Context: an optimization exercise on an open-source flow, tuned for small area. The choices shown serve that exercise and are no tape-out recipe.
RTL that was checked went through simulation tests only; none was proved equivalent to the original.
Not every run is shown, and edits may drop behaviour that the tests do not exercise.
Function not checked in runs 2, 3 and 9: the RTL went through the layout flow alone.
Power figures rest on the tool's default switching activity, not on a simulated workload.

`flow/config.mk`:
```
export PLATFORM = sky130hd
export DESIGN_NAME = CPU
export DESIGN_NICKNAME = CPU
export VERILOG_FILES = /design/flow/design.v
export SDC_FILE = /design/flow/constraint.sdc
export NUM_CORES = 4
export LEC_CHECK = 0
export ABC_AREA = 1
export CAP_MARGIN = 20
export CORE_MARGIN = 2
export CORE_UTILIZATION = 65
export PLACE_DENSITY = 0.75
export SLEW_MARGIN = 20
```
`flow/constraint.sdc`:
```
create_clock -name core_clock -period 9.0 [get_ports {clk}]
set_input_delay 1.8000 -clock core_clock [delete_from_list [all_inputs] [get_ports {clk}]]
set_output_delay 1.8000 -clock core_clock [all_outputs]
set_load 0.01 [all_outputs]
```
`flow/design.v`:
```
`timescale 1ns / 1ps
module CPU(result,pc_value,r0_value,rf_we,instr,rst, clk);
input clk;
input rst;
input [15:0] instr;
output [15:0] result;
output [15:0] pc_value;
output [15:0] r0_value;
output rf_we;
reg  [15:0] ir;        
reg         zf;        
reg  [15:0] pc;
reg  [15:0] r0;
reg  [15:0] rf [1:15];
reg  [15:1] valid;
reg  [15:0] dm [0:15];
always @(posedge rst or posedge clk)
  if (rst) begin
    ir[15:12] <= 4'b0;
    ir[7:4]   <= 4'b0;
  end else begin
    ir[15:12] <= instr[15:12];
    ir[7:4]   <= instr[7:4];
  end
always @(posedge clk) begin
  ir[11:8] <= instr[11:8];
  ir[3:0]  <= instr[3:0];
end
wire [3:0] op = ir[15:12];
wire [3:0] rd = ir[11:8];
wire [3:0] ex = ir[7:4];
wire [3:0] rs = ir[3:0];
wire [7:0] imm = ir[7:0];
wire op0 = (op == 4'b0000);
wire op4 = (op == 4'b0100);
wire op8 = (op == 4'b1000);
wire i_mov   = op0 & (ex == 4'b1101);
wire i_cmp   = op0 & (ex == 4'b1011);
wire i_rr    = op0 & ~i_mov & ~i_cmp;           
wire i_load  = op4 & (ex == 4'b0000);
wire i_stor  = op4 & (ex == 4'b0100);
wire i_jc    = op4 & (ex == 4'b1100);
wire i_jal   = op4 & (ex == 4'b1000);
wire i_lui   = (op == 4'b1111);
wire i_movi  = (op == 4'b1101);
wire i_lsh   = op8 & (ex == 4'b0100);
wire i_lshi  = op8 & (ex[3:1] == 3'b000);
wire i_shift = i_lsh | i_lshi;
wire i_bc    = (op == 4'b1100);
wire i_addi  = (op == 4'b0101);
wire i_subi  = (op == 4'b1001);
wire i_cmpi  = (op == 4'b1011);
wire i_andi  = (op == 4'b0001);
wire i_ori   = (op == 4'b0010);
wire i_xori  = (op == 4'b0011);
wire f_sub = (i_rr & (ex == 4'b1001)) | i_subi;
wire f_and = (i_rr & (ex == 4'b0001)) | i_andi;
wire f_or  = (i_rr & (ex == 4'b0010)) | i_ori;
wire f_xor = (i_rr & (ex == 4'b0011)) | i_cmp | i_cmpi | i_xori;
wire f_log = f_and | f_or | f_xor;
wire use_sext = i_addi | i_subi | i_cmpi;
wire use_zext = i_andi | i_ori | i_xori;
wire wr_alu = i_rr | i_addi | i_subi | i_andi | i_ori | i_xori;
wire wr_en  = wr_alu | i_mov | i_movi | i_load | i_lui | i_shift | i_jal;
wire cond = (rd[3:1] == 3'b000) & (rd[0] ^ zf);
wire take_br = i_bc & cond;
wire take_j  = (i_jc & cond) | i_jal;
wire [15:0] dec_rd, dec_rs;
genvar gi;
generate
  for (gi = 0; gi < 16; gi = gi + 1) begin : g_dec
    assign dec_rd[gi] = (rd == gi);
    assign dec_rs[gi] = (rs == gi);
  end
endgenerate
wire [15:0] vmask = {valid, 1'b1};
wire [15:0] sel_a = dec_rd & vmask;
wire [15:0] sel_b = dec_rs & vmask;
reg [15:0] ra, rb, mrd;
integer k;
always @(*) begin
  ra  = {16{sel_a[0]}} & r0;
  rb  = {16{sel_b[0]}} & r0;
  mrd = {16{dec_rs[0]}} & dm[0];
  for (k = 1; k < 16; k = k + 1) begin
    ra  = ra  | ({16{sel_a[k]}} & rf[k]);
    rb  = rb  | ({16{sel_b[k]}} & rf[k]);
    mrd = mrd | ({16{dec_rs[k]}} & dm[k]);
  end
end
wire [15:0] sext = {{8{imm[7]}}, imm};
wire [15:0] zext = {8'b0, imm};
wire [15:0] bop  = use_sext ? sext : (use_zext ? zext : rb);
wire [15:0] sum  = ra + (bop ^ {16{f_sub}}) + {15'b0, f_sub};
wire [15:0] lres = f_and ? (ra & bop) : (f_or ? (ra | bop) : (ra ^ bop));
wire [15:0] y    = f_log ? lres : sum;
wire        z_next = (y == 16'b0);
wire [4:0]  sh  = i_lsh ? rb[4:0] : imm[4:0];
wire [15:0] sin, sl, sout;
generate
  for (gi = 0; gi < 16; gi = gi + 1) begin : g_rev
    assign sin[gi]  = sh[4] ? ra[15-gi] : ra[gi];
    assign sout[gi] = sh[4] ? sl[15-gi] : sl[gi];
  end
endgenerate
assign sl = sin << sh[3:0];
reg [15:0] wd;
always @(*) begin
  if (wr_alu)       wd = y;
  else if (i_mov)   wd = rb;
  else if (i_movi)  wd = zext;
  else if (i_load)  wd = mrd;
  else if (i_lui)   wd = {imm, 8'b0};
  else if (i_shift) wd = sout;
  else              wd = pc;            
end
assign result   = wd;
assign rf_we    = wr_en;
assign pc_value = pc;
assign r0_value = r0;
always @(posedge rst or posedge clk)
  if (rst) zf <= 1'b0;
  else     zf <= z_next;
wire [15:0] pc_inc = pc + (take_br ? sext : 16'd1);
always @(posedge rst or posedge clk)
  if (rst)          pc <= 16'b0;
  else if (take_j & ~take_br) pc <= rb;
  else              pc <= pc_inc;
always @(posedge rst or posedge clk)
  if (rst)                     r0 <= 16'b0;
  else if (wr_en & dec_rd[0])  r0 <= wd;
always @(posedge rst or posedge clk)
  if (rst) valid <= 15'b0;
  else if (wr_en) valid <= valid | dec_rd[15:1];
always @(posedge clk)
  for (k = 1; k < 16; k = k + 1)
    if (wr_en & dec_rd[k]) rf[k] <= wd;
always @(posedge clk)
  for (k = 0; k < 16; k = k + 1)
    if (i_stor & dec_rs[k]) dm[k] <= ra;
endmodule
```
`flow/run.sh`:
```
#!/bin/bash
# synth_recipe.tcl (not shown) runs the flow's synth.tcl, then flattens the netlist and writes it again
# the make line also repeats each setting of config.mk as NAME=value (left out here)
make -C /OpenROAD-flow-scripts/flow DESIGN_CONFIG=/design/flow/config.mk WORK_HOME=/design/flow/orfs CLKGATE_MAP_FILE= SYNTH_SCRIPT=/design/flow/synth_recipe.tcl finish
```
**Run 1: clock network drawn from the DEF**

The bar under the picture is 50 µm long.
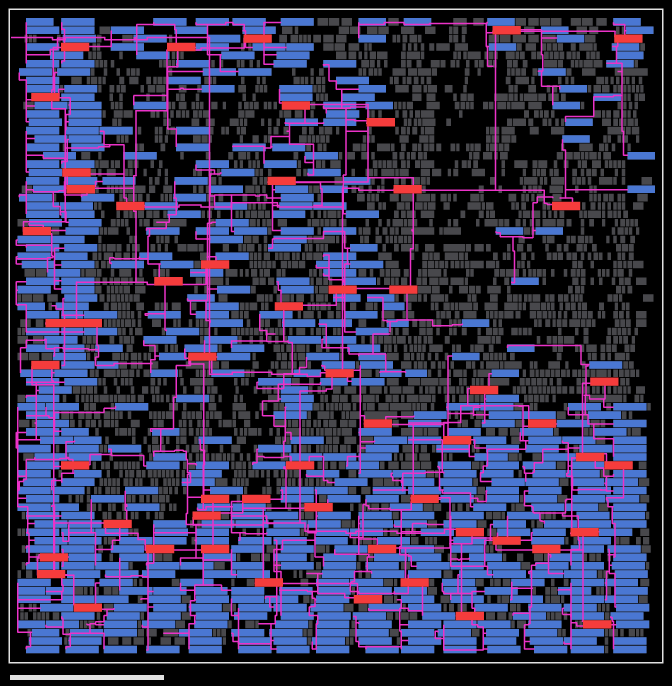
magenta -> clock wires  # length 6,330 µm
red -> clock-net drivers  # count 55
blue -> flip-flops  # count 560
routed clock nets = 56
flops lie = all over the die

**Run 1: close-up of the layout**

The bar under the picture is 10 µm long. Window x 146 to 171, y 146 to 171 µm. Cells in gray, sequential cells in the stronger gray; small squares are vias.
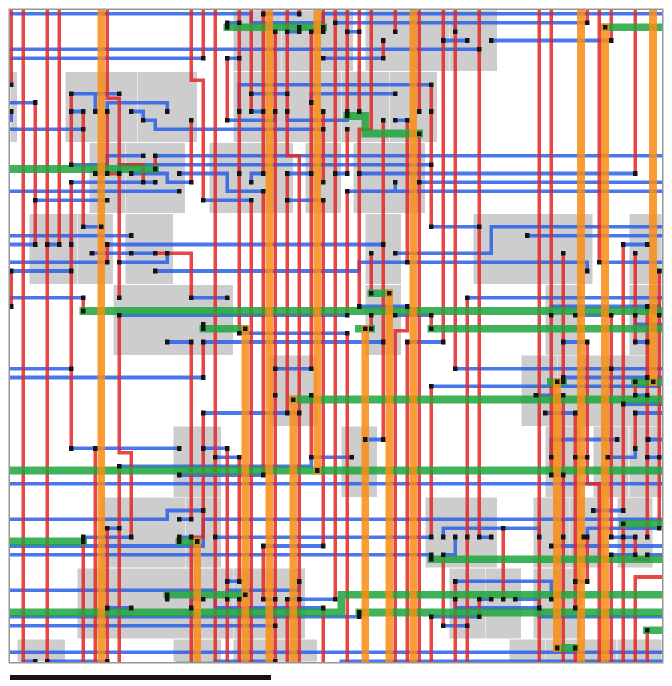
blue -> M1
red -> M2
orange -> M4
green -> M3
cells with their middle in the window = 46
most frequent = nand2_1 (13), a21oi_1 (6), inv_1 (5)
sequential cells in the window = 0

**Run 1: sequential cells colored by netlist name**

The bar under the picture is 50 µm long. Other sequential cells in the stronger gray, the rest of the logic in the fainter gray.
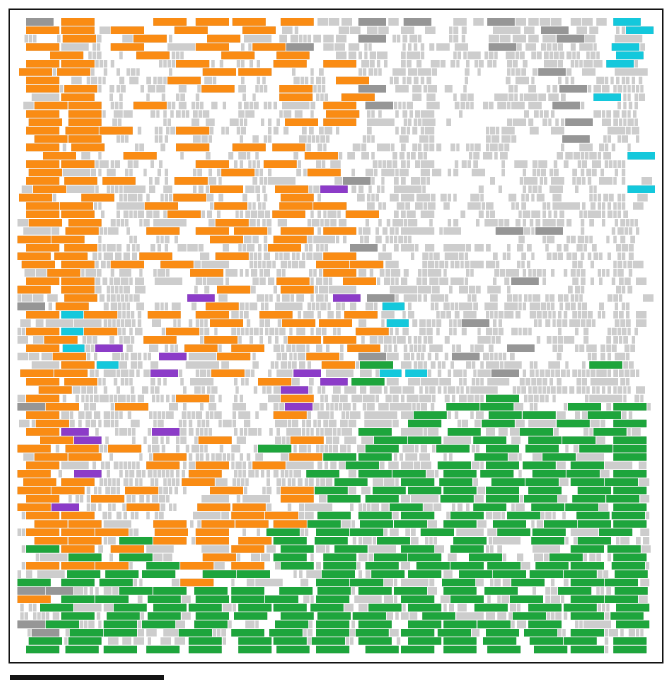
green -> `dm`  # flops 256
cyan -> `ir`  # flops 16
orange -> `rf`  # flops 240
purple -> `valid`  # flops 15
not colored = 33
Seq/total area: 0.521
FF+latch area: 0.0165 mm²
post-layout util: 0.736

**Run 1: wiring by layer**

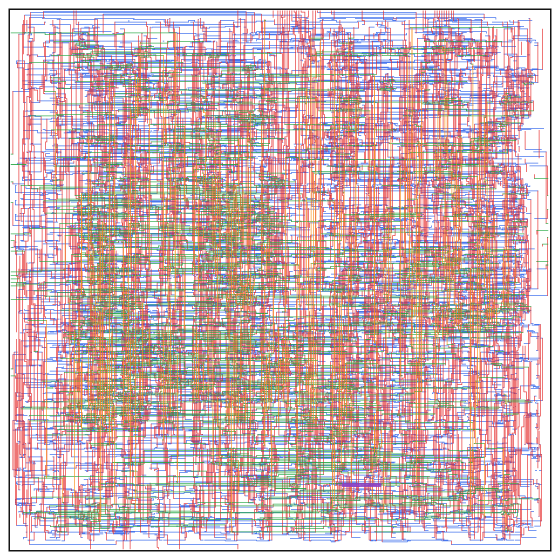
green -> M3  # wire length 16,800 µm
red -> M2  # wire length 44.1 mm
orange -> M4  # wire length 8,210 µm
purple -> M5  # wire length 13.8 µm
blue -> M1  # wire length 35.9 mm
vias post-DR: 24.7k
Total GRT Usage: 0.470
Avg WL per Cell: 29.0 µm
routed wire length: 105,000 µm

run 1: synthesized netlist by cell type (all sizes together) (2+ instances only):
cell	count	area share
ha	61	0.027
a2111oi	8	0.0025
a22oi	6	0.0016
nor2	251	0.040
clkinv	6	0.00080
a32o	10	0.0036
and2	2	0.00045
nor3	8	0.0014
a21oi	100	0.018
o21bai	3	0.00080
o221ai	2	0.00062
a31oi	10	0.0024
o22ai	10	0.0022
edfxtp	496	0.53
nand2	864	0.12
nand4	71	0.016
a211oi	13	0.0035
and3	2	0.00045
nand3	247	0.045
a221oi	52	0.016
fa	2	0.0014
a21boi	6	0.0016
dfxtp	8	0.0057
a32oi	2	0.00062
clkbuf	51	0.0068
dfrtp	56	0.050
nor4	3	0.0011
or2	17	0.0038
o211ai	13	0.0035
nand3b	3	0.00080
a41oi	4	0.0012
o21ai	132	0.025
inv	226	0.030
xnor2	12	0.0037
buf	41	0.0095
xor2	20	0.0062
o2111ai	7	0.0022
a22o	34	0.011
a221o	2	0.00071
run 1: flip-flops by register name, indices dropped and copies added, names as in the netlist:
signal  cells
r0         16
pc         16
valid      15
zf          1
dm        256
rf        240
ir         16
==> results.cfg, run 1 <==
[power_and_ir_drop]
p_leak_nw = 12.5
powerClk_mw = 2.31
ir_drop_mv = 0.217
total_power_mw = 7.12
p_seq_frac = 0.458
netSwitchingPower_mw = 2.26

[place]
dp_worst_setup_slack_ns = 1.35
port_buffers = 66
place_hpwl_um = 74500

[cts]
clk_pin_slew_ns = 0.06
cts_tree = yes
clock-sinks = 560

[logic_synthesis]
synth.distinct_cells = 62
ys.flop_type = edfxtp_1
synth_xor_xnor_area_share = 0.00997
synth-compound-area-share = 0.0981
synth-simple-area-share = 0.230

[timing]
setup_tns_ns = 0
setup_ws_ns = 0.341
fmax_mhz = 115
fin_crit_ns = 8.66
finalSetupViolCount = 0
rsz0062_at_grt = false

[floorplanning]
die_area_mm2 = 0.0449

[finish]
drive_gt1_frac = 0.102
fillers = 3019
fin_area_mm2 = 0.0316
clockBufferCount = 73
nNetsFinal = 3066
top_area_cell_class = flip-flops and latches
multiInputCombCellCount = 1981

[global_routing]
overflow = 0
grt_most_used_layer = met2
met1_usage = 0.613
grt_antenna_before_repair = 4

[worst_setup_path]
cp_num_buf_inv = 4
cp_max_fo = 18
r2r-start = ir[11]
path_cells = inv_2 -> nand2_4 -> nor2_4 -> nand2_2 -> inv_2 -> a22oi_1 -> nand2_1 -> a221oi_1 -> o2111ai_1 -> a2111oi_1 -> buf_4 -> o21ai_0 -> xnor2_1 -> ha_1 -> a21oi_1 -> o21ai_0 -> a21oi_1 -> o21ai_2 -> a21oi_1 -> xor2_1 -> a21oi_1 -> nand2_1 -> a21boi_1 -> clkdlybuf4s50_1
critPathLaunchType = flop

[hold_path]
hp-class = reg -> reg

[flow_run]
cap_viol_max_count = 0

[status]
outcome = finished clean

[drt]
wl_met2_um = 44100
top_layer_used = met5
**Run 1: clock tree branches**

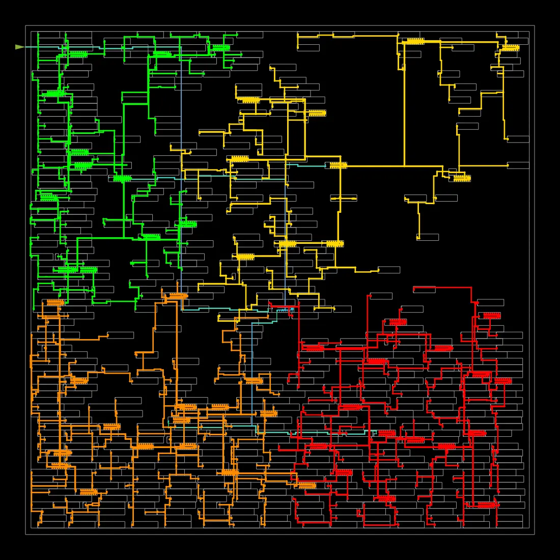

## Run 2: files that changed since run 1, shown whole
removed: flow/run.sh
==> flow/design.v <==
`timescale 1ns / 1ps
module CPU(result,pc_value,r0_value,rf_we,instr,rst, clk);
input clk;
input rst;
input [15:0] instr;
output [15:0] result;
output [15:0] pc_value;
output [15:0] r0_value;
output rf_we;
reg  [15:0] ir;        
reg         zf;        
reg  [15:0] pc;
reg  [15:0] r0;
reg  [15:0] rf [1:15];
reg  [15:1] valid;
reg  [15:0] dm [0:15];
always @(posedge rst or posedge clk)
  if (rst) begin
    ir[15:12] <= 4'b0;
    ir[7:4]   <= 4'b0;
  end else begin
    ir[15:12] <= instr[15:12];
    ir[7:4]   <= instr[7:4];
  end
always @(posedge clk) begin
  ir[11:8] <= instr[11:8];
  ir[3:0]  <= instr[3:0];
end
wire [3:0] op = ir[15:12];
wire [3:0] rd = ir[11:8];
wire [3:0] ex = ir[7:4];
wire [3:0] rs = ir[3:0];
wire [7:0] imm = ir[7:0];
wire op0 = (op == 4'b0000);
wire op4 = (op == 4'b0100);
wire op8 = (op == 4'b1000);
wire i_mov   = op0 & (ex == 4'b1101);
wire i_cmp   = op0 & (ex == 4'b1011);
wire i_rr    = op0 & ~i_mov & ~i_cmp;           
wire i_load  = op4 & (ex == 4'b0000);
wire i_stor  = op4 & (ex == 4'b0100);
wire i_jc    = op4 & (ex == 4'b1100);
wire i_jal   = op4 & (ex == 4'b1000);
wire i_lui   = (op == 4'b1111);
wire i_movi  = (op == 4'b1101);
wire i_lsh   = op8 & (ex == 4'b0100);
wire i_lshi  = op8 & (ex[3:1] == 3'b000);
wire i_shift = i_lsh | i_lshi;
wire i_bc    = (op == 4'b1100);
wire i_addi  = (op == 4'b0101);
wire i_subi  = (op == 4'b1001);
wire i_cmpi  = (op == 4'b1011);
wire i_andi  = (op == 4'b0001);
wire i_ori   = (op == 4'b0010);
wire i_xori  = (op == 4'b0011);
wire f_sub = (i_rr & (ex == 4'b1001)) | i_subi;
wire f_and = (i_rr & (ex == 4'b0001)) | i_andi;
wire f_or  = (i_rr & (ex == 4'b0010)) | i_ori;
wire f_xor = (i_rr & (ex == 4'b0011)) | i_cmp | i_cmpi | i_xori;
wire f_log = f_and | f_or | f_xor;
wire use_sext = i_addi | i_subi | i_cmpi;
wire use_zext = i_andi | i_ori | i_xori;
wire wr_alu = i_rr | i_addi | i_subi | i_andi | i_ori | i_xori;
wire wr_en  = wr_alu | i_mov | i_movi | i_load | i_lui | i_shift | i_jal;
wire cond = (rd[3:1] == 3'b000) & (rd[0] ^ zf);
wire take_br = i_bc & cond;
wire take_j  = (i_jc & cond) | i_jal;
wire [15:0] dec_rd, dec_rs;
genvar gi;
generate
  for (gi = 0; gi < 16; gi = gi + 1) begin : g_dec
    assign dec_rd[gi] = (rd == gi);
    assign dec_rs[gi] = (rs == gi);
  end
endgenerate
wire [15:0] vmask = {valid, 1'b1};
wire [15:0] sel_a = dec_rd & vmask;
wire        use_imm = use_sext | use_zext;
wire [15:0] sel_b = dec_rs & vmask & {16{~use_imm}};
reg [15:0] ra, rb, mrd;
integer k;
always @(*) begin
  ra  = {16{sel_a[0]}} & r0;
  rb  = {16{sel_b[0]}} & r0;
  mrd = {16{dec_rs[0]}} & dm[0];
  for (k = 1; k < 16; k = k + 1) begin
    ra  = ra  | ({16{sel_a[k]}} & rf[k]);
    rb  = rb  | ({16{sel_b[k]}} & rf[k]);
    mrd = mrd | ({16{dec_rs[k]}} & dm[k]);
  end
end
wire [15:0] sext = {{8{imm[7]}}, imm};
wire [15:0] zext = {8'b0, imm};
wire [15:0] bop  = rb | {{8{use_sext & imm[7]}}, {8{use_imm}} & imm};
wire [15:0] bx   = bop ^ {16{f_sub}};
wire [15:0] sum  = ra + bx + {15'b0, f_sub};
wire [15:0] p    = ra ^ bx;
wire [15:0] g    = ra & bx;
wire t_g = f_and | f_or;            
wire t_p = f_or | f_xor;            
wire f_ar = ~f_log;
wire [15:0] y    = ({16{t_g}} & g) | ({16{t_p}} & p) | ({16{f_ar}} & sum);
wire        z_next = (y == 16'b0);
wire [4:0]  sh  = i_lsh ? rb[4:0] : imm[4:0];
wire [3:0]  rot = sh[4] ? (4'd0 - sh[3:0]) : sh[3:0];
wire [15:0] r1 = rot[0] ? {ra[14:0], ra[15]}    : ra;
wire [15:0] r2 = rot[1] ? {r1[13:0], r1[15:14]} : r1;
wire [15:0] r4 = rot[2] ? {r2[11:0], r2[15:12]} : r2;
wire [15:0] r8 = rot[3] ? {r4[7:0],  r4[15:8]}  : r4;
wire [15:0] mleft, mask;
generate
  for (gi = 0; gi < 16; gi = gi + 1) begin : g_mask
    assign mleft[gi] = (gi >= sh[3:0]);
  end
  for (gi = 0; gi < 16; gi = gi + 1) begin : g_mask2
    assign mask[gi] = sh[4] ? mleft[15-gi] : mleft[gi];
  end
endgenerate
wire [15:0] wd = ({16{wr_alu}} & y)
               | ({16{i_mov}}  & rb)
               | ({16{i_load}} & mrd)
               | ({16{i_shift}} & mask & r8)
               | ({16{i_jal}}  & pc)
               | {{8{i_lui}} & imm, {8{i_movi}} & imm};
assign result   = wd;
assign rf_we    = wr_en;
assign pc_value = pc;
assign r0_value = r0;
always @(posedge rst or posedge clk)
  if (rst) zf <= 1'b0;
  else     zf <= z_next;
wire [7:0]  pc_add = take_br ? imm : 8'd1;
wire [8:0]  pc_lo  = {1'b0, pc[7:0]} + {1'b0, pc_add};
wire [7:0]  pc_hi  = pc[15:8] + {8{take_br & imm[7]}} + {7'b0, pc_lo[8]};
wire [15:0] pc_inc = {pc_hi, pc_lo[7:0]};
always @(posedge rst or posedge clk)
  if (rst)          pc <= 16'b0;
  else if (take_j)  pc <= rb;
  else              pc <= pc_inc;
always @(posedge rst or posedge clk)
  if (rst)                     r0 <= 16'b0;
  else if (wr_en & dec_rd[0])  r0 <= wd;
always @(posedge rst or posedge clk)
  if (rst) valid <= 15'b0;
  else if (wr_en) valid <= valid | dec_rd[15:1];
always @(posedge clk)
  for (k = 1; k < 16; k = k + 1)
    if (wr_en & dec_rd[k]) rf[k] <= wd;
always @(posedge clk)
  for (k = 0; k < 16; k = k + 1)
    if (i_stor & dec_rs[k]) dm[k] <= ra;
endmodule
==> flow/flow/run.sh <==
#!/bin/bash
# Own layout flow: the standard ORFS flow (standard.sh), with one change to
# synthesis: the ABC technology-mapping script is replaced by an area-oriented
# one (flow/abc_area.script). Everything else in synthesis is synth_recipe.tcl
# unchanged (same passes, flattening and renaming, so the registers are the
# standard synthesis's). Floorplan to finish are standard.sh's.
set -euo pipefail
W=$(pwd)
{
  cat <<EOT
proc abc {args} {
  set i [lsearch \$args -script]
  if {\$i >= 0} { lset args [expr {\$i + 1}] {$W/flow/abc_area.script} }
  yosys abc {*}\$args
}
EOT
  cat "$W/synth_recipe.tcl"
} > "$W/own_synth.tcl"
sed "s#SYNTH_SCRIPT=[^ ]*#SYNTH_SCRIPT=$W/own_synth.tcl#" "$W/standard.sh" > "$W/own_standard.sh"
grep -q "SYNTH_SCRIPT=$W/own_synth.tcl" "$W/own_standard.sh"
bash "$W/own_standard.sh" > "$W/own_flow.log" 2>&1
==> flow/flow/abc_area.script <==
&get -n
&st
&dch -f
&nf -p -R 1000
&put
&get -n
&st
&dch -f
&nf -p -R 1000
&put
topo
==> flow/standard.sh <==
#!/bin/bash
# synth_recipe.tcl (not shown) runs the flow's synth.tcl, then flattens the netlist and writes it again
# the make line also repeats each setting of config.mk as NAME=value (left out here)
make -C /OpenROAD-flow-scripts/flow DESIGN_CONFIG=/design/flow/config.mk WORK_HOME=/design/flow/orfs CLKGATE_MAP_FILE= SYNTH_SCRIPT=/design/flow/synth_recipe.tcl "${@:-finish}"
==> flow/config.mk <==
export PLATFORM = sky130hd
export DESIGN_NAME = CPU
export DESIGN_NICKNAME = CPU
export VERILOG_FILES = /design/flow/design.v
export SDC_FILE = /design/flow/constraint.sdc
export NUM_CORES = 4
export LEC_CHECK = 0
export ABC_AREA = 1
export CAP_MARGIN = 20
export CORE_MARGIN = 2
export CORE_UTILIZATION = 50
export PLACE_DENSITY = 0.65
export SLEW_MARGIN = 20
**Run 2: clock tree branches**

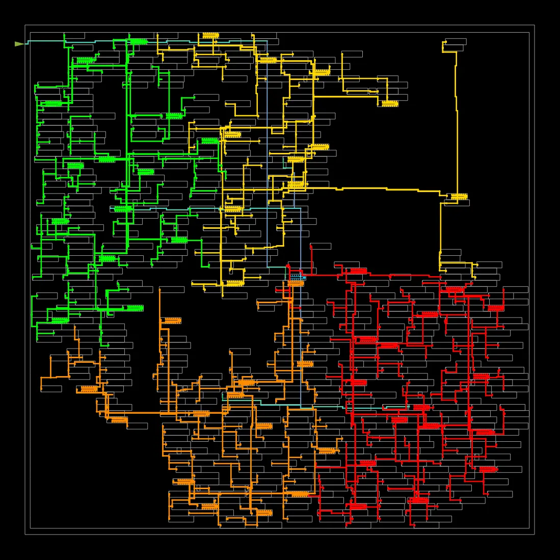
H-tree depth: 2
CTS buffer count: 56

==> results.cfg, run 2 <==
[status]
outcome = finished clean

[worst_setup_path]
r2r_cells = 30
cp_top_family = compound AO/OA/AOI/OAI gates
end_kind = output port
cp_num_buf_inv = 2
slowest_stage = dfrtp_2
startpoint = ir[14]
arrival_ns = 6.82
rr_endpoint = zf
r2r-start = ir[14]
crit_path_frequent_cell = a21o_1
cp_data_required_time_ns = 7.20
crit_cells = 28
critPathLaunchType = flop
cp_max_fo = 16
crit_type = reg -> out

[logic_synthesis]
synth-async-reset-ratio = 0.100
ys.flop_type = edfxtp_1
synth_nets = 1688
synth_edf_count = 496
yosys.area.top_type = edfxtp_1
ys_seq_area_frac = 0.683
synth.most_common_cell = edfxtp_1
synth.top_cell.area_share = 0.618
syn_avg_cell_area_um2 = 14.8
synth_area_leaders = edfxtp_1 (62%), a222oi_1 (6.9%), dfrtp_1 (5.8%)
netlist_area_mm2 = 0.0241
synth.distinct_cells = 47
synthCells = 1633
synth_common_cells = edfxtp_1 (496), a222oi_1 (166), nand2_1 (107)

[power_and_ir_drop]
p_leak_nw = 10.2
maxPowerGroup = registers
p_clk_frac = 0.357
powerClk_mw = 2.35
netSwitchingPower_mw = 1.80
ir_drop_mv = 0.163
total_power_mw = 6.59
comb_power_mw = 1.12
powerDensity_mw_per_mm2 = 230
p_seq_frac = 0.474

[finish]
nNetsFinal = 1948
regArea_mm2 = 0.0165
multiInputGateArea_mm2 = 0.00781
largest_reg_flops = 256
final_common_cell = edfxtp_1
drive_gt1_frac = 0.138
fillers = 3674
final_cell_mix = edfxtp_1 (496), a222oi_1 (166), buf_4 (136)
syn_to_final_growth_pct = 18.7
fin_area_mm2 = 0.0286
fin_util = 0.601
top_regs = dm (256), rf (240)
largest_register = dm

[cts]
hold_buffers = 0
cts_tree = yes
clock-sinks = 560
clk_pin_slew_ns = 0.06
cts_buffer_depth = 3
clk_latency_ns = 0.63
root_buffer = clkbuf_16

[global_routing]
grt_antenna_before_repair = 2
grt_pass1_vias = 17300
use_met2 = 0.499
grt_most_used_layer = met2
grt_usage = 0.322
grt_pass1_wl_um = 118000
met1_usage = 0.460
grt_start_max_net_pins = 57
overflow = 0

[floorplanning]
die_height_um = 224
start_util = 0.506
die_area_mm2 = 0.0500
ios = 67
die_x_um = 224
core_mm2 = 0.0476
rows = 80

[timing]
finalHoldViolations = 0
finClkSkew_ns = 0.0280
fin_crit_ns = 8.62
setup_ws_ns = 0.380
hold_ws_ns = 0.530
fmax_mhz = 116
finalSetupViolCount = 0
rsz0062_at_grt = false
setup_tns_ns = 0

[flow_run]
cap_viol_max_count = 0

[hold_path]
min_to = valid[15]
hp-class = reg -> reg

[place]
dp_worst_setup_slack_ns = 0.242
placed_cells = 2443
place_congestion = 1.02
port_buffers = 66
place_hpwl_um = 55700

[drt]
drcViolationCount = 0
wl_met2_um = 36900
via_per_inst = 7.15
via_count = 18300
antenna_left = 0
wl_per_cell_um = 31.9
drt-initial-drc-count = 4062
top_layer_used = met5
routed_wl_um = 81500
drt-met1-wl_um = 31100
route.met3.wl_um = 10700
**Run 2: wiring by layer**

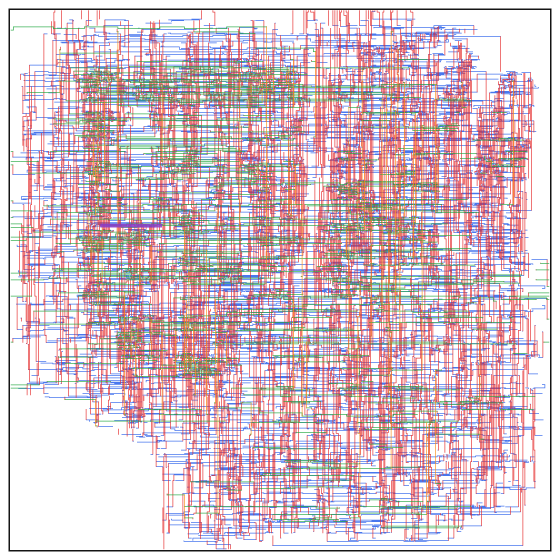
orange -> M4  # wire length 2,850 µm
blue -> M1  # wire length 31.1 mm
green -> M3  # wire length 10,700 µm
purple -> M5  # wire length 23.9 µm
red -> M2  # wire length 36.9 mm

run 2: cell type report:
| class | count | share of cell area |
|---|---|---|
| multi-input combinational | 1064 | 0.273 |
| sequential | 560 | 0.575 |
| inverter | 9 | 0.00118 |
| tap | 615 | 0.0269 |
| antenna | 1 | 0.0000874 |
| clock inverter | 30 | 0.0119 |
| timing repair buffer | 202 | 0.0589 |
| clock buffer | 73 | 0.0529 |
run 2: what timing repair did:
item                                    CTS  global route
gates resized for setup                   7            13
pin swaps                                 1             6
buffers inserted                          1             6
endpoints found under the setup margin    2             8
run 2: cells by family (layout without fill, tap and decap cells):
| group | after synthesis | after routing | share of synthesized area |
|---|---|---|---|
| DFF | 560 | 560 | 0.683 |
| AOI/OAI and AO/OA | 492 | 492 | 0.162 |
| and+or+nand+nor | 419 | 419 | 0.0871 |
| muxes | 72 | 72 | 0.0309 |
| xor gates and xnor gates | 44 | 44 | 0.0160 |
| adders and majority gates | 37 | 37 | 0.0205 |
| buffers and inverters | 9 | 314 | 0.00140 |
| other | 0 | 1 | 0 |
**Run 2: close-up of the layout**

The bar under the picture is 10 µm long. Window x 155 to 180, y 155 to 180 µm. Cells in gray, sequential cells in the stronger gray; small squares are vias.
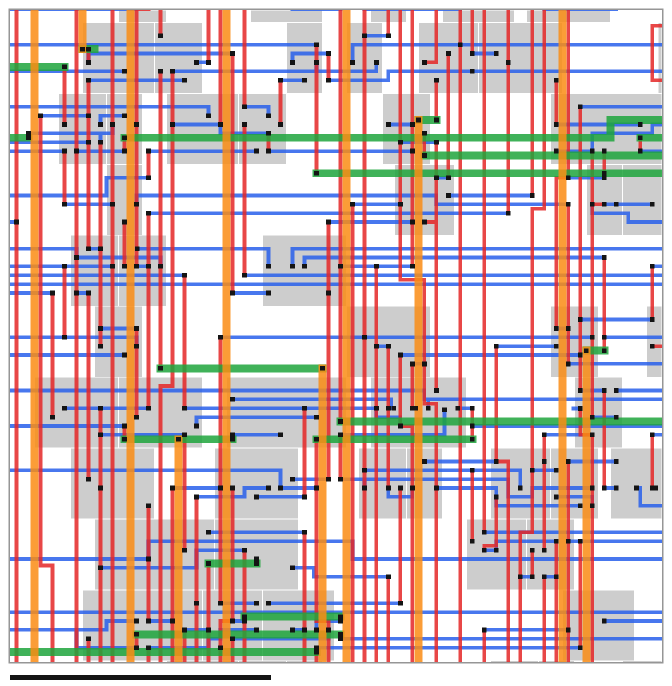

==> run 3: changes to the inputs <==
--- a/flow/flow/run.sh
+++ b/flow/flow/run.sh
@@ -3,7 +3,8 @@
 # synthesis: the ABC technology-mapping script is replaced by an area-oriented
 # one (flow/abc_area.script). Everything else in synthesis is synth_recipe.tcl
 # unchanged (same passes, flattening and renaming, so the registers are the
-# standard synthesis's). Floorplan to finish are standard.sh's.
+# standard synthesis's). Floorplan to finish are standard.sh's, with the clock
+# tree and port buffer options set below.
 set -euo pipefail
 W=$(pwd)
 {
@@ -18,4 +19,8 @@
 } > "$W/own_synth.tcl"
 sed "s#SYNTH_SCRIPT=[^ ]*#SYNTH_SCRIPT=$W/own_synth.tcl#" "$W/standard.sh" > "$W/own_standard.sh"
 grep -q "SYNTH_SCRIPT=$W/own_synth.tcl" "$W/own_standard.sh"
+# Clock tree: no dummy loads, small clock buffers in larger sink clusters.
+export CTS_ARGS="-sink_clustering_enable -repair_clock_nets -dont_use_dummy_load -buf_list {sky130_fd_sc_hd__clkbuf_4 sky130_fd_sc_hd__clkbuf_8} -sink_clustering_size 18 -sink_clustering_max_diameter 50"
+# Every input and output port still gets its own buffer; the smallest buffer does.
+export BUFFER_PORTS_ARGS="-buffer_cell sky130_fd_sc_hd__buf_1"
 bash "$W/own_standard.sh" > "$W/own_flow.log" 2>&1
--- a/flow/config.mk
+++ b/flow/config.mk
@@ -6,8 +6,8 @@
 export NUM_CORES = 4
 export LEC_CHECK = 0
 export ABC_AREA = 1
-export CAP_MARGIN = 20
+export CAP_MARGIN = 5
 export CORE_MARGIN = 2
 export CORE_UTILIZATION = 50
 export PLACE_DENSITY = 0.65
-export SLEW_MARGIN = 20
+export SLEW_MARGIN = 5
**Run 3: close-up of the layout**

The bar under the picture is 10 µm long. Window x 155 to 180, y 155 to 180 µm. Cells in gray, sequential cells in the stronger gray; small squares are vias.
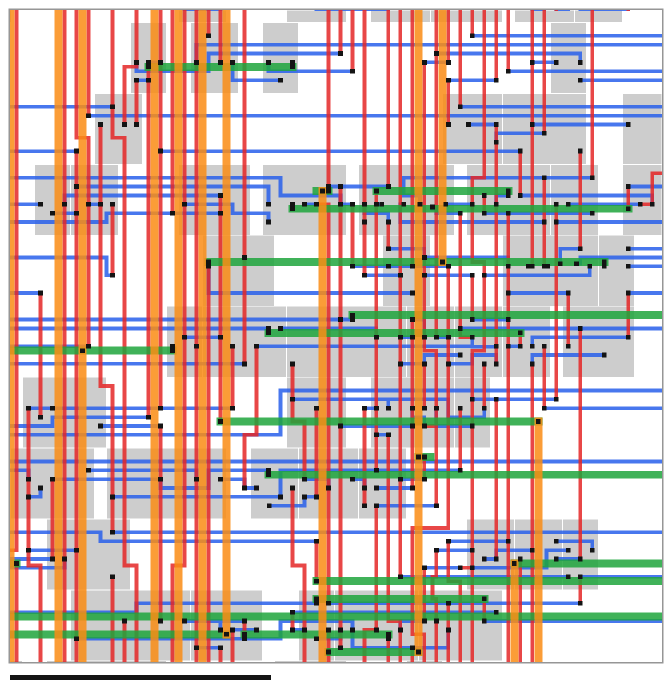
red -> M2
orange -> M4
green -> M3
blue -> M1
sequential cells in the window = 0
most frequent = nand2_1 (6), xnor2_1 (5), a21oi_1 (4)
cells with their middle in the window = 43

**Run 3: sequential cells colored by netlist name**

The bar under the picture is 50 µm long. Other sequential cells in the stronger gray, the rest of the logic in the fainter gray.
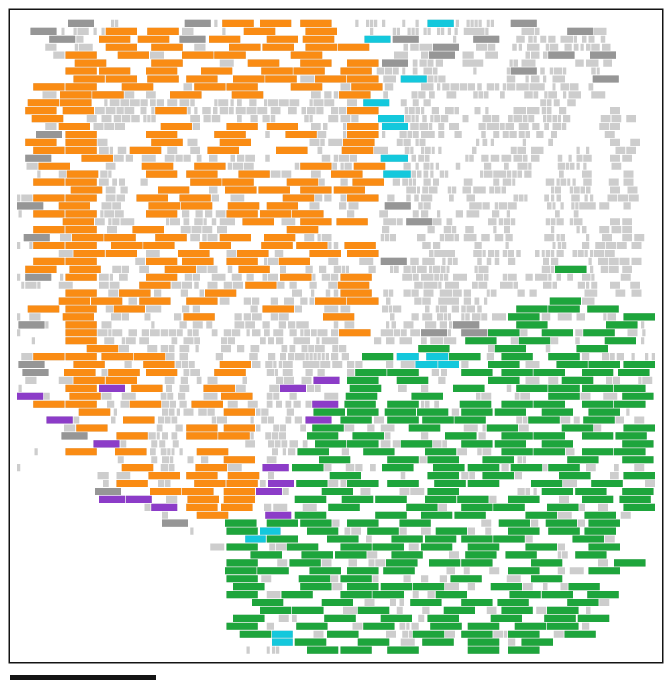
cyan -> `ir`  # flops 16
green -> `dm`  # flops 256
purple -> `valid`  # flops 15
orange -> `rf`  # flops 240
not colored = 33

==> results.cfg, run 3 <==
[status]
outcome = finished clean

[logic_synthesis]
synthCells = 1633
synth_area_leaders = edfxtp_1 (62%), a222oi_1 (6.9%), dfrtp_1 (5.8%)
syn_avg_cell_area_um2 = 14.8
synth-async-reset-ratio = 0.100
synth.most_common_cell = edfxtp_1
synth_nets = 1688
ys_seq_area_frac = 0.683
synth_edf_count = 496
synth.distinct_cells = 47
netlist_area_mm2 = 0.0241
synth_common_cells = edfxtp_1 (496), a222oi_1 (166), nand2_1 (107)
ys.flop_type = edfxtp_1
yosys.area.top_type = edfxtp_1

[power_and_ir_drop]
powerClk_mw = 1.23
powerDensity_mw_per_mm2 = 201
p_clk_frac = 0.229
p_leak_nw = 9.28
netSwitchingPower_mw = 1.58
comb_power_mw = 1.02
maxPowerGroup = registers
ir_drop_mv = 0.141
p_seq_frac = 0.581

[finish]
antenna_cells = 0
regArea_mm2 = 0.0165
final_cell_mix = edfxtp_1 (496), a222oi_1 (166), nand2_1 (106)
fillers = 3805
multiInputGateArea_mm2 = 0.00783
nNetsFinal = 1908
final_common_cell = edfxtp_1
top_regs = dm (256), rf (240)
syn_to_final_growth_pct = 11.1
largest_register = dm
drive_gt1_frac = 0.109
largest_reg_flops = 256

[global_routing]
grt_start_max_net_pins = 57
overflow = 0
grt_antenna_before_repair = 1
grt_usage = 0.324
grt_pass1_vias = 17100
grt_pass1_wl_um = 118000

[timing]
setup_ws_ns = 0.263
setup_tns_ns = 0
finalSetupViolCount = 0
finalHoldViolations = 0
finClkSkew_ns = 0.0883
hold_ws_ns = 0.541
fmax_mhz = 114

[worst_setup_path]
cp_max_fo = 16
cp_num_buf_inv = 3
critPathLaunchType = flop
r2r-start = ir[14]
rr_endpoint = r0[10]
slowest_delay_ns = 0.45
crit_type = reg -> out
cp_top_family = compound AO/OA/AOI/OAI gates
startpoint = ir[14]
slowest_stage = dfrtp_2
crit_cells = 30
r2r_cells = 31
end_kind = output port

[cts]
hold_buffers = 0
clk_pin_slew_ns = 0.11
clk_latency_ns = 0.67
cts_tree = yes
root_buffer = clkbuf_8
clock-sinks = 560
cts_htree_levels = 2

[place]
place_hpwl_um = 55400
place_congestion = 1.12
placed_cells = 2411
dp_worst_setup_slack_ns = 0.658
port_buffers = 66

[floorplanning]
rows = 80
die_area_mm2 = 0.0500
core_mm2 = 0.0476
ios = 67
die_height_um = 224

[drt]
wl_per_cell_um = 33.1
routed_wl_um = 81700
antenna_left = 0
via_per_inst = 7.33
drt-initial-drc-count = 4509
via_count = 18100

[hold_path]
hp-class = reg -> reg

[flow_run]
cap_viol_max_count = 0
[run 3: logic make-up (layout without fill, tap and decap cells)]
kind of cell,after synthesis,in the layout,synth area share
DFF,560,560,0.683
adders and majority gates,37,37,0.0205
muxes,72,72,0.0309
AOI/OAI and AO/OA,492,492,0.162
xor gates and xnor gates,44,44,0.0160
buffers and inverters,9,227,0.00140
and+or+nand+nor,419,419,0.0871
[run 3: layout make-up]
class,count,share of cell area
multi-input combinational,1064,0.292
timing repair buffer,171,0.0387
clock buffer,47,0.0242
inverter,9,0.00126
tap,615,0.0287
sequential,560,0.615
[run 3: through the flow]
step / util / power (mW)
after CTS: 0.559 / 5.35
after global routing: 0.562 / 5.56
after detailed placement: 0.546 / 4.16
after floorplan: - / 3.71
after global placement: 0.546 / 4.14
final: 0.562 / 5.39
[run 3: repair_timing]
item	in CTS	in global routing
gates resized for setup	1	18
buffers inserted	0	8
endpoints found under the setup margin	2	7
pin swaps	0	6
[run 3: routing by layer]
layer | part of all wire | up-vias | track usage
li1 | - | 7422 | -
met1 | 0.38 | 8949 | 0.452
met2 | 0.45 | 1479 | 0.501
met3 | 0.13 | 235 | 0.0799
met4 | 0.039 | 3 | 0.113
met5 | 0.0011 | - | 0.00978
**Run 3: clock network drawn from the DEF**

The bar under the picture is 50 µm long.
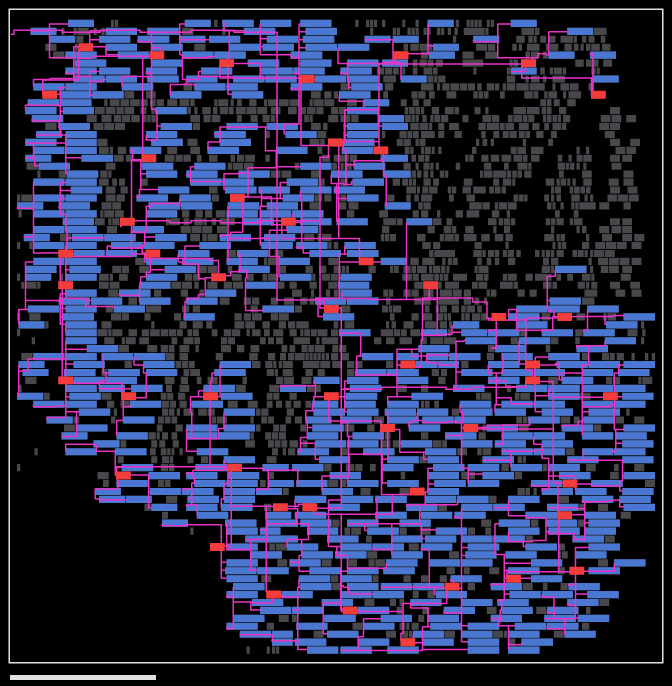

==> run 4: changes to the inputs <==
--- a/flow/design.v
+++ b/flow/design.v
@@ -129,10 +129,25 @@
 always @(posedge rst or posedge clk)
   if (rst) zf <= 1'b0;
   else     zf <= z_next;
-wire [7:0]  pc_add = take_br ? imm : 8'd1;
-wire [8:0]  pc_lo  = {1'b0, pc[7:0]} + {1'b0, pc_add};
-wire [7:0]  pc_hi  = pc[15:8] + {8{take_br & imm[7]}} + {7'b0, pc_lo[8]};
-wire [15:0] pc_inc = {pc_hi, pc_lo[7:0]};
+wire [7:0]  pc_add = {{7{take_br}} & imm[7:1], ~take_br | imm[0]};
+wire [8:0]  pcc;
+wire [15:0] pc_inc;
+assign pcc[0] = 1'b0;
+generate
+  for (gi = 0; gi < 8; gi = gi + 1) begin : g_pclo
+    assign pc_inc[gi] = pc[gi] ^ pc_add[gi] ^ pcc[gi];
+    assign pcc[gi+1]  = (pc[gi] & pc_add[gi]) | (pcc[gi] & (pc[gi] | pc_add[gi]));
+  end
+endgenerate
+wire       pc_dec = take_br & imm[7];
+wire [8:0] hc;    
+assign hc[0] = pcc[8] ^ pc_dec;
+generate
+  for (gi = 0; gi < 8; gi = gi + 1) begin : g_pchi
+    assign pc_inc[8+gi] = pc[8+gi] ^ hc[gi];
+    assign hc[gi+1]     = hc[gi] & (pc[8+gi] ^ pc_dec);
+  end
+endgenerate
 always @(posedge rst or posedge clk)
   if (rst)          pc <= 16'b0;
   else if (take_j)  pc <= rb;
**Run 4: clock network drawn from the DEF**

The bar under the picture is 50 µm long.
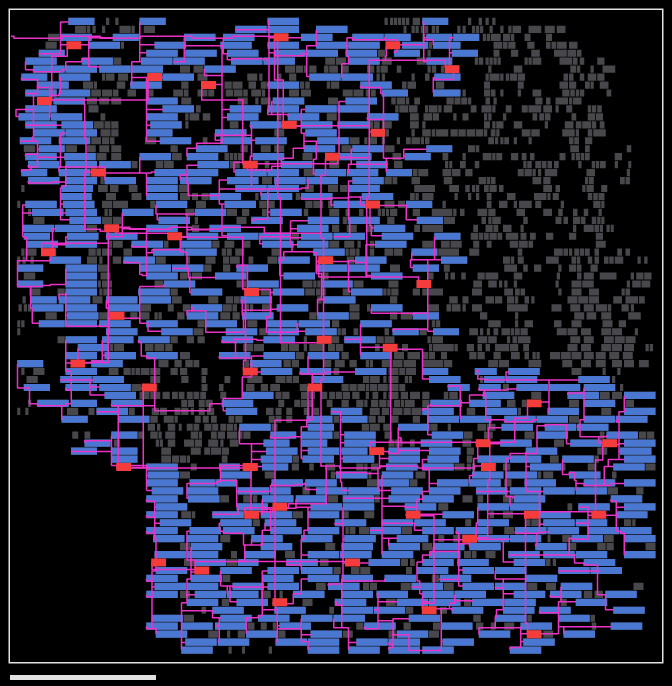
magenta -> clock wires  # length 5,750 µm
red -> clock-net drivers  # count 45
blue -> flip-flops  # count 560
flops lie = all over the die

**Run 4: sequential cells colored by netlist name**

The bar under the picture is 50 µm long. Other sequential cells in the stronger gray, the rest of the logic in the fainter gray.
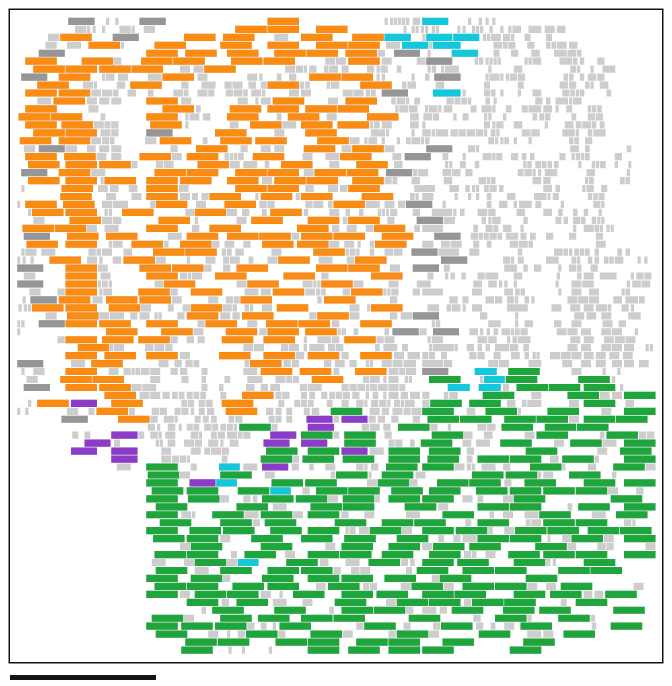
purple -> `valid`  # flops 15
orange -> `rf`  # flops 240
cyan -> `ir`  # flops 16
green -> `dm`  # flops 256
not colored = 33
FF+latch area: 0.0165 mm²
Sequential Power: 3.14 mW
post-layout util: 0.562
Seq/total area: 0.617

==> results.cfg, run 4 <==
[status]
outcome = finished clean

[global_routing]
grt_pass1_vias = 16900
overflow = 0
grt_most_used_layer = met2
grt_usage = 0.326
use_met3 = 0.0731
grt_start_max_net_pins = 57
met1_usage = 0.468
grt_antenna_before_repair = 4
use_met2 = 0.494

[logic_synthesis]
ys_seq_area_frac = 0.687
syn_avg_cell_area_um2 = 14.8
synth_common_cells = edfxtp_1 (496), a222oi_1 (172), nand2_1 (139)
synth_area_leaders = edfxtp_1 (62%), a222oi_1 (7.2%), dfrtp_1 (5.9%)
ys.flop_type = edfxtp_1
synth-async-reset-ratio = 0.100
synth.most_common_cell = edfxtp_1
synthCells = 1623
yosys.area.top_type = edfxtp_1
synth.top_cell.area_share = 0.622
synth_edf_count = 496
synth.distinct_cells = 45

[cts]
cts_tree = yes
clk_pin_slew_ns = 0.07
root_buffer = clkbuf_8
cts_htree_levels = 2
cts_buffers = 45
hold_buffers = 0
clk_latency_ns = 0.66
clock-sinks = 560
cts_buffer_depth = 3

[drt]
drt-met1-wl_um = 31700
via_count = 17800
top_layer_used = met5
antenna_left = 0
drcViolationCount = 0
route.met3.wl_um = 10900
drtPass1Iterations = 11
wl_met2_um = 36400
routed_wl_um = 82100
drt-initial-drc-count = 3860
wl_per_cell_um = 33.3
via_per_inst = 7.22

[finish]
largest_reg_flops = 256
nNonClkInverters = 12
multi_input_area_share = 0.288
top_regs = dm (256), rf (240)
drive_gt1_frac = 0.118
multiInputGateArea_mm2 = 0.00768
antenna_cells = 0
fin_area_mm2 = 0.0267
largest_register = dm
clockBufferCount = 45
buffers = 183
top_area_cell_class = flip-flops and latches
multiInputCombCellCount = 1051
final_common_cell = edfxtp_1
seq_cell_count = 560
final-clk-cell-share = 0.0232
syn_to_final_growth_pct = 11.5

[floorplanning]
start_util = 0.504
die_height_um = 223
ios = 67
core_mm2 = 0.0475
die_area_mm2 = 0.0497
die_x_um = 223
tap-cell-count = 615

[worst_setup_path]
cp_top_family = compound AO/OA/AOI/OAI gates
r2r-start = ir[11]
cp_num_buf_inv = 4
cp_max_fo = 16
critPathLaunchType = flop
arrival_ns = 6.73
cp_data_required_time_ns = 7.20
startpoint = ir[13]
r2r_cells = 24
slowest_stage = o21ai_1
crit_cells = 31
rr_endpoint = pc[15]
slowest_delay_ns = 0.59

[place]
placed_cells = 2420
place_congestion = 0.962
place_hpwl_um = 55300
port_buffers = 66

[timing]
setup_ws_ns = 0.467
finClkSkew_ns = 0.0727
finalHoldViolations = 0
rsz0062_at_grt = false
setup_tns_ns = 0
finalSetupViolCount = 0
fmax_mhz = 117
fin_crit_ns = 8.53
hold_ws_ns = 0.518

[power_and_ir_drop]
ir_drop_mv = 0.127
p_leak_nw = 9.07
total_power_mw = 5.39
powerDensity_mw_per_mm2 = 202

[hold_path]
min_to = valid[10]
hp-start = valid[10]
hp-class = reg -> reg

[flow_run]
cap_viol_max_count = 0
## run 4: changes by cell type in the layout (fill, tap and decap cells not counted), moves of 7 or more
cell / previous run / this run
nand2_1: 106 / 139
nor2b_1: 30 / 15
ha_1: 33 / 20
xor2_1: 22 / 9
a21o_1: 16 / 4
buf_4: 105 / 117
xnor2_1: 21 / 33
nor3_2: 14 / 25
a22oi_1: 96 / 86
o21ai_0: 38 / 48
nand3_1: 58 / 51
nor2_2: 11 / 4
## run 4: logic make-up (layout without fill, tap and decap cells)
kind of cell,Yosys count,after routing,synth area share
DFF,560,560,0.687
AOI/OAI and AO/OA,477,477,0.158
and+or+nand+nor,427,427,0.0869
muxes,76,76,0.0331
xor gates and xnor gates,43,43,0.0157
adders and majority gates,28,28,0.0171
buffers and inverters,12,240,0.00188
## run 4: where the power goes
part	total [mW]	internal [mW]	switching (mW)
combinational	1.03	0.316	0.709
clock	1.22	0.447	0.769
sequential	3.14	3.02	0.119
total	5.39	3.79	1.60
## run 4: repair_timing
action,CTS,global route
resized for setup,0,17
buffers inserted,0,1
hold endpoints to repair,0,0
endpoints found under the setup margin,0,3
**Run 4: close-up of the layout**

The bar under the picture is 10 µm long. Window x 155 to 180, y 155 to 180 µm. Cells in gray, sequential cells in the stronger gray; small squares are vias.
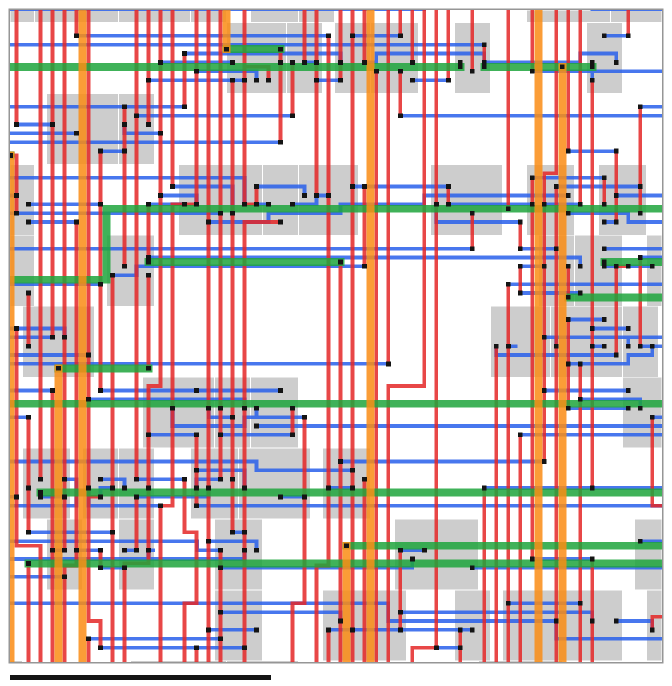

==> run 5: changes to the inputs <==
--- a/flow/flow/run.sh
+++ b/flow/flow/run.sh
@@ -20,7 +20,7 @@
 sed "s#SYNTH_SCRIPT=[^ ]*#SYNTH_SCRIPT=$W/own_synth.tcl#" "$W/standard.sh" > "$W/own_standard.sh"
 grep -q "SYNTH_SCRIPT=$W/own_synth.tcl" "$W/own_standard.sh"
 # Clock tree: no dummy loads, small clock buffers in larger sink clusters.
-export CTS_ARGS="-sink_clustering_enable -repair_clock_nets -dont_use_dummy_load -buf_list {sky130_fd_sc_hd__clkbuf_4 sky130_fd_sc_hd__clkbuf_8} -sink_clustering_size 18 -sink_clustering_max_diameter 50"
+export CTS_ARGS="-sink_clustering_enable -repair_clock_nets -dont_use_dummy_load -buf_list {sky130_fd_sc_hd__clkbuf_4} -sink_clustering_size 10 -sink_clustering_max_diameter 40"
 # Every input and output port still gets its own buffer; the smallest buffer does.
 export BUFFER_PORTS_ARGS="-buffer_cell sky130_fd_sc_hd__buf_1"
 bash "$W/own_standard.sh" > "$W/own_flow.log" 2>&1
==> flow/flow/abc_area.script (replaced) <==
&get -n
&st
&dch -f
&nf -p -R 1000
&put
&get -n
&st
&dch -f
&nf -p -R 1000
&put
&get -n
&st
&dch -f
&nf -p -R 1000
&put
&get -n
&st
&dch -f
&nf -p -R 1000
&put
&get -n
&st
&dch -f
&nf -p -R 1000
&put
&get -n
&st
&dch -f
&nf -p -R 1000
&put
topo
**Run 5: close-up of the layout**

The bar under the picture is 10 µm long. Window x 154 to 179, y 154 to 179 µm. Cells in gray, sequential cells in the stronger gray; small squares are vias.
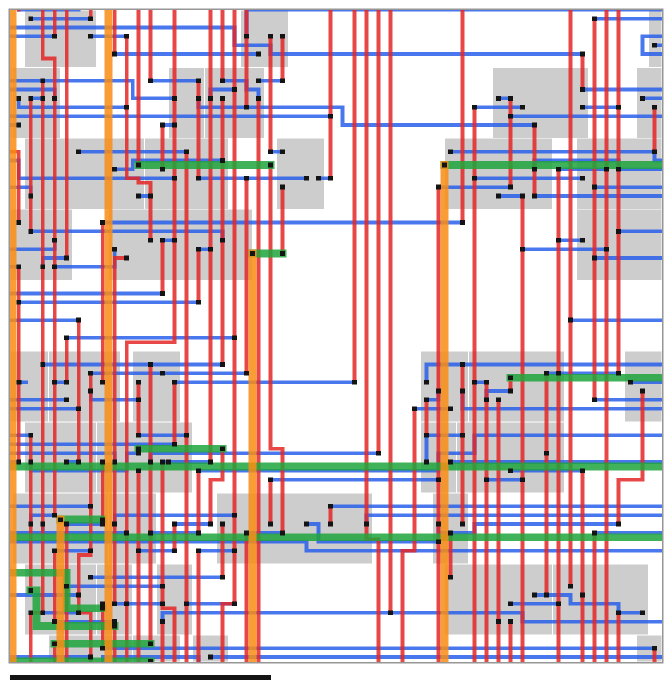
orange -> M4
red -> M2
green -> M3
blue -> M1
sequential cells in the window = 0
cells with their middle in the window = 33
most frequent = mux2i_1 (5), nor2_1 (4)

==> results.cfg, run 5 <==
[global_routing]
use_met3 = 0.107
grt_antenna_before_repair = 4
grt_pass1_wl_um = 122000
met1_usage = 0.458
grt_pass1_vias = 17300
overflow = 0

[floorplanning]
ios = 67
die_x_um = 222
die_height_um = 222
core_mm2 = 0.0468

[power_and_ir_drop]
p_comb_frac = 0.186
maxPowerGroup = registers
intPower_mw = 3.77
powerDensity_mw_per_mm2 = 202
comb_power_mw = 1.00
ir_drop_mv = 0.117
switching_share = 0.298
p_leak_nw = 9.14
powerSeq_mw = 3.15
p_clk_frac = 0.228
p_seq_frac = 0.585
netSwitchingPower_mw = 1.60
powerClk_mw = 1.23
total_power_mw = 5.37

[drt]
top_layer_used = met4
route.met3.wl_um = 12100
antenna_left = 0
wl_met2_um = 38700
via_count = 18200
drt-initial-drc-count = 4310
wl_per_cell_um = 35.5
drcViolationCount = 0
via_per_inst = 7.47
drt-met1-wl_um = 31100

[logic_synthesis]
yosys.area.top_type = edfxtp_1
netlist_area_mm2 = 0.0238
ys_seq_area_frac = 0.693
synth_common_cells = edfxtp_1 (496), a222oi_1 (189), nor2_1 (75)
synthCells = 1549
synth-simple-area-share = 0.0788
synth_nets = 1595
synth-compound-area-share = 0.159
ys.flop_type = edfxtp_1
synth_area_leaders = edfxtp_1 (63%), a222oi_1 (8.0%), dfrtp_1 (5.9%)
synth_edf_count = 496
syn_avg_cell_area_um2 = 15.3
synth.most_common_cell = edfxtp_1
synth_mux_area_frac = 0.0349
synth_xor_xnor_area_share = 0.0155
synth-adder-area-share = 0.0173

[timing]
fmax_mhz = 115
rsz0062_at_grt = true
finalSetupViolCount = 0
fin_crit_ns = 8.72
hold_ws_ns = 0.514
finClkSkew_ns = 0.146
setup_tns_ns = 0
finalHoldViolations = 0

[worst_setup_path]
cp_max_fo = 16
slowest_stage = a2111oi_0
critPathLaunchType = flop
end_kind = output port
arrival_ns = 6.92
crit_type = reg -> out
cp_data_required_time_ns = 7.20
path_cells = or2_4 -> a21oi_2 -> a21oi_1 -> buf_4 -> and3_1 -> a222oi_1 -> nand2_1 -> a221oi_2 -> nand3_2 -> buf_4 -> buf_4 -> mux2i_1 -> clkinv_1 -> ha_1 -> a21oi_4 -> mux2i_1 -> mux2i_1 -> a2111oi_0 -> a221oi_1 -> o21ai_1 -> clkbuf_2
startpoint = ir[15]
cp_top_family = compound AO/OA/AOI/OAI gates
slowest_delay_ns = 0.80

[finish]
final_cell_mix = edfxtp_1 (496), a222oi_1 (189), buf_4 (124)
multiInputGateArea_mm2 = 0.00752
nNetsFinal = 1870
fin_util = 0.569
final_common_cell = edfxtp_1
drive_gt1_frac = 0.151
top_regs = dm (256), rf (240)
regArea_mm2 = 0.0165
fin_area_mm2 = 0.0266

[cts]
clock-sinks = 560
root_buffer = clkbuf_4
clk_latency_ns = 0.91
cts_buffers = 83
clk_pin_slew_ns = 0.06
cts_htree_levels = 3
cts_tree = yes

[status]
outcome = finished clean

[hold_path]
hp-class = reg -> reg
hp-start = valid[14]

[place]
dp_worst_setup_slack_ns = 0.866
placed_cells = 2340
place_hpwl_um = 55900
port_buffers = 66

[flow_run]
cap_viol_max_count = 0
**Run 5: clock network drawn from the DEF**

The bar under the picture is 50 µm long.
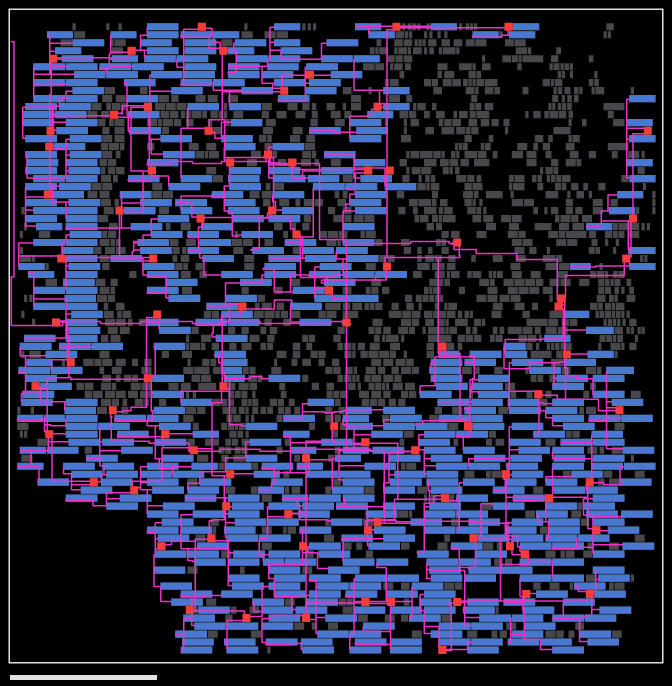
red -> clock-net drivers  # count 83
magenta -> clock wires  # length 6,200 µm
blue -> flip-flops  # count 560
flops lie = all over the die

run 5: layout make-up:
type | instances | area share
clock buffers | 83 | 0.0234
inverters | 14 | 0.00198
well taps | 607 | 0.0285
flip-flops and latches | 560 | 0.619
repair buffers | 190 | 0.0443
diodes | 4 | 0.000376
multi-input cells | 975 | 0.283
run 5: cells by family (layout without fill, tap and decap cells):
kind of cell / after synthesis / after routing
buffers and inverters: 14 / 287
other: 0 / 4
adders and majority gates: 28 / 28
DFF: 560 / 560
xor gates and xnor gates: 42 / 42
AOI/OAI and AO/OA: 457 / 457
and+or+nand+nor: 369 / 369
muxes: 79 / 79
run 5: final timing paths:
path / end / slack, ns / depth (start not counted)
worst min register to register: valid[14] / 0.51 / 1
max in group asynchronous: ir[15] / 7.12 / 3
worst max register to register: pc[15] / 1.17 / 22
min in group asynchronous: r0[8] / 1.12 / 3
worst max-delay path: result[14] / 0.28 / 21
worst min-delay path: valid[14] / 0.51 / 1
run 5: repair_timing:
action / in CTS / in global routing
pin swaps: 0 / 12
endpoints found under the hold margin: 0 / 0
setup buffers: 0 / 6
resized for setup: 1 / 36
setup endpoints to repair: 1 / 16
**Run 5: clock tree branches**

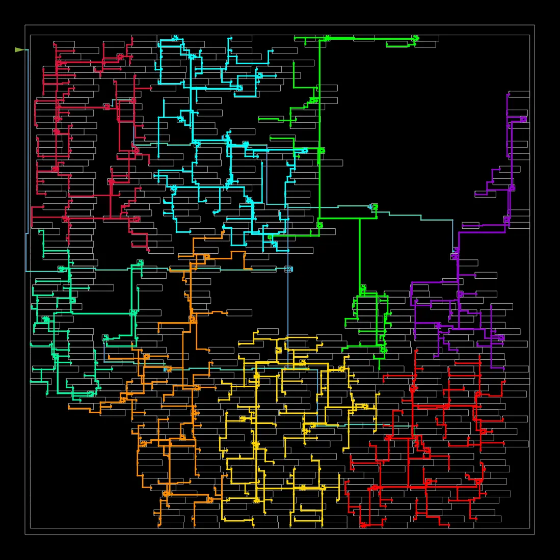

==> run 6: changes to the inputs <==
--- a/flow/config.mk
+++ b/flow/config.mk
@@ -8,6 +8,6 @@
 export ABC_AREA = 1
 export CAP_MARGIN = 5
 export CORE_MARGIN = 2
-export CORE_UTILIZATION = 50
-export PLACE_DENSITY = 0.65
+export CORE_UTILIZATION = 62
+export PLACE_DENSITY = 0.74
 export SLEW_MARGIN = 5
**Run 6: clock tree branches**

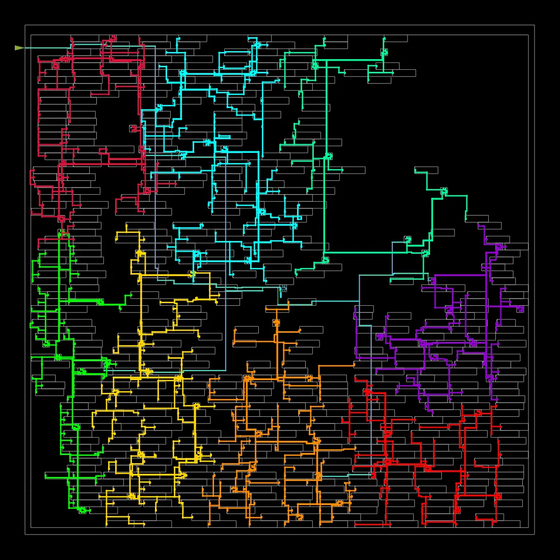
count of flip-flops and latches: 560
CTS buffer count: 75
clk sinks: 560
root buffer cell: clkbuf_4

**Run 6: clock network drawn from the DEF**

The bar under the picture is 50 µm long.
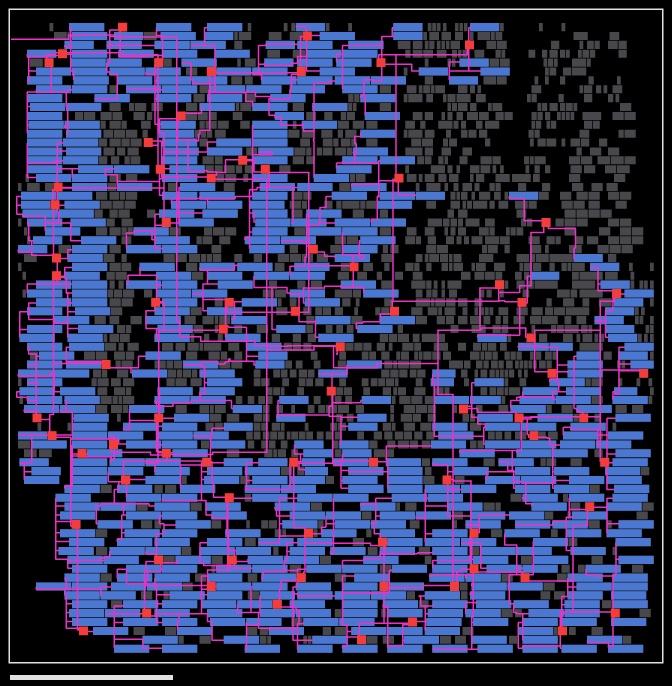
red -> clock-net drivers  # count 75
blue -> flip-flops  # count 560
magenta -> clock wires  # length 5,770 µm
routed clock nets = 76

==> results.cfg, run 6 <==
[status]
outcome = finished clean

[finish]
top_regs = dm (256), rf (240)
final_common_cell = edfxtp_1
final_cell_mix = edfxtp_1 (496), a222oi_1 (189), buf_4 (104)
drive_gt1_frac = 0.132
largest_register = dm
nNetsFinal = 1842
fin_area_mm2 = 0.0262
multiInputGateArea_mm2 = 0.00747
syn_to_final_growth_pct = 10.4
fillers = 2633

[floorplanning]
ios = 67
core_mm2 = 0.0377
die_area_mm2 = 0.0399
die_x_um = 200
die_height_um = 200
rows = 71
start_util = 0.631

[power_and_ir_drop]
powerSeq_mw = 3.14
p_leak_nw = 8.97
powerDensity_mw_per_mm2 = 201
p_clk_frac = 0.219
p_seq_frac = 0.596
powerClk_mw = 1.16
maxPowerGroup = registers
p_comb_frac = 0.185
intPower_mw = 3.72
switching_share = 0.294

[drt]
wl_per_cell_um = 35.5
via_per_inst = 7.91
drtPass1Iterations = 14
drcViolationCount = 0
via_count = 18200
drt-initial-drc-count = 4888
routed_wl_um = 81900

[logic_synthesis]
synth-simple-area-share = 0.0788
synth_common_cells = edfxtp_1 (496), a222oi_1 (189), nor2_1 (75)
ys_seq_area_frac = 0.693
synth_edf_count = 496
synth-compound-area-share = 0.159
netlist_area_mm2 = 0.0238
synth.distinct_cells = 46
synth-async-reset-ratio = 0.100
synth-adder-area-share = 0.0173
synth_xor_xnor_area_share = 0.0155
synth_mux_area_frac = 0.0349
syn_avg_cell_area_um2 = 15.3
synth.most_common_cell = edfxtp_1
synth.top_cell.area_share = 0.627
ys.flop_type = edfxtp_1
synth_top_family_by_area = compound AO/OA/AOI/OAI gates
synth_area_leaders = edfxtp_1 (63%), a222oi_1 (8.0%), dfrtp_1 (5.9%)

[timing]
setup_tns_ns = 0
finalSetupViolCount = 0
setup_ws_ns = 0.285
rsz0062_at_grt = true
fmax_mhz = 115
finalHoldViolations = 0
hold_ws_ns = 0.514

[cts]
clk_latency_ns = 0.84
cts_htree_levels = 3
clk_pin_slew_ns = 0.10
cts_tree = yes
ctsResizeCount = 3
hold_buffers = 0
cts_buffer_depth = 3
cts_setup_buffers = 1

[worst_setup_path]
arrival_ns = 6.91
slowest_delay_ns = 0.46
end_kind = output port
critPathLaunchType = flop
slowest_stage = dfrtp_2
cp_max_fo = 16

[global_routing]
grt_antenna_before_repair = 2
overflow = 0
grt_usage = 0.417
grt_start_max_net_pins = 57
grt_pass1_vias = 17500
grt_pass1_wl_um = 117000

[place]
placed_cells = 2226
place_congestion = 1.02
port_buffers = 66
place_hpwl_um = 52800
dp_worst_setup_slack_ns = 0.648

[hold_path]
hp-class = reg -> reg

[flow_run]
cap_viol_max_count = 0
==> run 6: cell counts after synthesis <==
Identical to the previous run, type by type.
==> run 6: layout make-up <==
class,count,area share
diodes,1,0.0000955
clock buffers,75,0.0215
inverters,14,0.00200
multi-input cells,975,0.285
flip-flops and latches,560,0.628
well taps,511,0.0244
repair buffers,170,0.0392
==> run 6: stage by stage <==
| step | utilization | power (mW) |
|---|---|---|
| after floorplan | - | 3.69 |
| after global placement | 0.678 | 4.10 |
| after detailed placement | 0.678 | 4.12 |
| after CTS | 0.694 | 5.23 |
| after global routing | 0.696 | 5.45 |
| final | 0.696 | 5.28 |
==> run 6: per-layer routing <==
| metal | part of all wire | GRT usage |
|---|---|---|
| met5 | 0 | 0 |
| met4 | 0.068 | 0.241 |
| met3 | 0.17 | 0.147 |
| met2 | 0.43 | 0.602 |
| met1 | 0.33 | 0.551 |
==> run 6: path summary, 6_finish.rpt <==
check	start	to	slack, ns	cells past startpoint
max	ir[13]	result[14]	0.29	32
min	valid[15]	valid[15]	0.51	1
max reg2reg	ir[11]	pc[15]	2.13	22
min reg2reg	valid[15]	valid[15]	0.51	1
max in group asynchronous	rst	ir[15]	7.10	3
min in group asynchronous	rst	r0[8]	1.17	3
**Run 6: close-up of the layout**

The bar under the picture is 10 µm long. Window x 137 to 162, y 137 to 162 µm. Cells in gray, sequential cells in the stronger gray; small squares are vias.
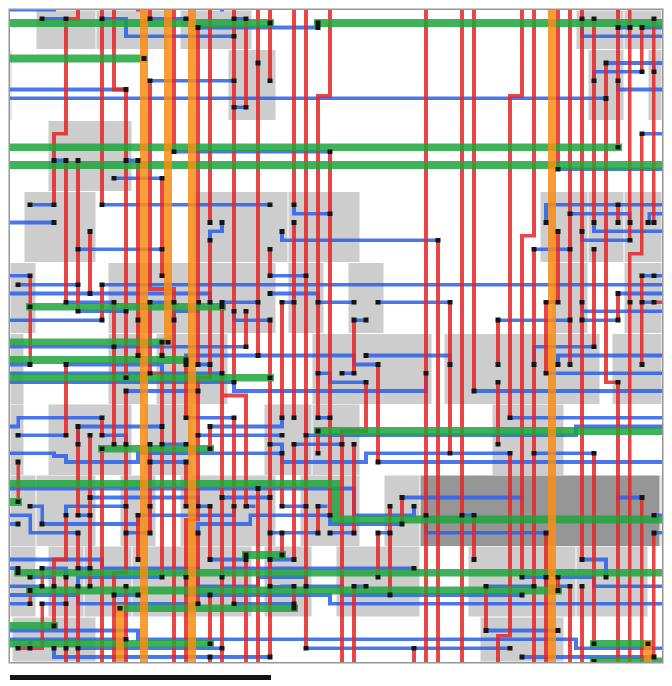

==> run 7: changes to the inputs <==
--- a/flow/flow/run.sh
+++ b/flow/flow/run.sh
@@ -23,4 +23,13 @@
 export CTS_ARGS="-sink_clustering_enable -repair_clock_nets -dont_use_dummy_load -buf_list {sky130_fd_sc_hd__clkbuf_4} -sink_clustering_size 10 -sink_clustering_max_diameter 40"
 # Every input and output port still gets its own buffer; the smallest buffer does.
 export BUFFER_PORTS_ARGS="-buffer_cell sky130_fd_sc_hd__buf_1"
+# Let the resizer use every buffer size (no buffer pruning) when it repairs
+# slew and capacitance during global placement and resizing. The setting is
+# kept in the database, so turn pruning back on for the later steps (their
+# timing repair does not run with it off).
+export PRE_GLOBAL_PLACE_TCL="$W/flow/rsz_noprune.tcl"
+export PRE_RESIZE_TCL="$W/flow/rsz_noprune.tcl"
+for step in DETAIL_PLACE REPAIR_TIMING_POST_PLACE CTS GLOBAL_ROUTE DETAIL_ROUTE; do
+  export PRE_${step}_TCL="$W/flow/rsz_prune.tcl"
+done
 bash "$W/own_standard.sh" > "$W/own_flow.log" 2>&1
==> flow/flow/rsz_noprune.tcl (new file) <==
set_opt_config -disable_buffer_pruning true
==> flow/flow/rsz_prune.tcl (new file) <==
set_opt_config -disable_buffer_pruning false
--- a/flow/config.mk
+++ b/flow/config.mk
@@ -8,6 +8,6 @@
 export ABC_AREA = 1
 export CAP_MARGIN = 5
 export CORE_MARGIN = 2
-export CORE_UTILIZATION = 62
-export PLACE_DENSITY = 0.74
+export CORE_UTILIZATION = 50
+export PLACE_DENSITY = 0.65
 export SLEW_MARGIN = 5
**Run 7: close-up of the layout**

The bar under the picture is 10 µm long. Window x 154 to 179, y 154 to 179 µm. Cells in gray, sequential cells in the stronger gray; small squares are vias.
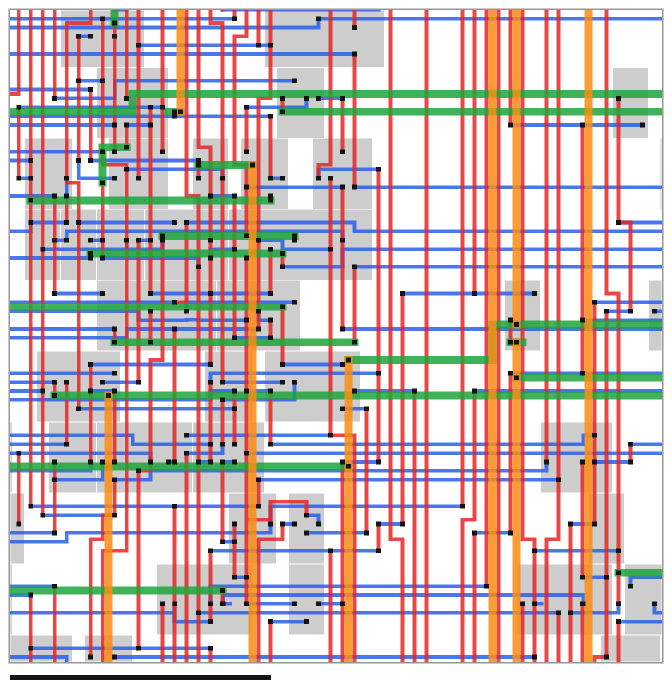
orange -> M4
blue -> M1
red -> M2
green -> M3
most frequent = a21oi_1 (4), a221o_1 (3), buf_1 (3)
cells with their middle in the window = 32
sequential cells in the window = 0

==> results.cfg, run 7 <==
[status]
outcome = finished clean

[power_and_ir_drop]
p_leak_nw = 8.80
ir_drop_mv = 0.130
total_power_mw = 5.36
powerDensity_mw_per_mm2 = 204

[global_routing]
grt_usage = 0.352
grt_pass1_vias = 17500
grt_pass1_wl_um = 124000
met1_usage = 0.466
use_met2 = 0.526
use_met3 = 0.105
grt_antenna_before_repair = 3
overflow = 0
grt_start_max_net_pins = 39

[cts]
clk_latency_ns = 0.93
clk_pin_slew_ns = 0.11
clock-sinks = 560
cts_setup_buffers = 1
cts_tree = yes
hold_buffers = 0
cts_buffer_depth = 3
ctsResizeCount = 7
root_buffer = clkbuf_4

[hold_path]
hp-class = reg -> reg

[drt]
via_count = 18500
antenna_left = 0
top_layer_used = met4
wl_met2_um = 38100
drtPass1Iterations = 20
routed_wl_um = 87500
wl_per_cell_um = 35.8
drt-met1-wl_um = 31500
drcViolationCount = 0
via_per_inst = 7.56
drt-initial-drc-count = 4138
route.met3.wl_um = 12600

[worst_setup_path]
cp_max_fo = 10
crit_type = reg -> out
path_cells = or2_4 -> a21oi_4 -> a21oi_4 -> and3_4 -> clkbuf_2 -> a222oi_1 -> nand3_1 -> a221oi_1 -> nand3_1 -> buf_1 -> a21oi_1 -> nor2_1 -> xnor2_2 -> buf_1 -> mux2i_1 -> a21oi_1 -> nand3_1 -> o211ai_1 -> buf_1
end_kind = output port
cp_data_required_time_ns = 7.20
cp_num_buf_inv = 4
slowest_stage = a21oi_1
slowest_delay_ns = 0.71
critPathLaunchType = flop
cp_top_family = compound AO/OA/AOI/OAI gates

[logic_synthesis]
netlist_area_mm2 = 0.0238
synth_edf_count = 496
synth-async-reset-ratio = 0.100
synthCells = 1549
ys.flop_type = edfxtp_1
synth_area_leaders = edfxtp_1 (63%), a222oi_1 (8.0%), dfrtp_1 (5.9%)
ys_seq_area_frac = 0.693
synth.most_common_cell = edfxtp_1
synth_nets = 1595
synth_common_cells = edfxtp_1 (496), a222oi_1 (189), nor2_1 (75)
syn_avg_cell_area_um2 = 15.3
synth.top_cell.area_share = 0.627
synth.distinct_cells = 46

[flow_run]
cap_viol_max_count = 0

[place]
port_buffers = 66
placed_cells = 2347
place_hpwl_um = 58000
dp_worst_setup_slack_ns = 0.453
place_congestion = 1.05

[finish]
final_common_cell = edfxtp_1
top_regs = dm (256), rf (240)
nNetsFinal = 1881
syn_to_final_growth_pct = 10.9
fin_area_mm2 = 0.0263
largest_register = dm
fillers = 3749
fin_util = 0.563
drive_gt1_frac = 0.111
largest_reg_flops = 256
final_cell_mix = edfxtp_1 (496), a222oi_1 (189), buf_1 (160)

[floorplanning]
start_util = 0.508
core_mm2 = 0.0468
die_area_mm2 = 0.0493
ios = 67
rows = 79
die_x_um = 222
die_height_um = 222

[timing]
fmax_mhz = 115
hold_ws_ns = 0.526
fin_crit_ns = 8.72
finClkSkew_ns = 0.125
finalHoldViolations = 0
finalSetupViolCount = 0
**Run 7: clock tree branches**

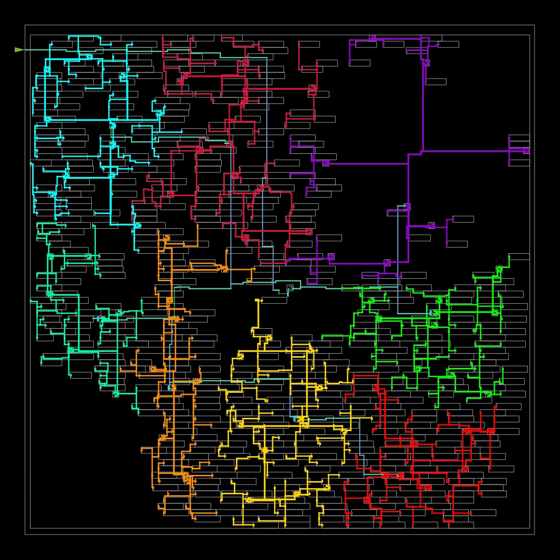
H-tree depth: 3
CTS buffer count: 80

## run 7: report_power, final
group	switching [mW]	internal, mW	total, mW
registers	0.113	3.04	3.15
clock network	0.814	0.407	1.22
logic	0.694	0.297	0.991
total	1.62	3.74	5.36
## run 7: cell families after synthesis
group	Yosys count	synth area share
multiplexers	79	0.0349
XOR/XNOR	42	0.0155
buffers and inverters	14	0.00221
flip-flops	560	0.693
adder cells (fa/ha/maj)	28	0.0173
AO/OA/AOI/OAI	457	0.159
AND/OR/NAND/NOR	369	0.0788
## run 7: area by class of cell
type	count	area (µm²)	area share
flip-flops and latches	560	16500	0.625
multi-input cells	976	7590	0.288
repair buffers	203	851	0.0323
inverters	14	52.6	0.00200
diodes	5	12.5	0.000475
clock buffers	80	601	0.0228
well taps	607	759	0.0288
## run 7: path summary, 6_finish.rpt
check                            end  startpoint  slack (ns)  cells past startpoint
setup / recovery           result[7]      ir[14]        0.28                     19
hold / removal              valid[4]    valid[4]        0.53                      1
setup reg to reg              pc[15]      ir[11]        1.68                     22
hold reg to reg             valid[4]    valid[4]        0.53                      1
max in group asynchronous     ir[15]         rst        6.15                      3
min in group asynchronous      r0[3]         rst        1.11                      2
**Run 7: clock network drawn from the DEF**

The bar under the picture is 50 µm long.
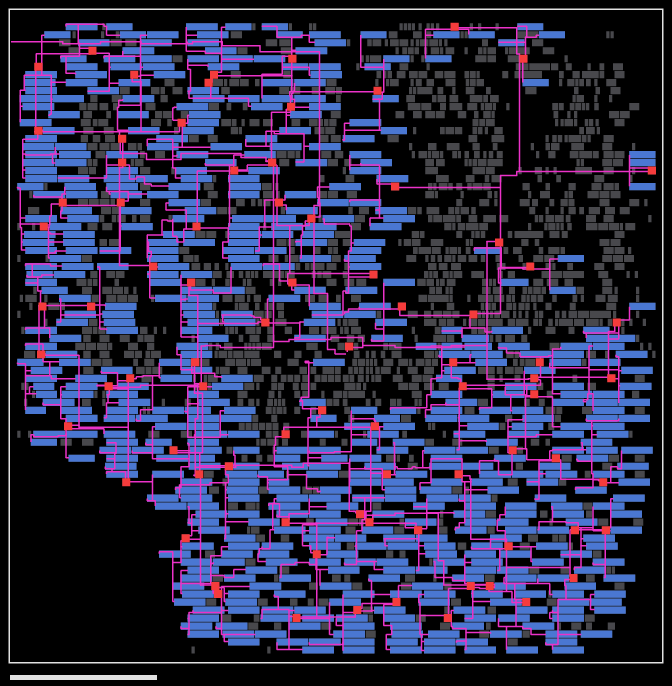

==> run 8: changes to the inputs <==
--- a/flow/flow/run.sh
+++ b/flow/flow/run.sh
@@ -20,7 +20,7 @@
 sed "s#SYNTH_SCRIPT=[^ ]*#SYNTH_SCRIPT=$W/own_synth.tcl#" "$W/standard.sh" > "$W/own_standard.sh"
 grep -q "SYNTH_SCRIPT=$W/own_synth.tcl" "$W/own_standard.sh"
 # Clock tree: no dummy loads, small clock buffers in larger sink clusters.
-export CTS_ARGS="-sink_clustering_enable -repair_clock_nets -dont_use_dummy_load -buf_list {sky130_fd_sc_hd__clkbuf_4} -sink_clustering_size 10 -sink_clustering_max_diameter 40"
+export CTS_ARGS="-sink_clustering_enable -repair_clock_nets -dont_use_dummy_load -buf_list {sky130_fd_sc_hd__clkbuf_4} -sink_clustering_size 8 -sink_clustering_max_diameter 40"
 # Every input and output port still gets its own buffer; the smallest buffer does.
 export BUFFER_PORTS_ARGS="-buffer_cell sky130_fd_sc_hd__buf_1"
 # Let the resizer use every buffer size (no buffer pruning) when it repairs
--- a/flow/config.mk
+++ b/flow/config.mk
@@ -8,6 +8,6 @@
 export ABC_AREA = 1
 export CAP_MARGIN = 5
 export CORE_MARGIN = 2
-export CORE_UTILIZATION = 50
-export PLACE_DENSITY = 0.65
+export CORE_UTILIZATION = 62
+export PLACE_DENSITY = 0.74
 export SLEW_MARGIN = 5
**Run 8: clock network drawn from the DEF**

The bar under the picture is 50 µm long.
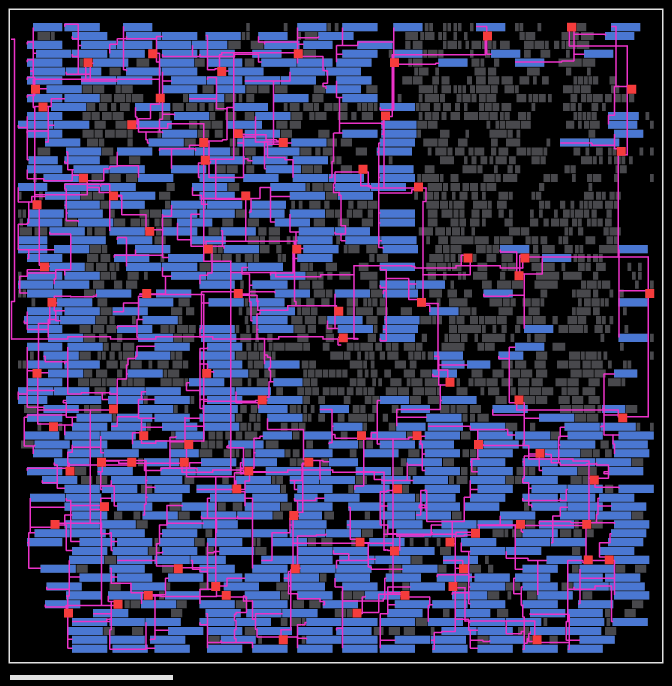
blue -> flip-flops  # count 560
magenta -> clock wires  # length 6,160 µm
red -> clock-net drivers  # count 85
routed clock nets = 86

==> results.cfg, run 8 <==
[logic_synthesis]
synth_common_cells = edfxtp_1 (496), a222oi_1 (189), nor2_1 (75)
yosys.area.top_type = edfxtp_1
synthCells = 1549
synth_edf_count = 496
ys_seq_area_frac = 0.693
synth-async-reset-ratio = 0.100
synth.top_cell.area_share = 0.627
synth_area_leaders = edfxtp_1 (63%), a222oi_1 (8.0%), dfrtp_1 (5.9%)
syn_avg_cell_area_um2 = 15.3
ys.flop_type = edfxtp_1
ys.warnings.count = 3
synth_nets = 1595
synth.distinct_cells = 46

[global_routing]
grt_pass1_wl_um = 120000
grt_start_max_net_pins = 30
grt_antenna_before_repair = 2
grt_usage = 0.430
overflow = 0

[place]
port_buffers = 66
place_congestion = 1.04
dp_worst_setup_slack_ns = 0.847
place_hpwl_um = 56100
placed_cells = 2246

[worst_setup_path]
cp_data_required_time_ns = 7.20
crit_end = result[10]
r2r_setup_slack_ns = 1.64
crit_cells = 25
end_kind = output port
r2r_cells = 22
r2r-start = ir[11]
startpoint = ir[8]
slowest_stage = and3_1
cp_top_family = simple AND/OR/NAND/NOR gates
arrival_ns = 6.92
critPathLaunchType = flop
slowest_delay_ns = 0.99
cp_num_buf_inv = 3
crit_type = reg -> out
cp_max_fo = 16
rr_endpoint = pc[15]

[finish]
fillers = 2618
top_regs = dm (256), rf (240)
nNetsFinal = 1874
largest_register = dm
fin_util = 0.693
largest_reg_flops = 256
final_cell_mix = edfxtp_1 (496), a222oi_1 (189), buf_1 (153)
fin_cells = 2341
syn_to_final_growth_pct = 9.92
drive_gt1_frac = 0.102
final_common_cell = edfxtp_1
fin_area_mm2 = 0.0261

[drt]
drt-initial-drc-count = 4572
via_count = 18800
via_per_inst = 8.02
drt-met1-wl_um = 28500
routed_wl_um = 85200
wl_per_cell_um = 36.4
route.met3.wl_um = 14600
antenna_left = 0
wl_met2_um = 35900
drtPass1Iterations = 14
drcViolationCount = 0
top_layer_used = met5

[timing]
setup_ws_ns = 0.280
finalSetupViolCount = 0
setup_tns_ns = 0
fin_crit_ns = 8.72
finalHoldViolations = 0
finClkSkew_ns = 0.102
fmax_mhz = 115

[power_and_ir_drop]
ir_drop_mv = 0.131
powerDensity_mw_per_mm2 = 206
netSwitchingPower_mw = 1.61
p_comb_frac = 0.183
total_power_mw = 5.38
p_clk_frac = 0.231
switching_share = 0.300
p_leak_nw = 8.79
intPower_mw = 3.76
p_seq_frac = 0.585

[floorplanning]
ios = 67
die_area_mm2 = 0.0399
die_height_um = 200
core_mm2 = 0.0377
rows = 71
die_x_um = 200

[hold_path]
min_to = valid[12]
hold-path-cell-count = 1
hp-start = valid[12]
hp-class = reg -> reg

[cts]
cts_buffer_depth = 3
clock-sinks = 560
root_buffer = clkbuf_4
cts_buffers = 85
cts_setup_buffers = 0
clk_latency_ns = 0.85
cts_tree = yes
ctsResizeCount = 1
cts_htree_levels = 3
clk_pin_slew_ns = 0.09

[status]
outcome = finished clean

[flow_run]
cap_viol_max_count = 0
**Run 8: wiring by layer**

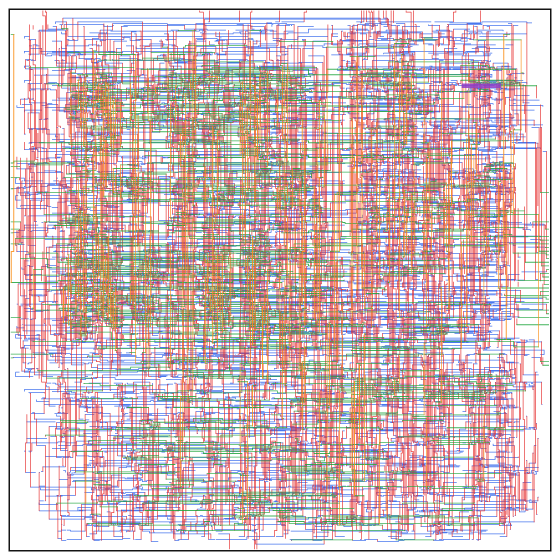
blue -> M1  # wire length 28.5 mm
red -> M2  # wire length 35.9 mm
green -> M3  # wire length 14,600 µm
orange -> M4  # wire length 6,320 µm
purple -> M5  # wire length 12.9 µm

-- run 8: cell families (layout without fill, tap and decap cells) --
family          Yosys count  after routing  share of synthesized area
compound gates          457            457                      0.159
simple gates            369            369                     0.0788
mux                      79             79                     0.0349
fa+ha+maj                28             28                     0.0173
xor+xnor                 42             42                     0.0155
flops                   560            560                      0.693
other cells               0              4                          0
buf+inv                  14            291                    0.00221
-- run 8: power by group through the flow --
stage	clock network [mW]	registers (mW)	logic, mW
final	1.24	3.15	0.985
after global routing	1.34	3.15	1.04
after CTS	1.25	3.14	0.925
after detailed placement	0	3.20	0.920
after global placement	0	3.19	0.906
after floorplan	0	3.17	0.526
-- run 8: per-layer routing --
layer	up-vias	GRT usage
li1	7325	-
met2	1976	0.615
met5	-	0.0185
met3	490	0.169
met4	2	0.255
met1	8980	0.560
-- run 8: final cells by class --
type | instances | area, µm² | area share
Sequential cell | 560 | 16500 | 0.630
Multi-Input combinational cell | 975 | 7510 | 0.288
Timing Repair Buffer | 192 | 800 | 0.0306
Tap cell | 511 | 639 | 0.0245
Inverter | 14 | 52.6 | 0.00201
Clock buffer | 85 | 638 | 0.0244
Antenna cell | 4 | 10.0 | 0.000383
**Run 8: close-up of the layout**

The bar under the picture is 10 µm long. Window x 137 to 162, y 137 to 162 µm. Cells in gray, sequential cells in the stronger gray; small squares are vias.
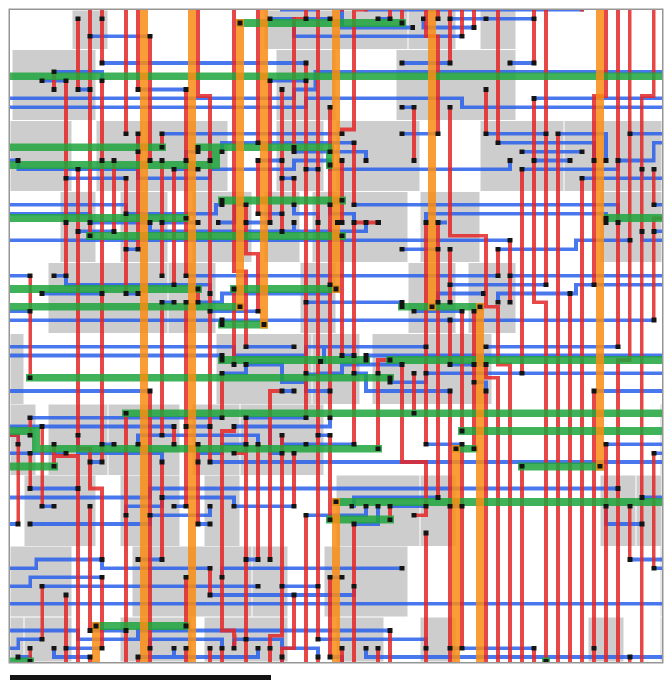

## Run 9: large edit since run 8, in outline
flow/design.v: 167 -> 764 lines; modules unchanged: 0
  CPU: edited, 166 -> 68 lines
  PC: new, 28 lines
  inde: new, 272 lines
  shifter: new, 18 lines
  Sign_Ex_Test: new, 12 lines
  ALU: new, 26 lines
  andop: new, 21 lines
  orop: new, 21 lines
  xorop: new, 21 lines
  notop: new, 20 lines
  xnorop: new, 21 lines
  zero: new, 25 lines
  carry_select_adder_subtractor: new, 28 lines
  carry_select_adder: new, 44 lines
  ripple_carry_adder: new, 16 lines
  full_adder: new, 17 lines
  multiplexer_2_1: new, 8 lines
  multiplexer_4_1: new, 17 lines
  multiplexer_8_1: new, 28 lines
  reg_file: new, 27 lines
  reg16: new, 12 lines
  spblockram_data: new, 13 lines
==> module xorop as of run 9 <==
module xorop(Y, A, B);
   output [15:0] Y;  
   input [15:0]  A;  
   input [15:0]  B;  
   xor(Y[0], A[0], B[0]);
   xor(Y[1], A[1], B[1]);
   xor(Y[2], A[2], B[2]);
   xor(Y[3], A[3], B[3]);
   xor(Y[4], A[4], B[4]);
   xor(Y[5], A[5], B[5]);
   xor(Y[6], A[6], B[6]);
   xor(Y[7], A[7], B[7]);
   xor(Y[8], A[8], B[8]);
   xor(Y[9], A[9], B[9]);
   xor(Y[10], A[10], B[10]);
   xor(Y[11], A[11], B[11]);
   xor(Y[12], A[12], B[12]);
   xor(Y[13], A[13], B[13]);
   xor(Y[14], A[14], B[14]);
   xor(Y[15], A[15], B[15]);
endmodule
==> module reg_file as of run 9 <==
module reg_file(rst, clk, wr_en, rd0_addr, rd1_addr,wr_addr, wr_data,rd0_data, rd1_data, r0);
			input rst;
            input clk;
            input wr_en;
            input [3:0] rd0_addr;
            input [3:0] rd1_addr;
            input [3:0] wr_addr;
            input [15:0] wr_data;
            output [15:0] rd0_data;
            output [15:0] rd1_data;
			output [15:0] r0;
    reg [15:0] mem [15:0];
    integer i;
	 assign rd0_data = mem[rd0_addr];
	assign rd1_data = mem[rd1_addr];
	assign r0 = mem[0];
    always @(posedge rst or posedge clk)
    begin
        if (rst) begin
            for (i=0; i<16; i=i+1)
                mem[i] <= 0;
        end
        else if (wr_en) begin
            mem[wr_addr] <= wr_data;
        end
    end
endmodule
==> module xnorop as of run 9 <==
module xnorop(Y, A, B);
   output [15:0] Y;  
   input [15:0]  A;  
   input [15:0]  B;  
   xnor(Y[0], A[0], B[0]);
   xnor(Y[1], A[1], B[1]);
   xnor(Y[2], A[2], B[2]);
   xnor(Y[3], A[3], B[3]);
   xnor(Y[4], A[4], B[4]);
   xnor(Y[5], A[5], B[5]);
   xnor(Y[6], A[6], B[6]);
   xnor(Y[7], A[7], B[7]);
   xnor(Y[8], A[8], B[8]);
   xnor(Y[9], A[9], B[9]);
   xnor(Y[10], A[10], B[10]);
   xnor(Y[11], A[11], B[11]);
   xnor(Y[12], A[12], B[12]);
   xnor(Y[13], A[13], B[13]);
   xnor(Y[14], A[14], B[14]);
   xnor(Y[15], A[15], B[15]);
endmodule
==> module shifter as of run 9 <==
module shifter(shifted_result, shifting_value, amount_of_shift);
input [15:0]amount_of_shift;
input [15:0]shifting_value;
output reg [15:0]shifted_result;
wire [3:0]amount ;
assign amount = amount_of_shift[3:0];
always @ (amount_of_shift or shifting_value)
begin
if(amount_of_shift[4] == 0)
begin
shifted_result <= shifting_value << amount;
end
else
begin
shifted_result <= shifting_value >> amount;
end
end
endmodule
==> module multiplexer_8_1 as of run 9 <==
module multiplexer_8_1(X, A0, A1, A2, A3, A4, A5, A6, A7, S);
   parameter WIDTH=16;      
   output [WIDTH-1:0] X;    
   input [WIDTH-1:0]  A7;   
   input [WIDTH-1:0]  A6;   
   input [WIDTH-1:0]  A5;   
   input [WIDTH-1:0]  A4;   
   input [WIDTH-1:0]  A3;   
   input [WIDTH-1:0]  A2;   
   input [WIDTH-1:0]  A1;   
   input [WIDTH-1:0]  A0;   
   input [2:0]	      S;   
   assign X = (S[2] == 0 
	       ? (S[1] == 0 
		  ? (S[0] == 0 
		     ? A0        
		     : A1)       
		  : (S[0] == 0 
		     ? A2        
		     : A3))      
	       : (S[1] == 0 
		  ? (S[0] == 0 
		     ? A4        
		     : A5)       
		  : (S[0] == 0 
		     ? A6        
		     : A7)));    
endmodule
==> module PC as of run 9 <==
module PC(clock,rst, branch, jump,bj_value, count);
	 input clock;
	 input branch;
	 input jump;
	 input rst;
	 input [15:0]bj_value;
	 reg [15:0] new_count;  
	 output [15:0] count;  
	assign count = new_count;
	 always @(posedge rst or posedge clock) begin
	 if(rst)
	 begin
	 new_count <= 0;
	 end
	 else if(branch)
	 begin
	 new_count <= new_count + bj_value;	 
	 end
	 else if(jump)
	 begin
	 new_count <= bj_value;
	 end
	 else
	 begin
	 new_count <= new_count + 16'd1;
	 end  
    end
	 endmodule
==> module CPU as of run 9 <==
module CPU(result,pc_value,r0_value,rf_we,instr,rst, clk);
input clk;
input rst;
input [15:0] instr;
output [15:0] result;
output [15:0] pc_value;
output [15:0] r0_value;
output rf_we;
wire [15:0] r0;
wire [15:0]out_ireg;
wire [3:0]out_idec_to_addrRdest;
wire [3:0]out_idec_to_addrRsrc;
wire [2:0]out_idec_to_alu_select;
wire [3:0]out_immHigh_idec;
wire out_wr_en_idec;
wire out_arith_mux_select0_idec;
wire out_arith_mux_select1_idec;
wire [15:0]out_arith_mux_to_alu_input;
wire [15:0] out_rfRsrc_to_arith_mux;
wire [15:0] out_imm_sign_extended_to_arith_mux;
wire [15:0] out_imm_zero_extended_to_arith_mux;
wire [15:0]out_rfRdest_to_alu;
wire [15:0] out_alu_to_mux;
wire C,V,N,Z;
wire [15:0] out_muxload;
wire select_mux_load;
wire select_mux_mov;
wire [15:0] out_left_shifted_to_muxload_in;
wire [15:0] out_ram_to_muxload_in;
wire ram_en;
wire [15:0]out_pc;
assign pc_value = out_pc;
assign r0_value = r0;
assign rf_we = out_wr_en_idec;
wire [2:0]select_mux_which_load;
wire [15:0] out_mov_mux;
wire [15:0] out_mux_to_rf;
assign result = out_mux_to_rf;
wire [15:0] out_shifter_to_select_mux_which_load;
wire [15:0] out_mux_to_shifter_in;
wire select_which_to_shift;
wire branch;
wire jump;
wire [15:0] bj_value;
wire select_br_or_jump;
wire [15:0] out_psr;
wire [15:0]input_psr;
assign input_psr[0] = C;
assign input_psr[1] = V;
assign input_psr[2] = N;
assign input_psr[3] = Z;
assign input_psr[15:4] = 12'b0;
inde dec(ram_en, select_br_or_jump, branch, jump, select_which_to_shift, select_mux_mov, select_mux_load,select_mux_which_load,out_immHigh_idec,out_idec_to_addrRdest, out_idec_to_addrRsrc, out_idec_to_alu_select, out_wr_en_idec,out_arith_mux_select1_idec, out_arith_mux_select0_idec, out_ireg, out_psr[3:0]);
reg16 inst_reg(rst, clk, instr, out_ireg);
reg16 psr(rst, clk, input_psr, out_psr);
multiplexer_4_1 arith_mux(out_arith_mux_to_alu_input, out_rfRsrc_to_arith_mux, out_imm_sign_extended_to_arith_mux, out_imm_zero_extended_to_arith_mux, 16'b0, out_arith_mux_select1_idec, out_arith_mux_select0_idec);
Sign_Ex_Test sign_extended(out_idec_to_addrRsrc, out_immHigh_idec, out_imm_sign_extended_to_arith_mux, out_left_shifted_to_muxload_in, out_imm_zero_extended_to_arith_mux);
ALU alu(out_alu_to_mux,C,V,N,Z,out_rfRdest_to_alu,out_arith_mux_to_alu_input,out_idec_to_alu_select);
reg_file	reg_file16(rst, clk, out_wr_en_idec, out_idec_to_addrRdest, out_idec_to_addrRsrc,out_idec_to_addrRdest, out_mux_to_rf,out_rfRdest_to_alu, out_rfRsrc_to_arith_mux, r0);
multiplexer_2_1 muxload(out_muxload, out_ram_to_muxload_in,out_left_shifted_to_muxload_in , select_mux_load);
multiplexer_8_1	which_to_load_wdat_mux(out_mux_to_rf, out_alu_to_mux, out_muxload, out_mov_mux, out_shifter_to_select_mux_which_load, out_pc, 16'b1111111111111111, 16'b1111111111111111, 16'b1111111111111111, select_mux_which_load);
multiplexer_2_1 mux_mov(out_mov_mux, out_rfRsrc_to_arith_mux,out_imm_zero_extended_to_arith_mux , select_mux_mov);
multiplexer_2_1 mux_which_shift(out_mux_to_shifter_in, out_rfRsrc_to_arith_mux,out_imm_sign_extended_to_arith_mux , select_which_to_shift);
shifter shift(out_shifter_to_select_mux_which_load, out_rfRdest_to_alu, out_mux_to_shifter_in);
PC pc(clk,rst, branch, jump,bj_value, out_pc);
multiplexer_2_1 mux_brach(bj_value, out_rfRsrc_to_arith_mux, out_imm_sign_extended_to_arith_mux , select_br_or_jump);
spblockram_data ram(clk, ram_en, out_idec_to_addrRsrc, out_rfRdest_to_alu, out_ram_to_muxload_in);
endmodule
==> module full_adder as of run 9 <==
module full_adder(S, Cout, A, B, Cin);
   output S;
   output Cout;
   input  A;
   input  B;
   input  Cin;
   wire   w1;
   wire   w2;
   wire   w3;
   wire   w4;
   xor(w1, A, B);
   xor(S, Cin, w1);
   and(w2, A, B);   
   and(w3, A, Cin);
   and(w4, B, Cin);   
   or(Cout, w2, w3, w4);
endmodule
==> module multiplexer_4_1 as of run 9 <==
module multiplexer_4_1(X, A0, A1, A2, A3, S1, S0);
   parameter WIDTH=16;      
   output [WIDTH-1:0] X;    
   input [WIDTH-1:0]  A3;   
   input [WIDTH-1:0]  A2;   
   input [WIDTH-1:0]  A1;   
   input [WIDTH-1:0]  A0;   
   input 	      S0;   
   input 	      S1;   
   assign X = (S1 == 0 
	       ? (S0 == 0 
		  ? A0        
		  : A1)       
	       : (S0 == 0 
		  ? A2        
		  : A3));     
endmodule
==> flow/run.sh (new file) <==
#!/bin/bash
# synth_recipe.tcl (not shown) runs the flow's synth.tcl, then flattens the netlist and writes it again
# the make line also repeats each setting of config.mk as NAME=value (left out here)
make -C /OpenROAD-flow-scripts/flow DESIGN_CONFIG=/design/flow/config.mk WORK_HOME=/design/flow/orfs CLKGATE_MAP_FILE= SYNTH_SCRIPT=/design/flow/synth_recipe.tcl finish
==> flow/config.mk (replaced) <==
export PLATFORM = sky130hd
export DESIGN_NAME = CPU
export DESIGN_NICKNAME = CPU
export VERILOG_FILES = /design/flow/design.v
export SDC_FILE = /design/flow/constraint.sdc
export NUM_CORES = 4
export LEC_CHECK = 0
export CAP_MARGIN = 20
export CORE_MARGIN = 2
export CORE_UTILIZATION = 40
export PLACE_DENSITY = 0.6
export SLEW_MARGIN = 20
removed: flow/flow/run.sh
removed: flow/flow/abc_area.script
removed: flow/flow/rsz_noprune.tcl
removed: flow/flow/rsz_prune.tcl
removed: flow/standard.sh
**Run 9: close-up of the layout**

The bar under the picture is 10 µm long. Window x 202 to 227, y 202 to 227 µm. Cells in gray, sequential cells in the stronger gray; small squares are vias.
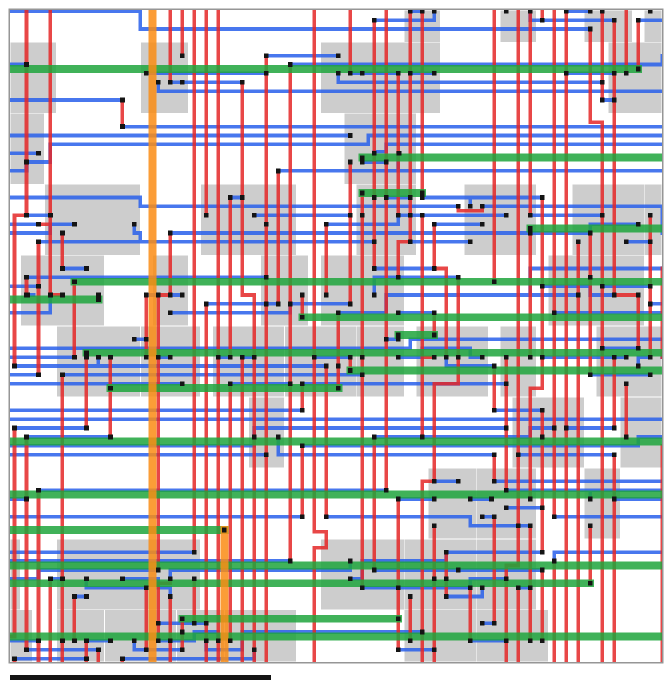
green -> M3
blue -> M1
red -> M2
orange -> M4
most frequent = a21oi_1 (5), buf_4 (5), nor2_1 (4)
cells with their middle in the window = 40
sequential cells in the window = 0

==> results.cfg, run 9 <==
[timing]
rsz0062_at_grt = true
setup_ws_ns = 0.155
finalHoldViolations = 0
fmax_mhz = 113
finalSetupViolCount = 0

[floorplanning]
die_height_um = 286
core_mm2 = 0.0787
die_area_mm2 = 0.0816
rows = 103
ios = 67
die_x_um = 286
start_util = 0.403

[global_routing]
grt_usage = 0.339
grt_pass1_vias = 26000
overflow = 0
use_met2 = 0.506
grt_start_max_net_pins = 166
grt_most_used_layer = met2
grt_pass1_wl_um = 199000
use_met3 = 0.0698
grt_antenna_before_repair = 5

[logic_synthesis]
netlist_area_mm2 = 0.0317
synth.most_common_cell = nand2_1
synth-async-reset-ratio = 0.530
ys.warnings.count = 7
synth_area_leaders = edfxtp_1 (24%), dfrtp_1 (23%), mux4_2 (5.8%)
yosys.area.top_type = edfxtp_1
ys.flop_type = dfrtp_1
synth_nets = 3117
syn_avg_cell_area_um2 = 10.5
synth.distinct_cells = 117
synth_common_cells = nand2_1 (346), dfrtp_1 (289), o21ai_0 (258)
synth.top_cell.area_share = 0.242
ys_seq_area_frac = 0.470

[power_and_ir_drop]
intPower_mw = 6.26
total_power_mw = 10.7
comb_power_mw = 4.07
netSwitchingPower_mw = 4.45
powerClk_mw = 2.51
maxPowerGroup = registers
p_leak_nw = 13.8
powerSeq_mw = 4.14
powerDensity_mw_per_mm2 = 296
p_comb_frac = 0.380
ir_drop_mv = 0.184

[worst_setup_path]
end_kind = output port
slowest_delay_ns = 0.61
crit_path_frequent_cell = fa_1
cp_max_fo = 18
cp_data_required_time_ns = 7.20
arrival_ns = 7.05
crit_end = result[11]
rr_endpoint = reg_file16.mem[13][11]
critPathLaunchType = flop
slowest_stage = dfrtp_4
crit_cells = 22
cp_num_buf_inv = 4
r2r_cells = 23
r2r_setup_slack_ns = 2.64
crit_type = reg -> out
cp_top_family = simple AND/OR/NAND/NOR gates
startpoint = inst_reg.Q[2]

[cts]
cts_htree_levels = 2
ctsResizeCount = 4
cts_setup_buffers = 1
cts_buffers = 60
clock-sinks = 545
cts_buffer_depth = 3
cts_tree = yes
hold_buffers = 0
clk_pin_slew_ns = 0.07
root_buffer = clkbuf_16

[finish]
nNetsFinal = 3207
regArea_mm2 = 0.0149
fillers = 7317
fin_cells = 4223
syn_to_final_growth_pct = 14.1
top_regs = ram.RAM (256), reg_file16.mem (256)
drive_gt1_frac = 0.172
multiInputGateArea_mm2 = 0.0156
fin_area_mm2 = 0.0362
final_common_cell = nand2_1

[drt]
via_count = 27500
drtPass1Iterations = 8
route.met3.wl_um = 13800
drcViolationCount = 0
top_layer_used = met4
via_per_inst = 6.52
antenna_left = 0
wl_per_cell_um = 33.4
routed_wl_um = 141000

[status]
outcome = finished clean

[hold_path]
hp-class = reg -> reg
min_to = reg_file16.mem[15][8]
hp-start = reg_file16.mem[15][8]

[place]
place_congestion = 1.01
dp_worst_setup_slack_ns = 0.540

[flow_run]
cap_viol_max_count = 0
**Run 9: clock network drawn from the DEF**

The bar under the picture is 100 µm long.
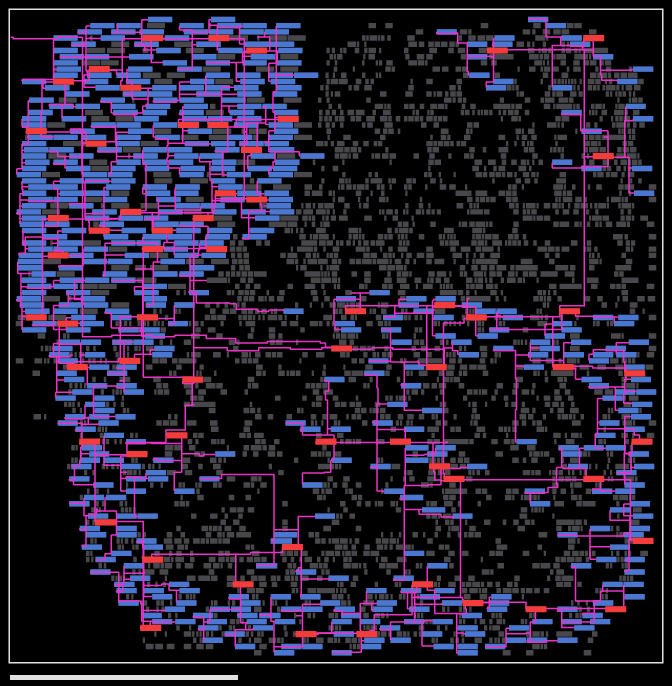
red -> clock-net drivers  # count 60
blue -> flip-flops  # count 545
magenta -> clock wires  # length 7,210 µm
flops lie = all over the die
clock latency (worst-skew pair): 0.68 ns
Setup Skew: 0.0791 ns
Clk pwr share: 0.234

[run 9: cell count changes after synthesis, moves of 66 or more]
cell	previous run	this run
inv_1	0	66
nor2_1	75	237
clkbuf_1	0	93
nand2_1	67	346
a222oi_1	189	2
mux4_2	0	82
edfxtp_1	496	256
buf_2	0	71
o21ai_0	28	258
dfrtp_1	56	289
a21oi_1	69	172
[run 9: cells by family after synthesis]
group                      share of synthesized area
AOI/OAI and AO/OA                              0.199
xor gates and xnor gates                      0.0138
adders and majority gates                     0.0270
buffers and inverters                         0.0454
DFF                                            0.470
muxes                                         0.0962
and+or+nand+nor                                0.148
[run 9: through the flow]
step / TNS (ns) / hold WS (ns) / util
after global placement: 0 / 0.486 / 0.431
after global routing: -0.0431 / 0.534 / 0.460
after floorplan: 0 / 0.454 / -
after CTS: 0 / 0.508 / 0.458
after detailed placement: 0 / 0.488 / 0.432
final: 0 / 0.512 / 0.460
[run 9: area by class of cell]
cell class              instances  share of cell area
flip-flops and latches        545               0.413
multi-input cells            2195               0.430
repair buffers                248              0.0579
diodes                          2            0.000138
clock buffers                  82              0.0463
clock inverters                28             0.00947
well taps                    1050              0.0363
inverters                      73             0.00767

==> screenshots <==
Clock tree branches.
(a)
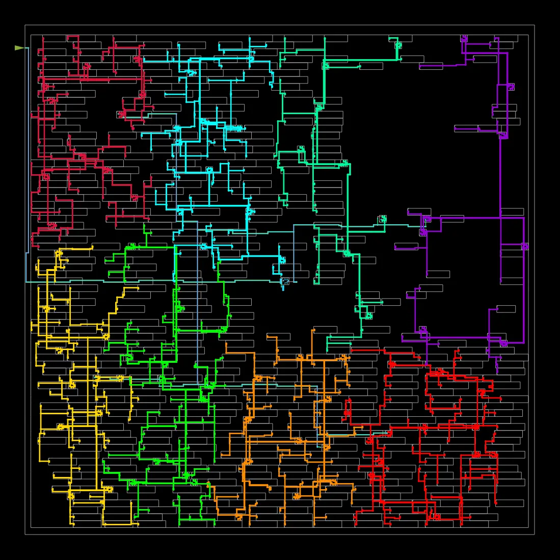
(b)
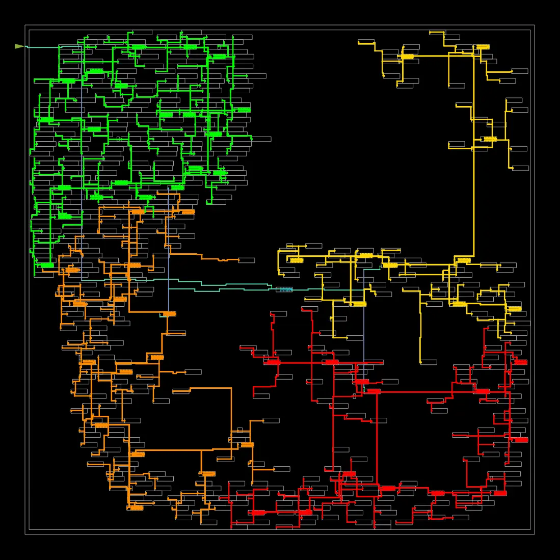
(c)
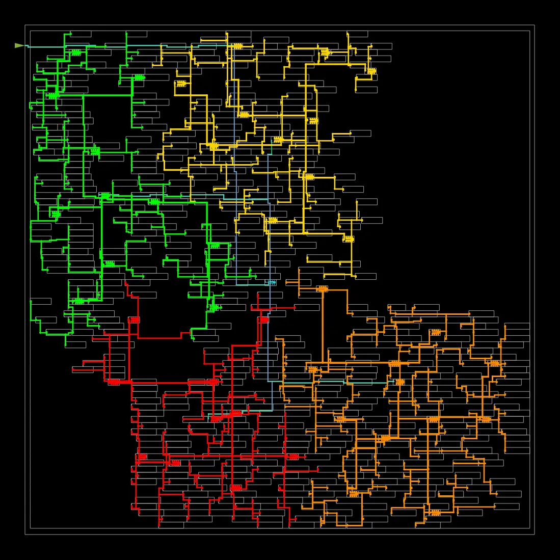
(d)
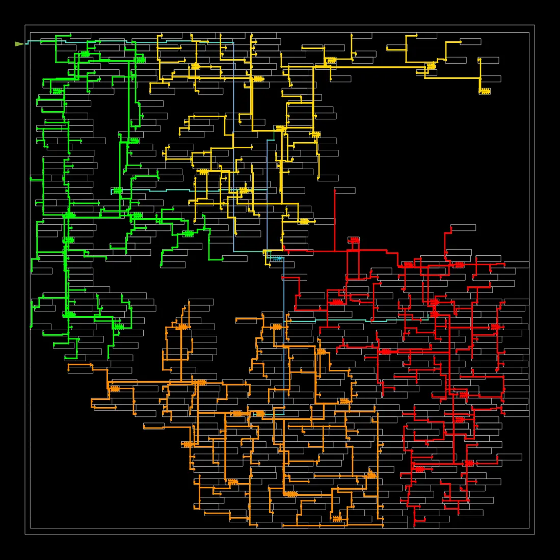
For run 8, see (a).
For run 3, see (d).
For run 4, see (c).
For run 9, see (b).


==> gallery <==
Sequential cells colored by netlist name.
The bar under the picture is 50 µm long. Other sequential cells in the stronger gray, the rest of the logic in the fainter gray.
picture 1
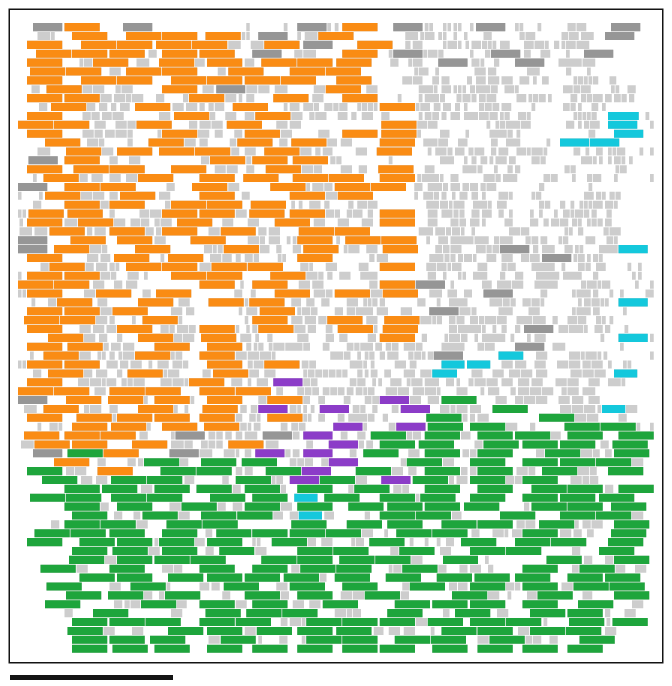
picture 2
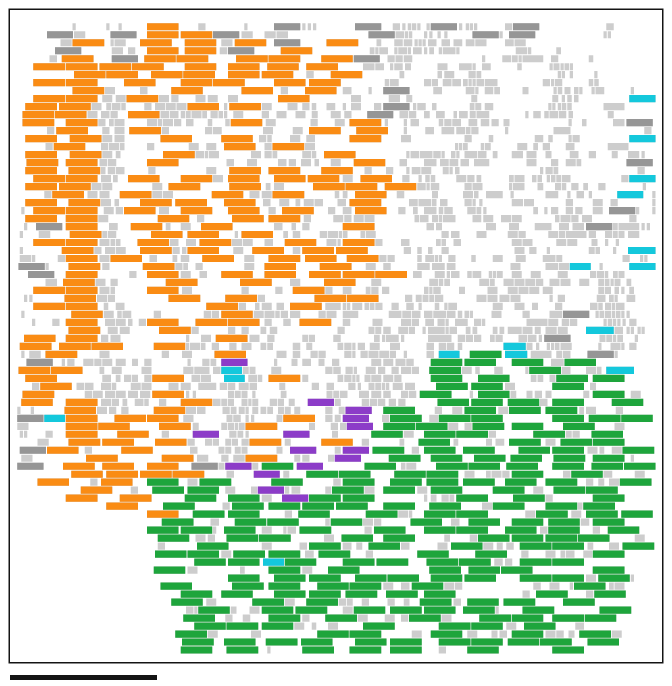
Picture 2 comes from run 5.
Picture 1 comes from run 8.

## what the ideal ports hide
No port has a modelled driver above. Below, the same layouts with a new extraction and two added sets of constraints.
Step 1: set_driving_cell puts a clkbuf_16 on clk and a buf_2 on each other input, an assumption about the parent block.
Step 2 times the ports against the registers' clock, not the clock port: input delays grow and output delays shrink by t, the midpoint of the rising clock arrivals with the driver on.
a / b / c = ideal ports / drivers / drivers and shift; a / b = the first two.
run	shift t [ns]	setup WS [ns]	worst setup path after step 2	latest minus earliest clock arrival (ns)	slew at the worst register clock pin (ns)
run 1	0.684	0.341 / 0.280 / 0.965	register to output	0.023 / 0.023	0.07 / 0.07
run 2	0.673	0.380 / 0.321 / 0.994	register to output	0.028 / 0.028	0.07 / 0.07
run 3	0.680	0.263 / 0.207 / 0.887	register to output	0.089 / 0.089	0.11 / 0.11
run 4	0.677	0.467 / 0.410 / 1.088	register to output	0.073 / 0.073	0.11 / 0.11
run 5	0.890	0.278 / 0.225 / 1.115	register to output	0.146 / 0.146	0.11 / 0.11
run 6	0.844	0.285 / 0.228 / 1.072	register to output	0.113 / 0.114	0.12 / 0.12
run 7	0.927	0.281 / 0.223 / 1.150	register to output	0.125 / 0.125	0.11 / 0.11
run 8	0.851	0.280 / 0.226 / 1.077	register to output	0.103 / 0.103	0.10 / 0.10
run 9	0.710	0.155 / 0.083 / 0.792	register to output	0.079 / 0.079	0.07 / 0.07
After both steps every run listed still meets setup and hold.
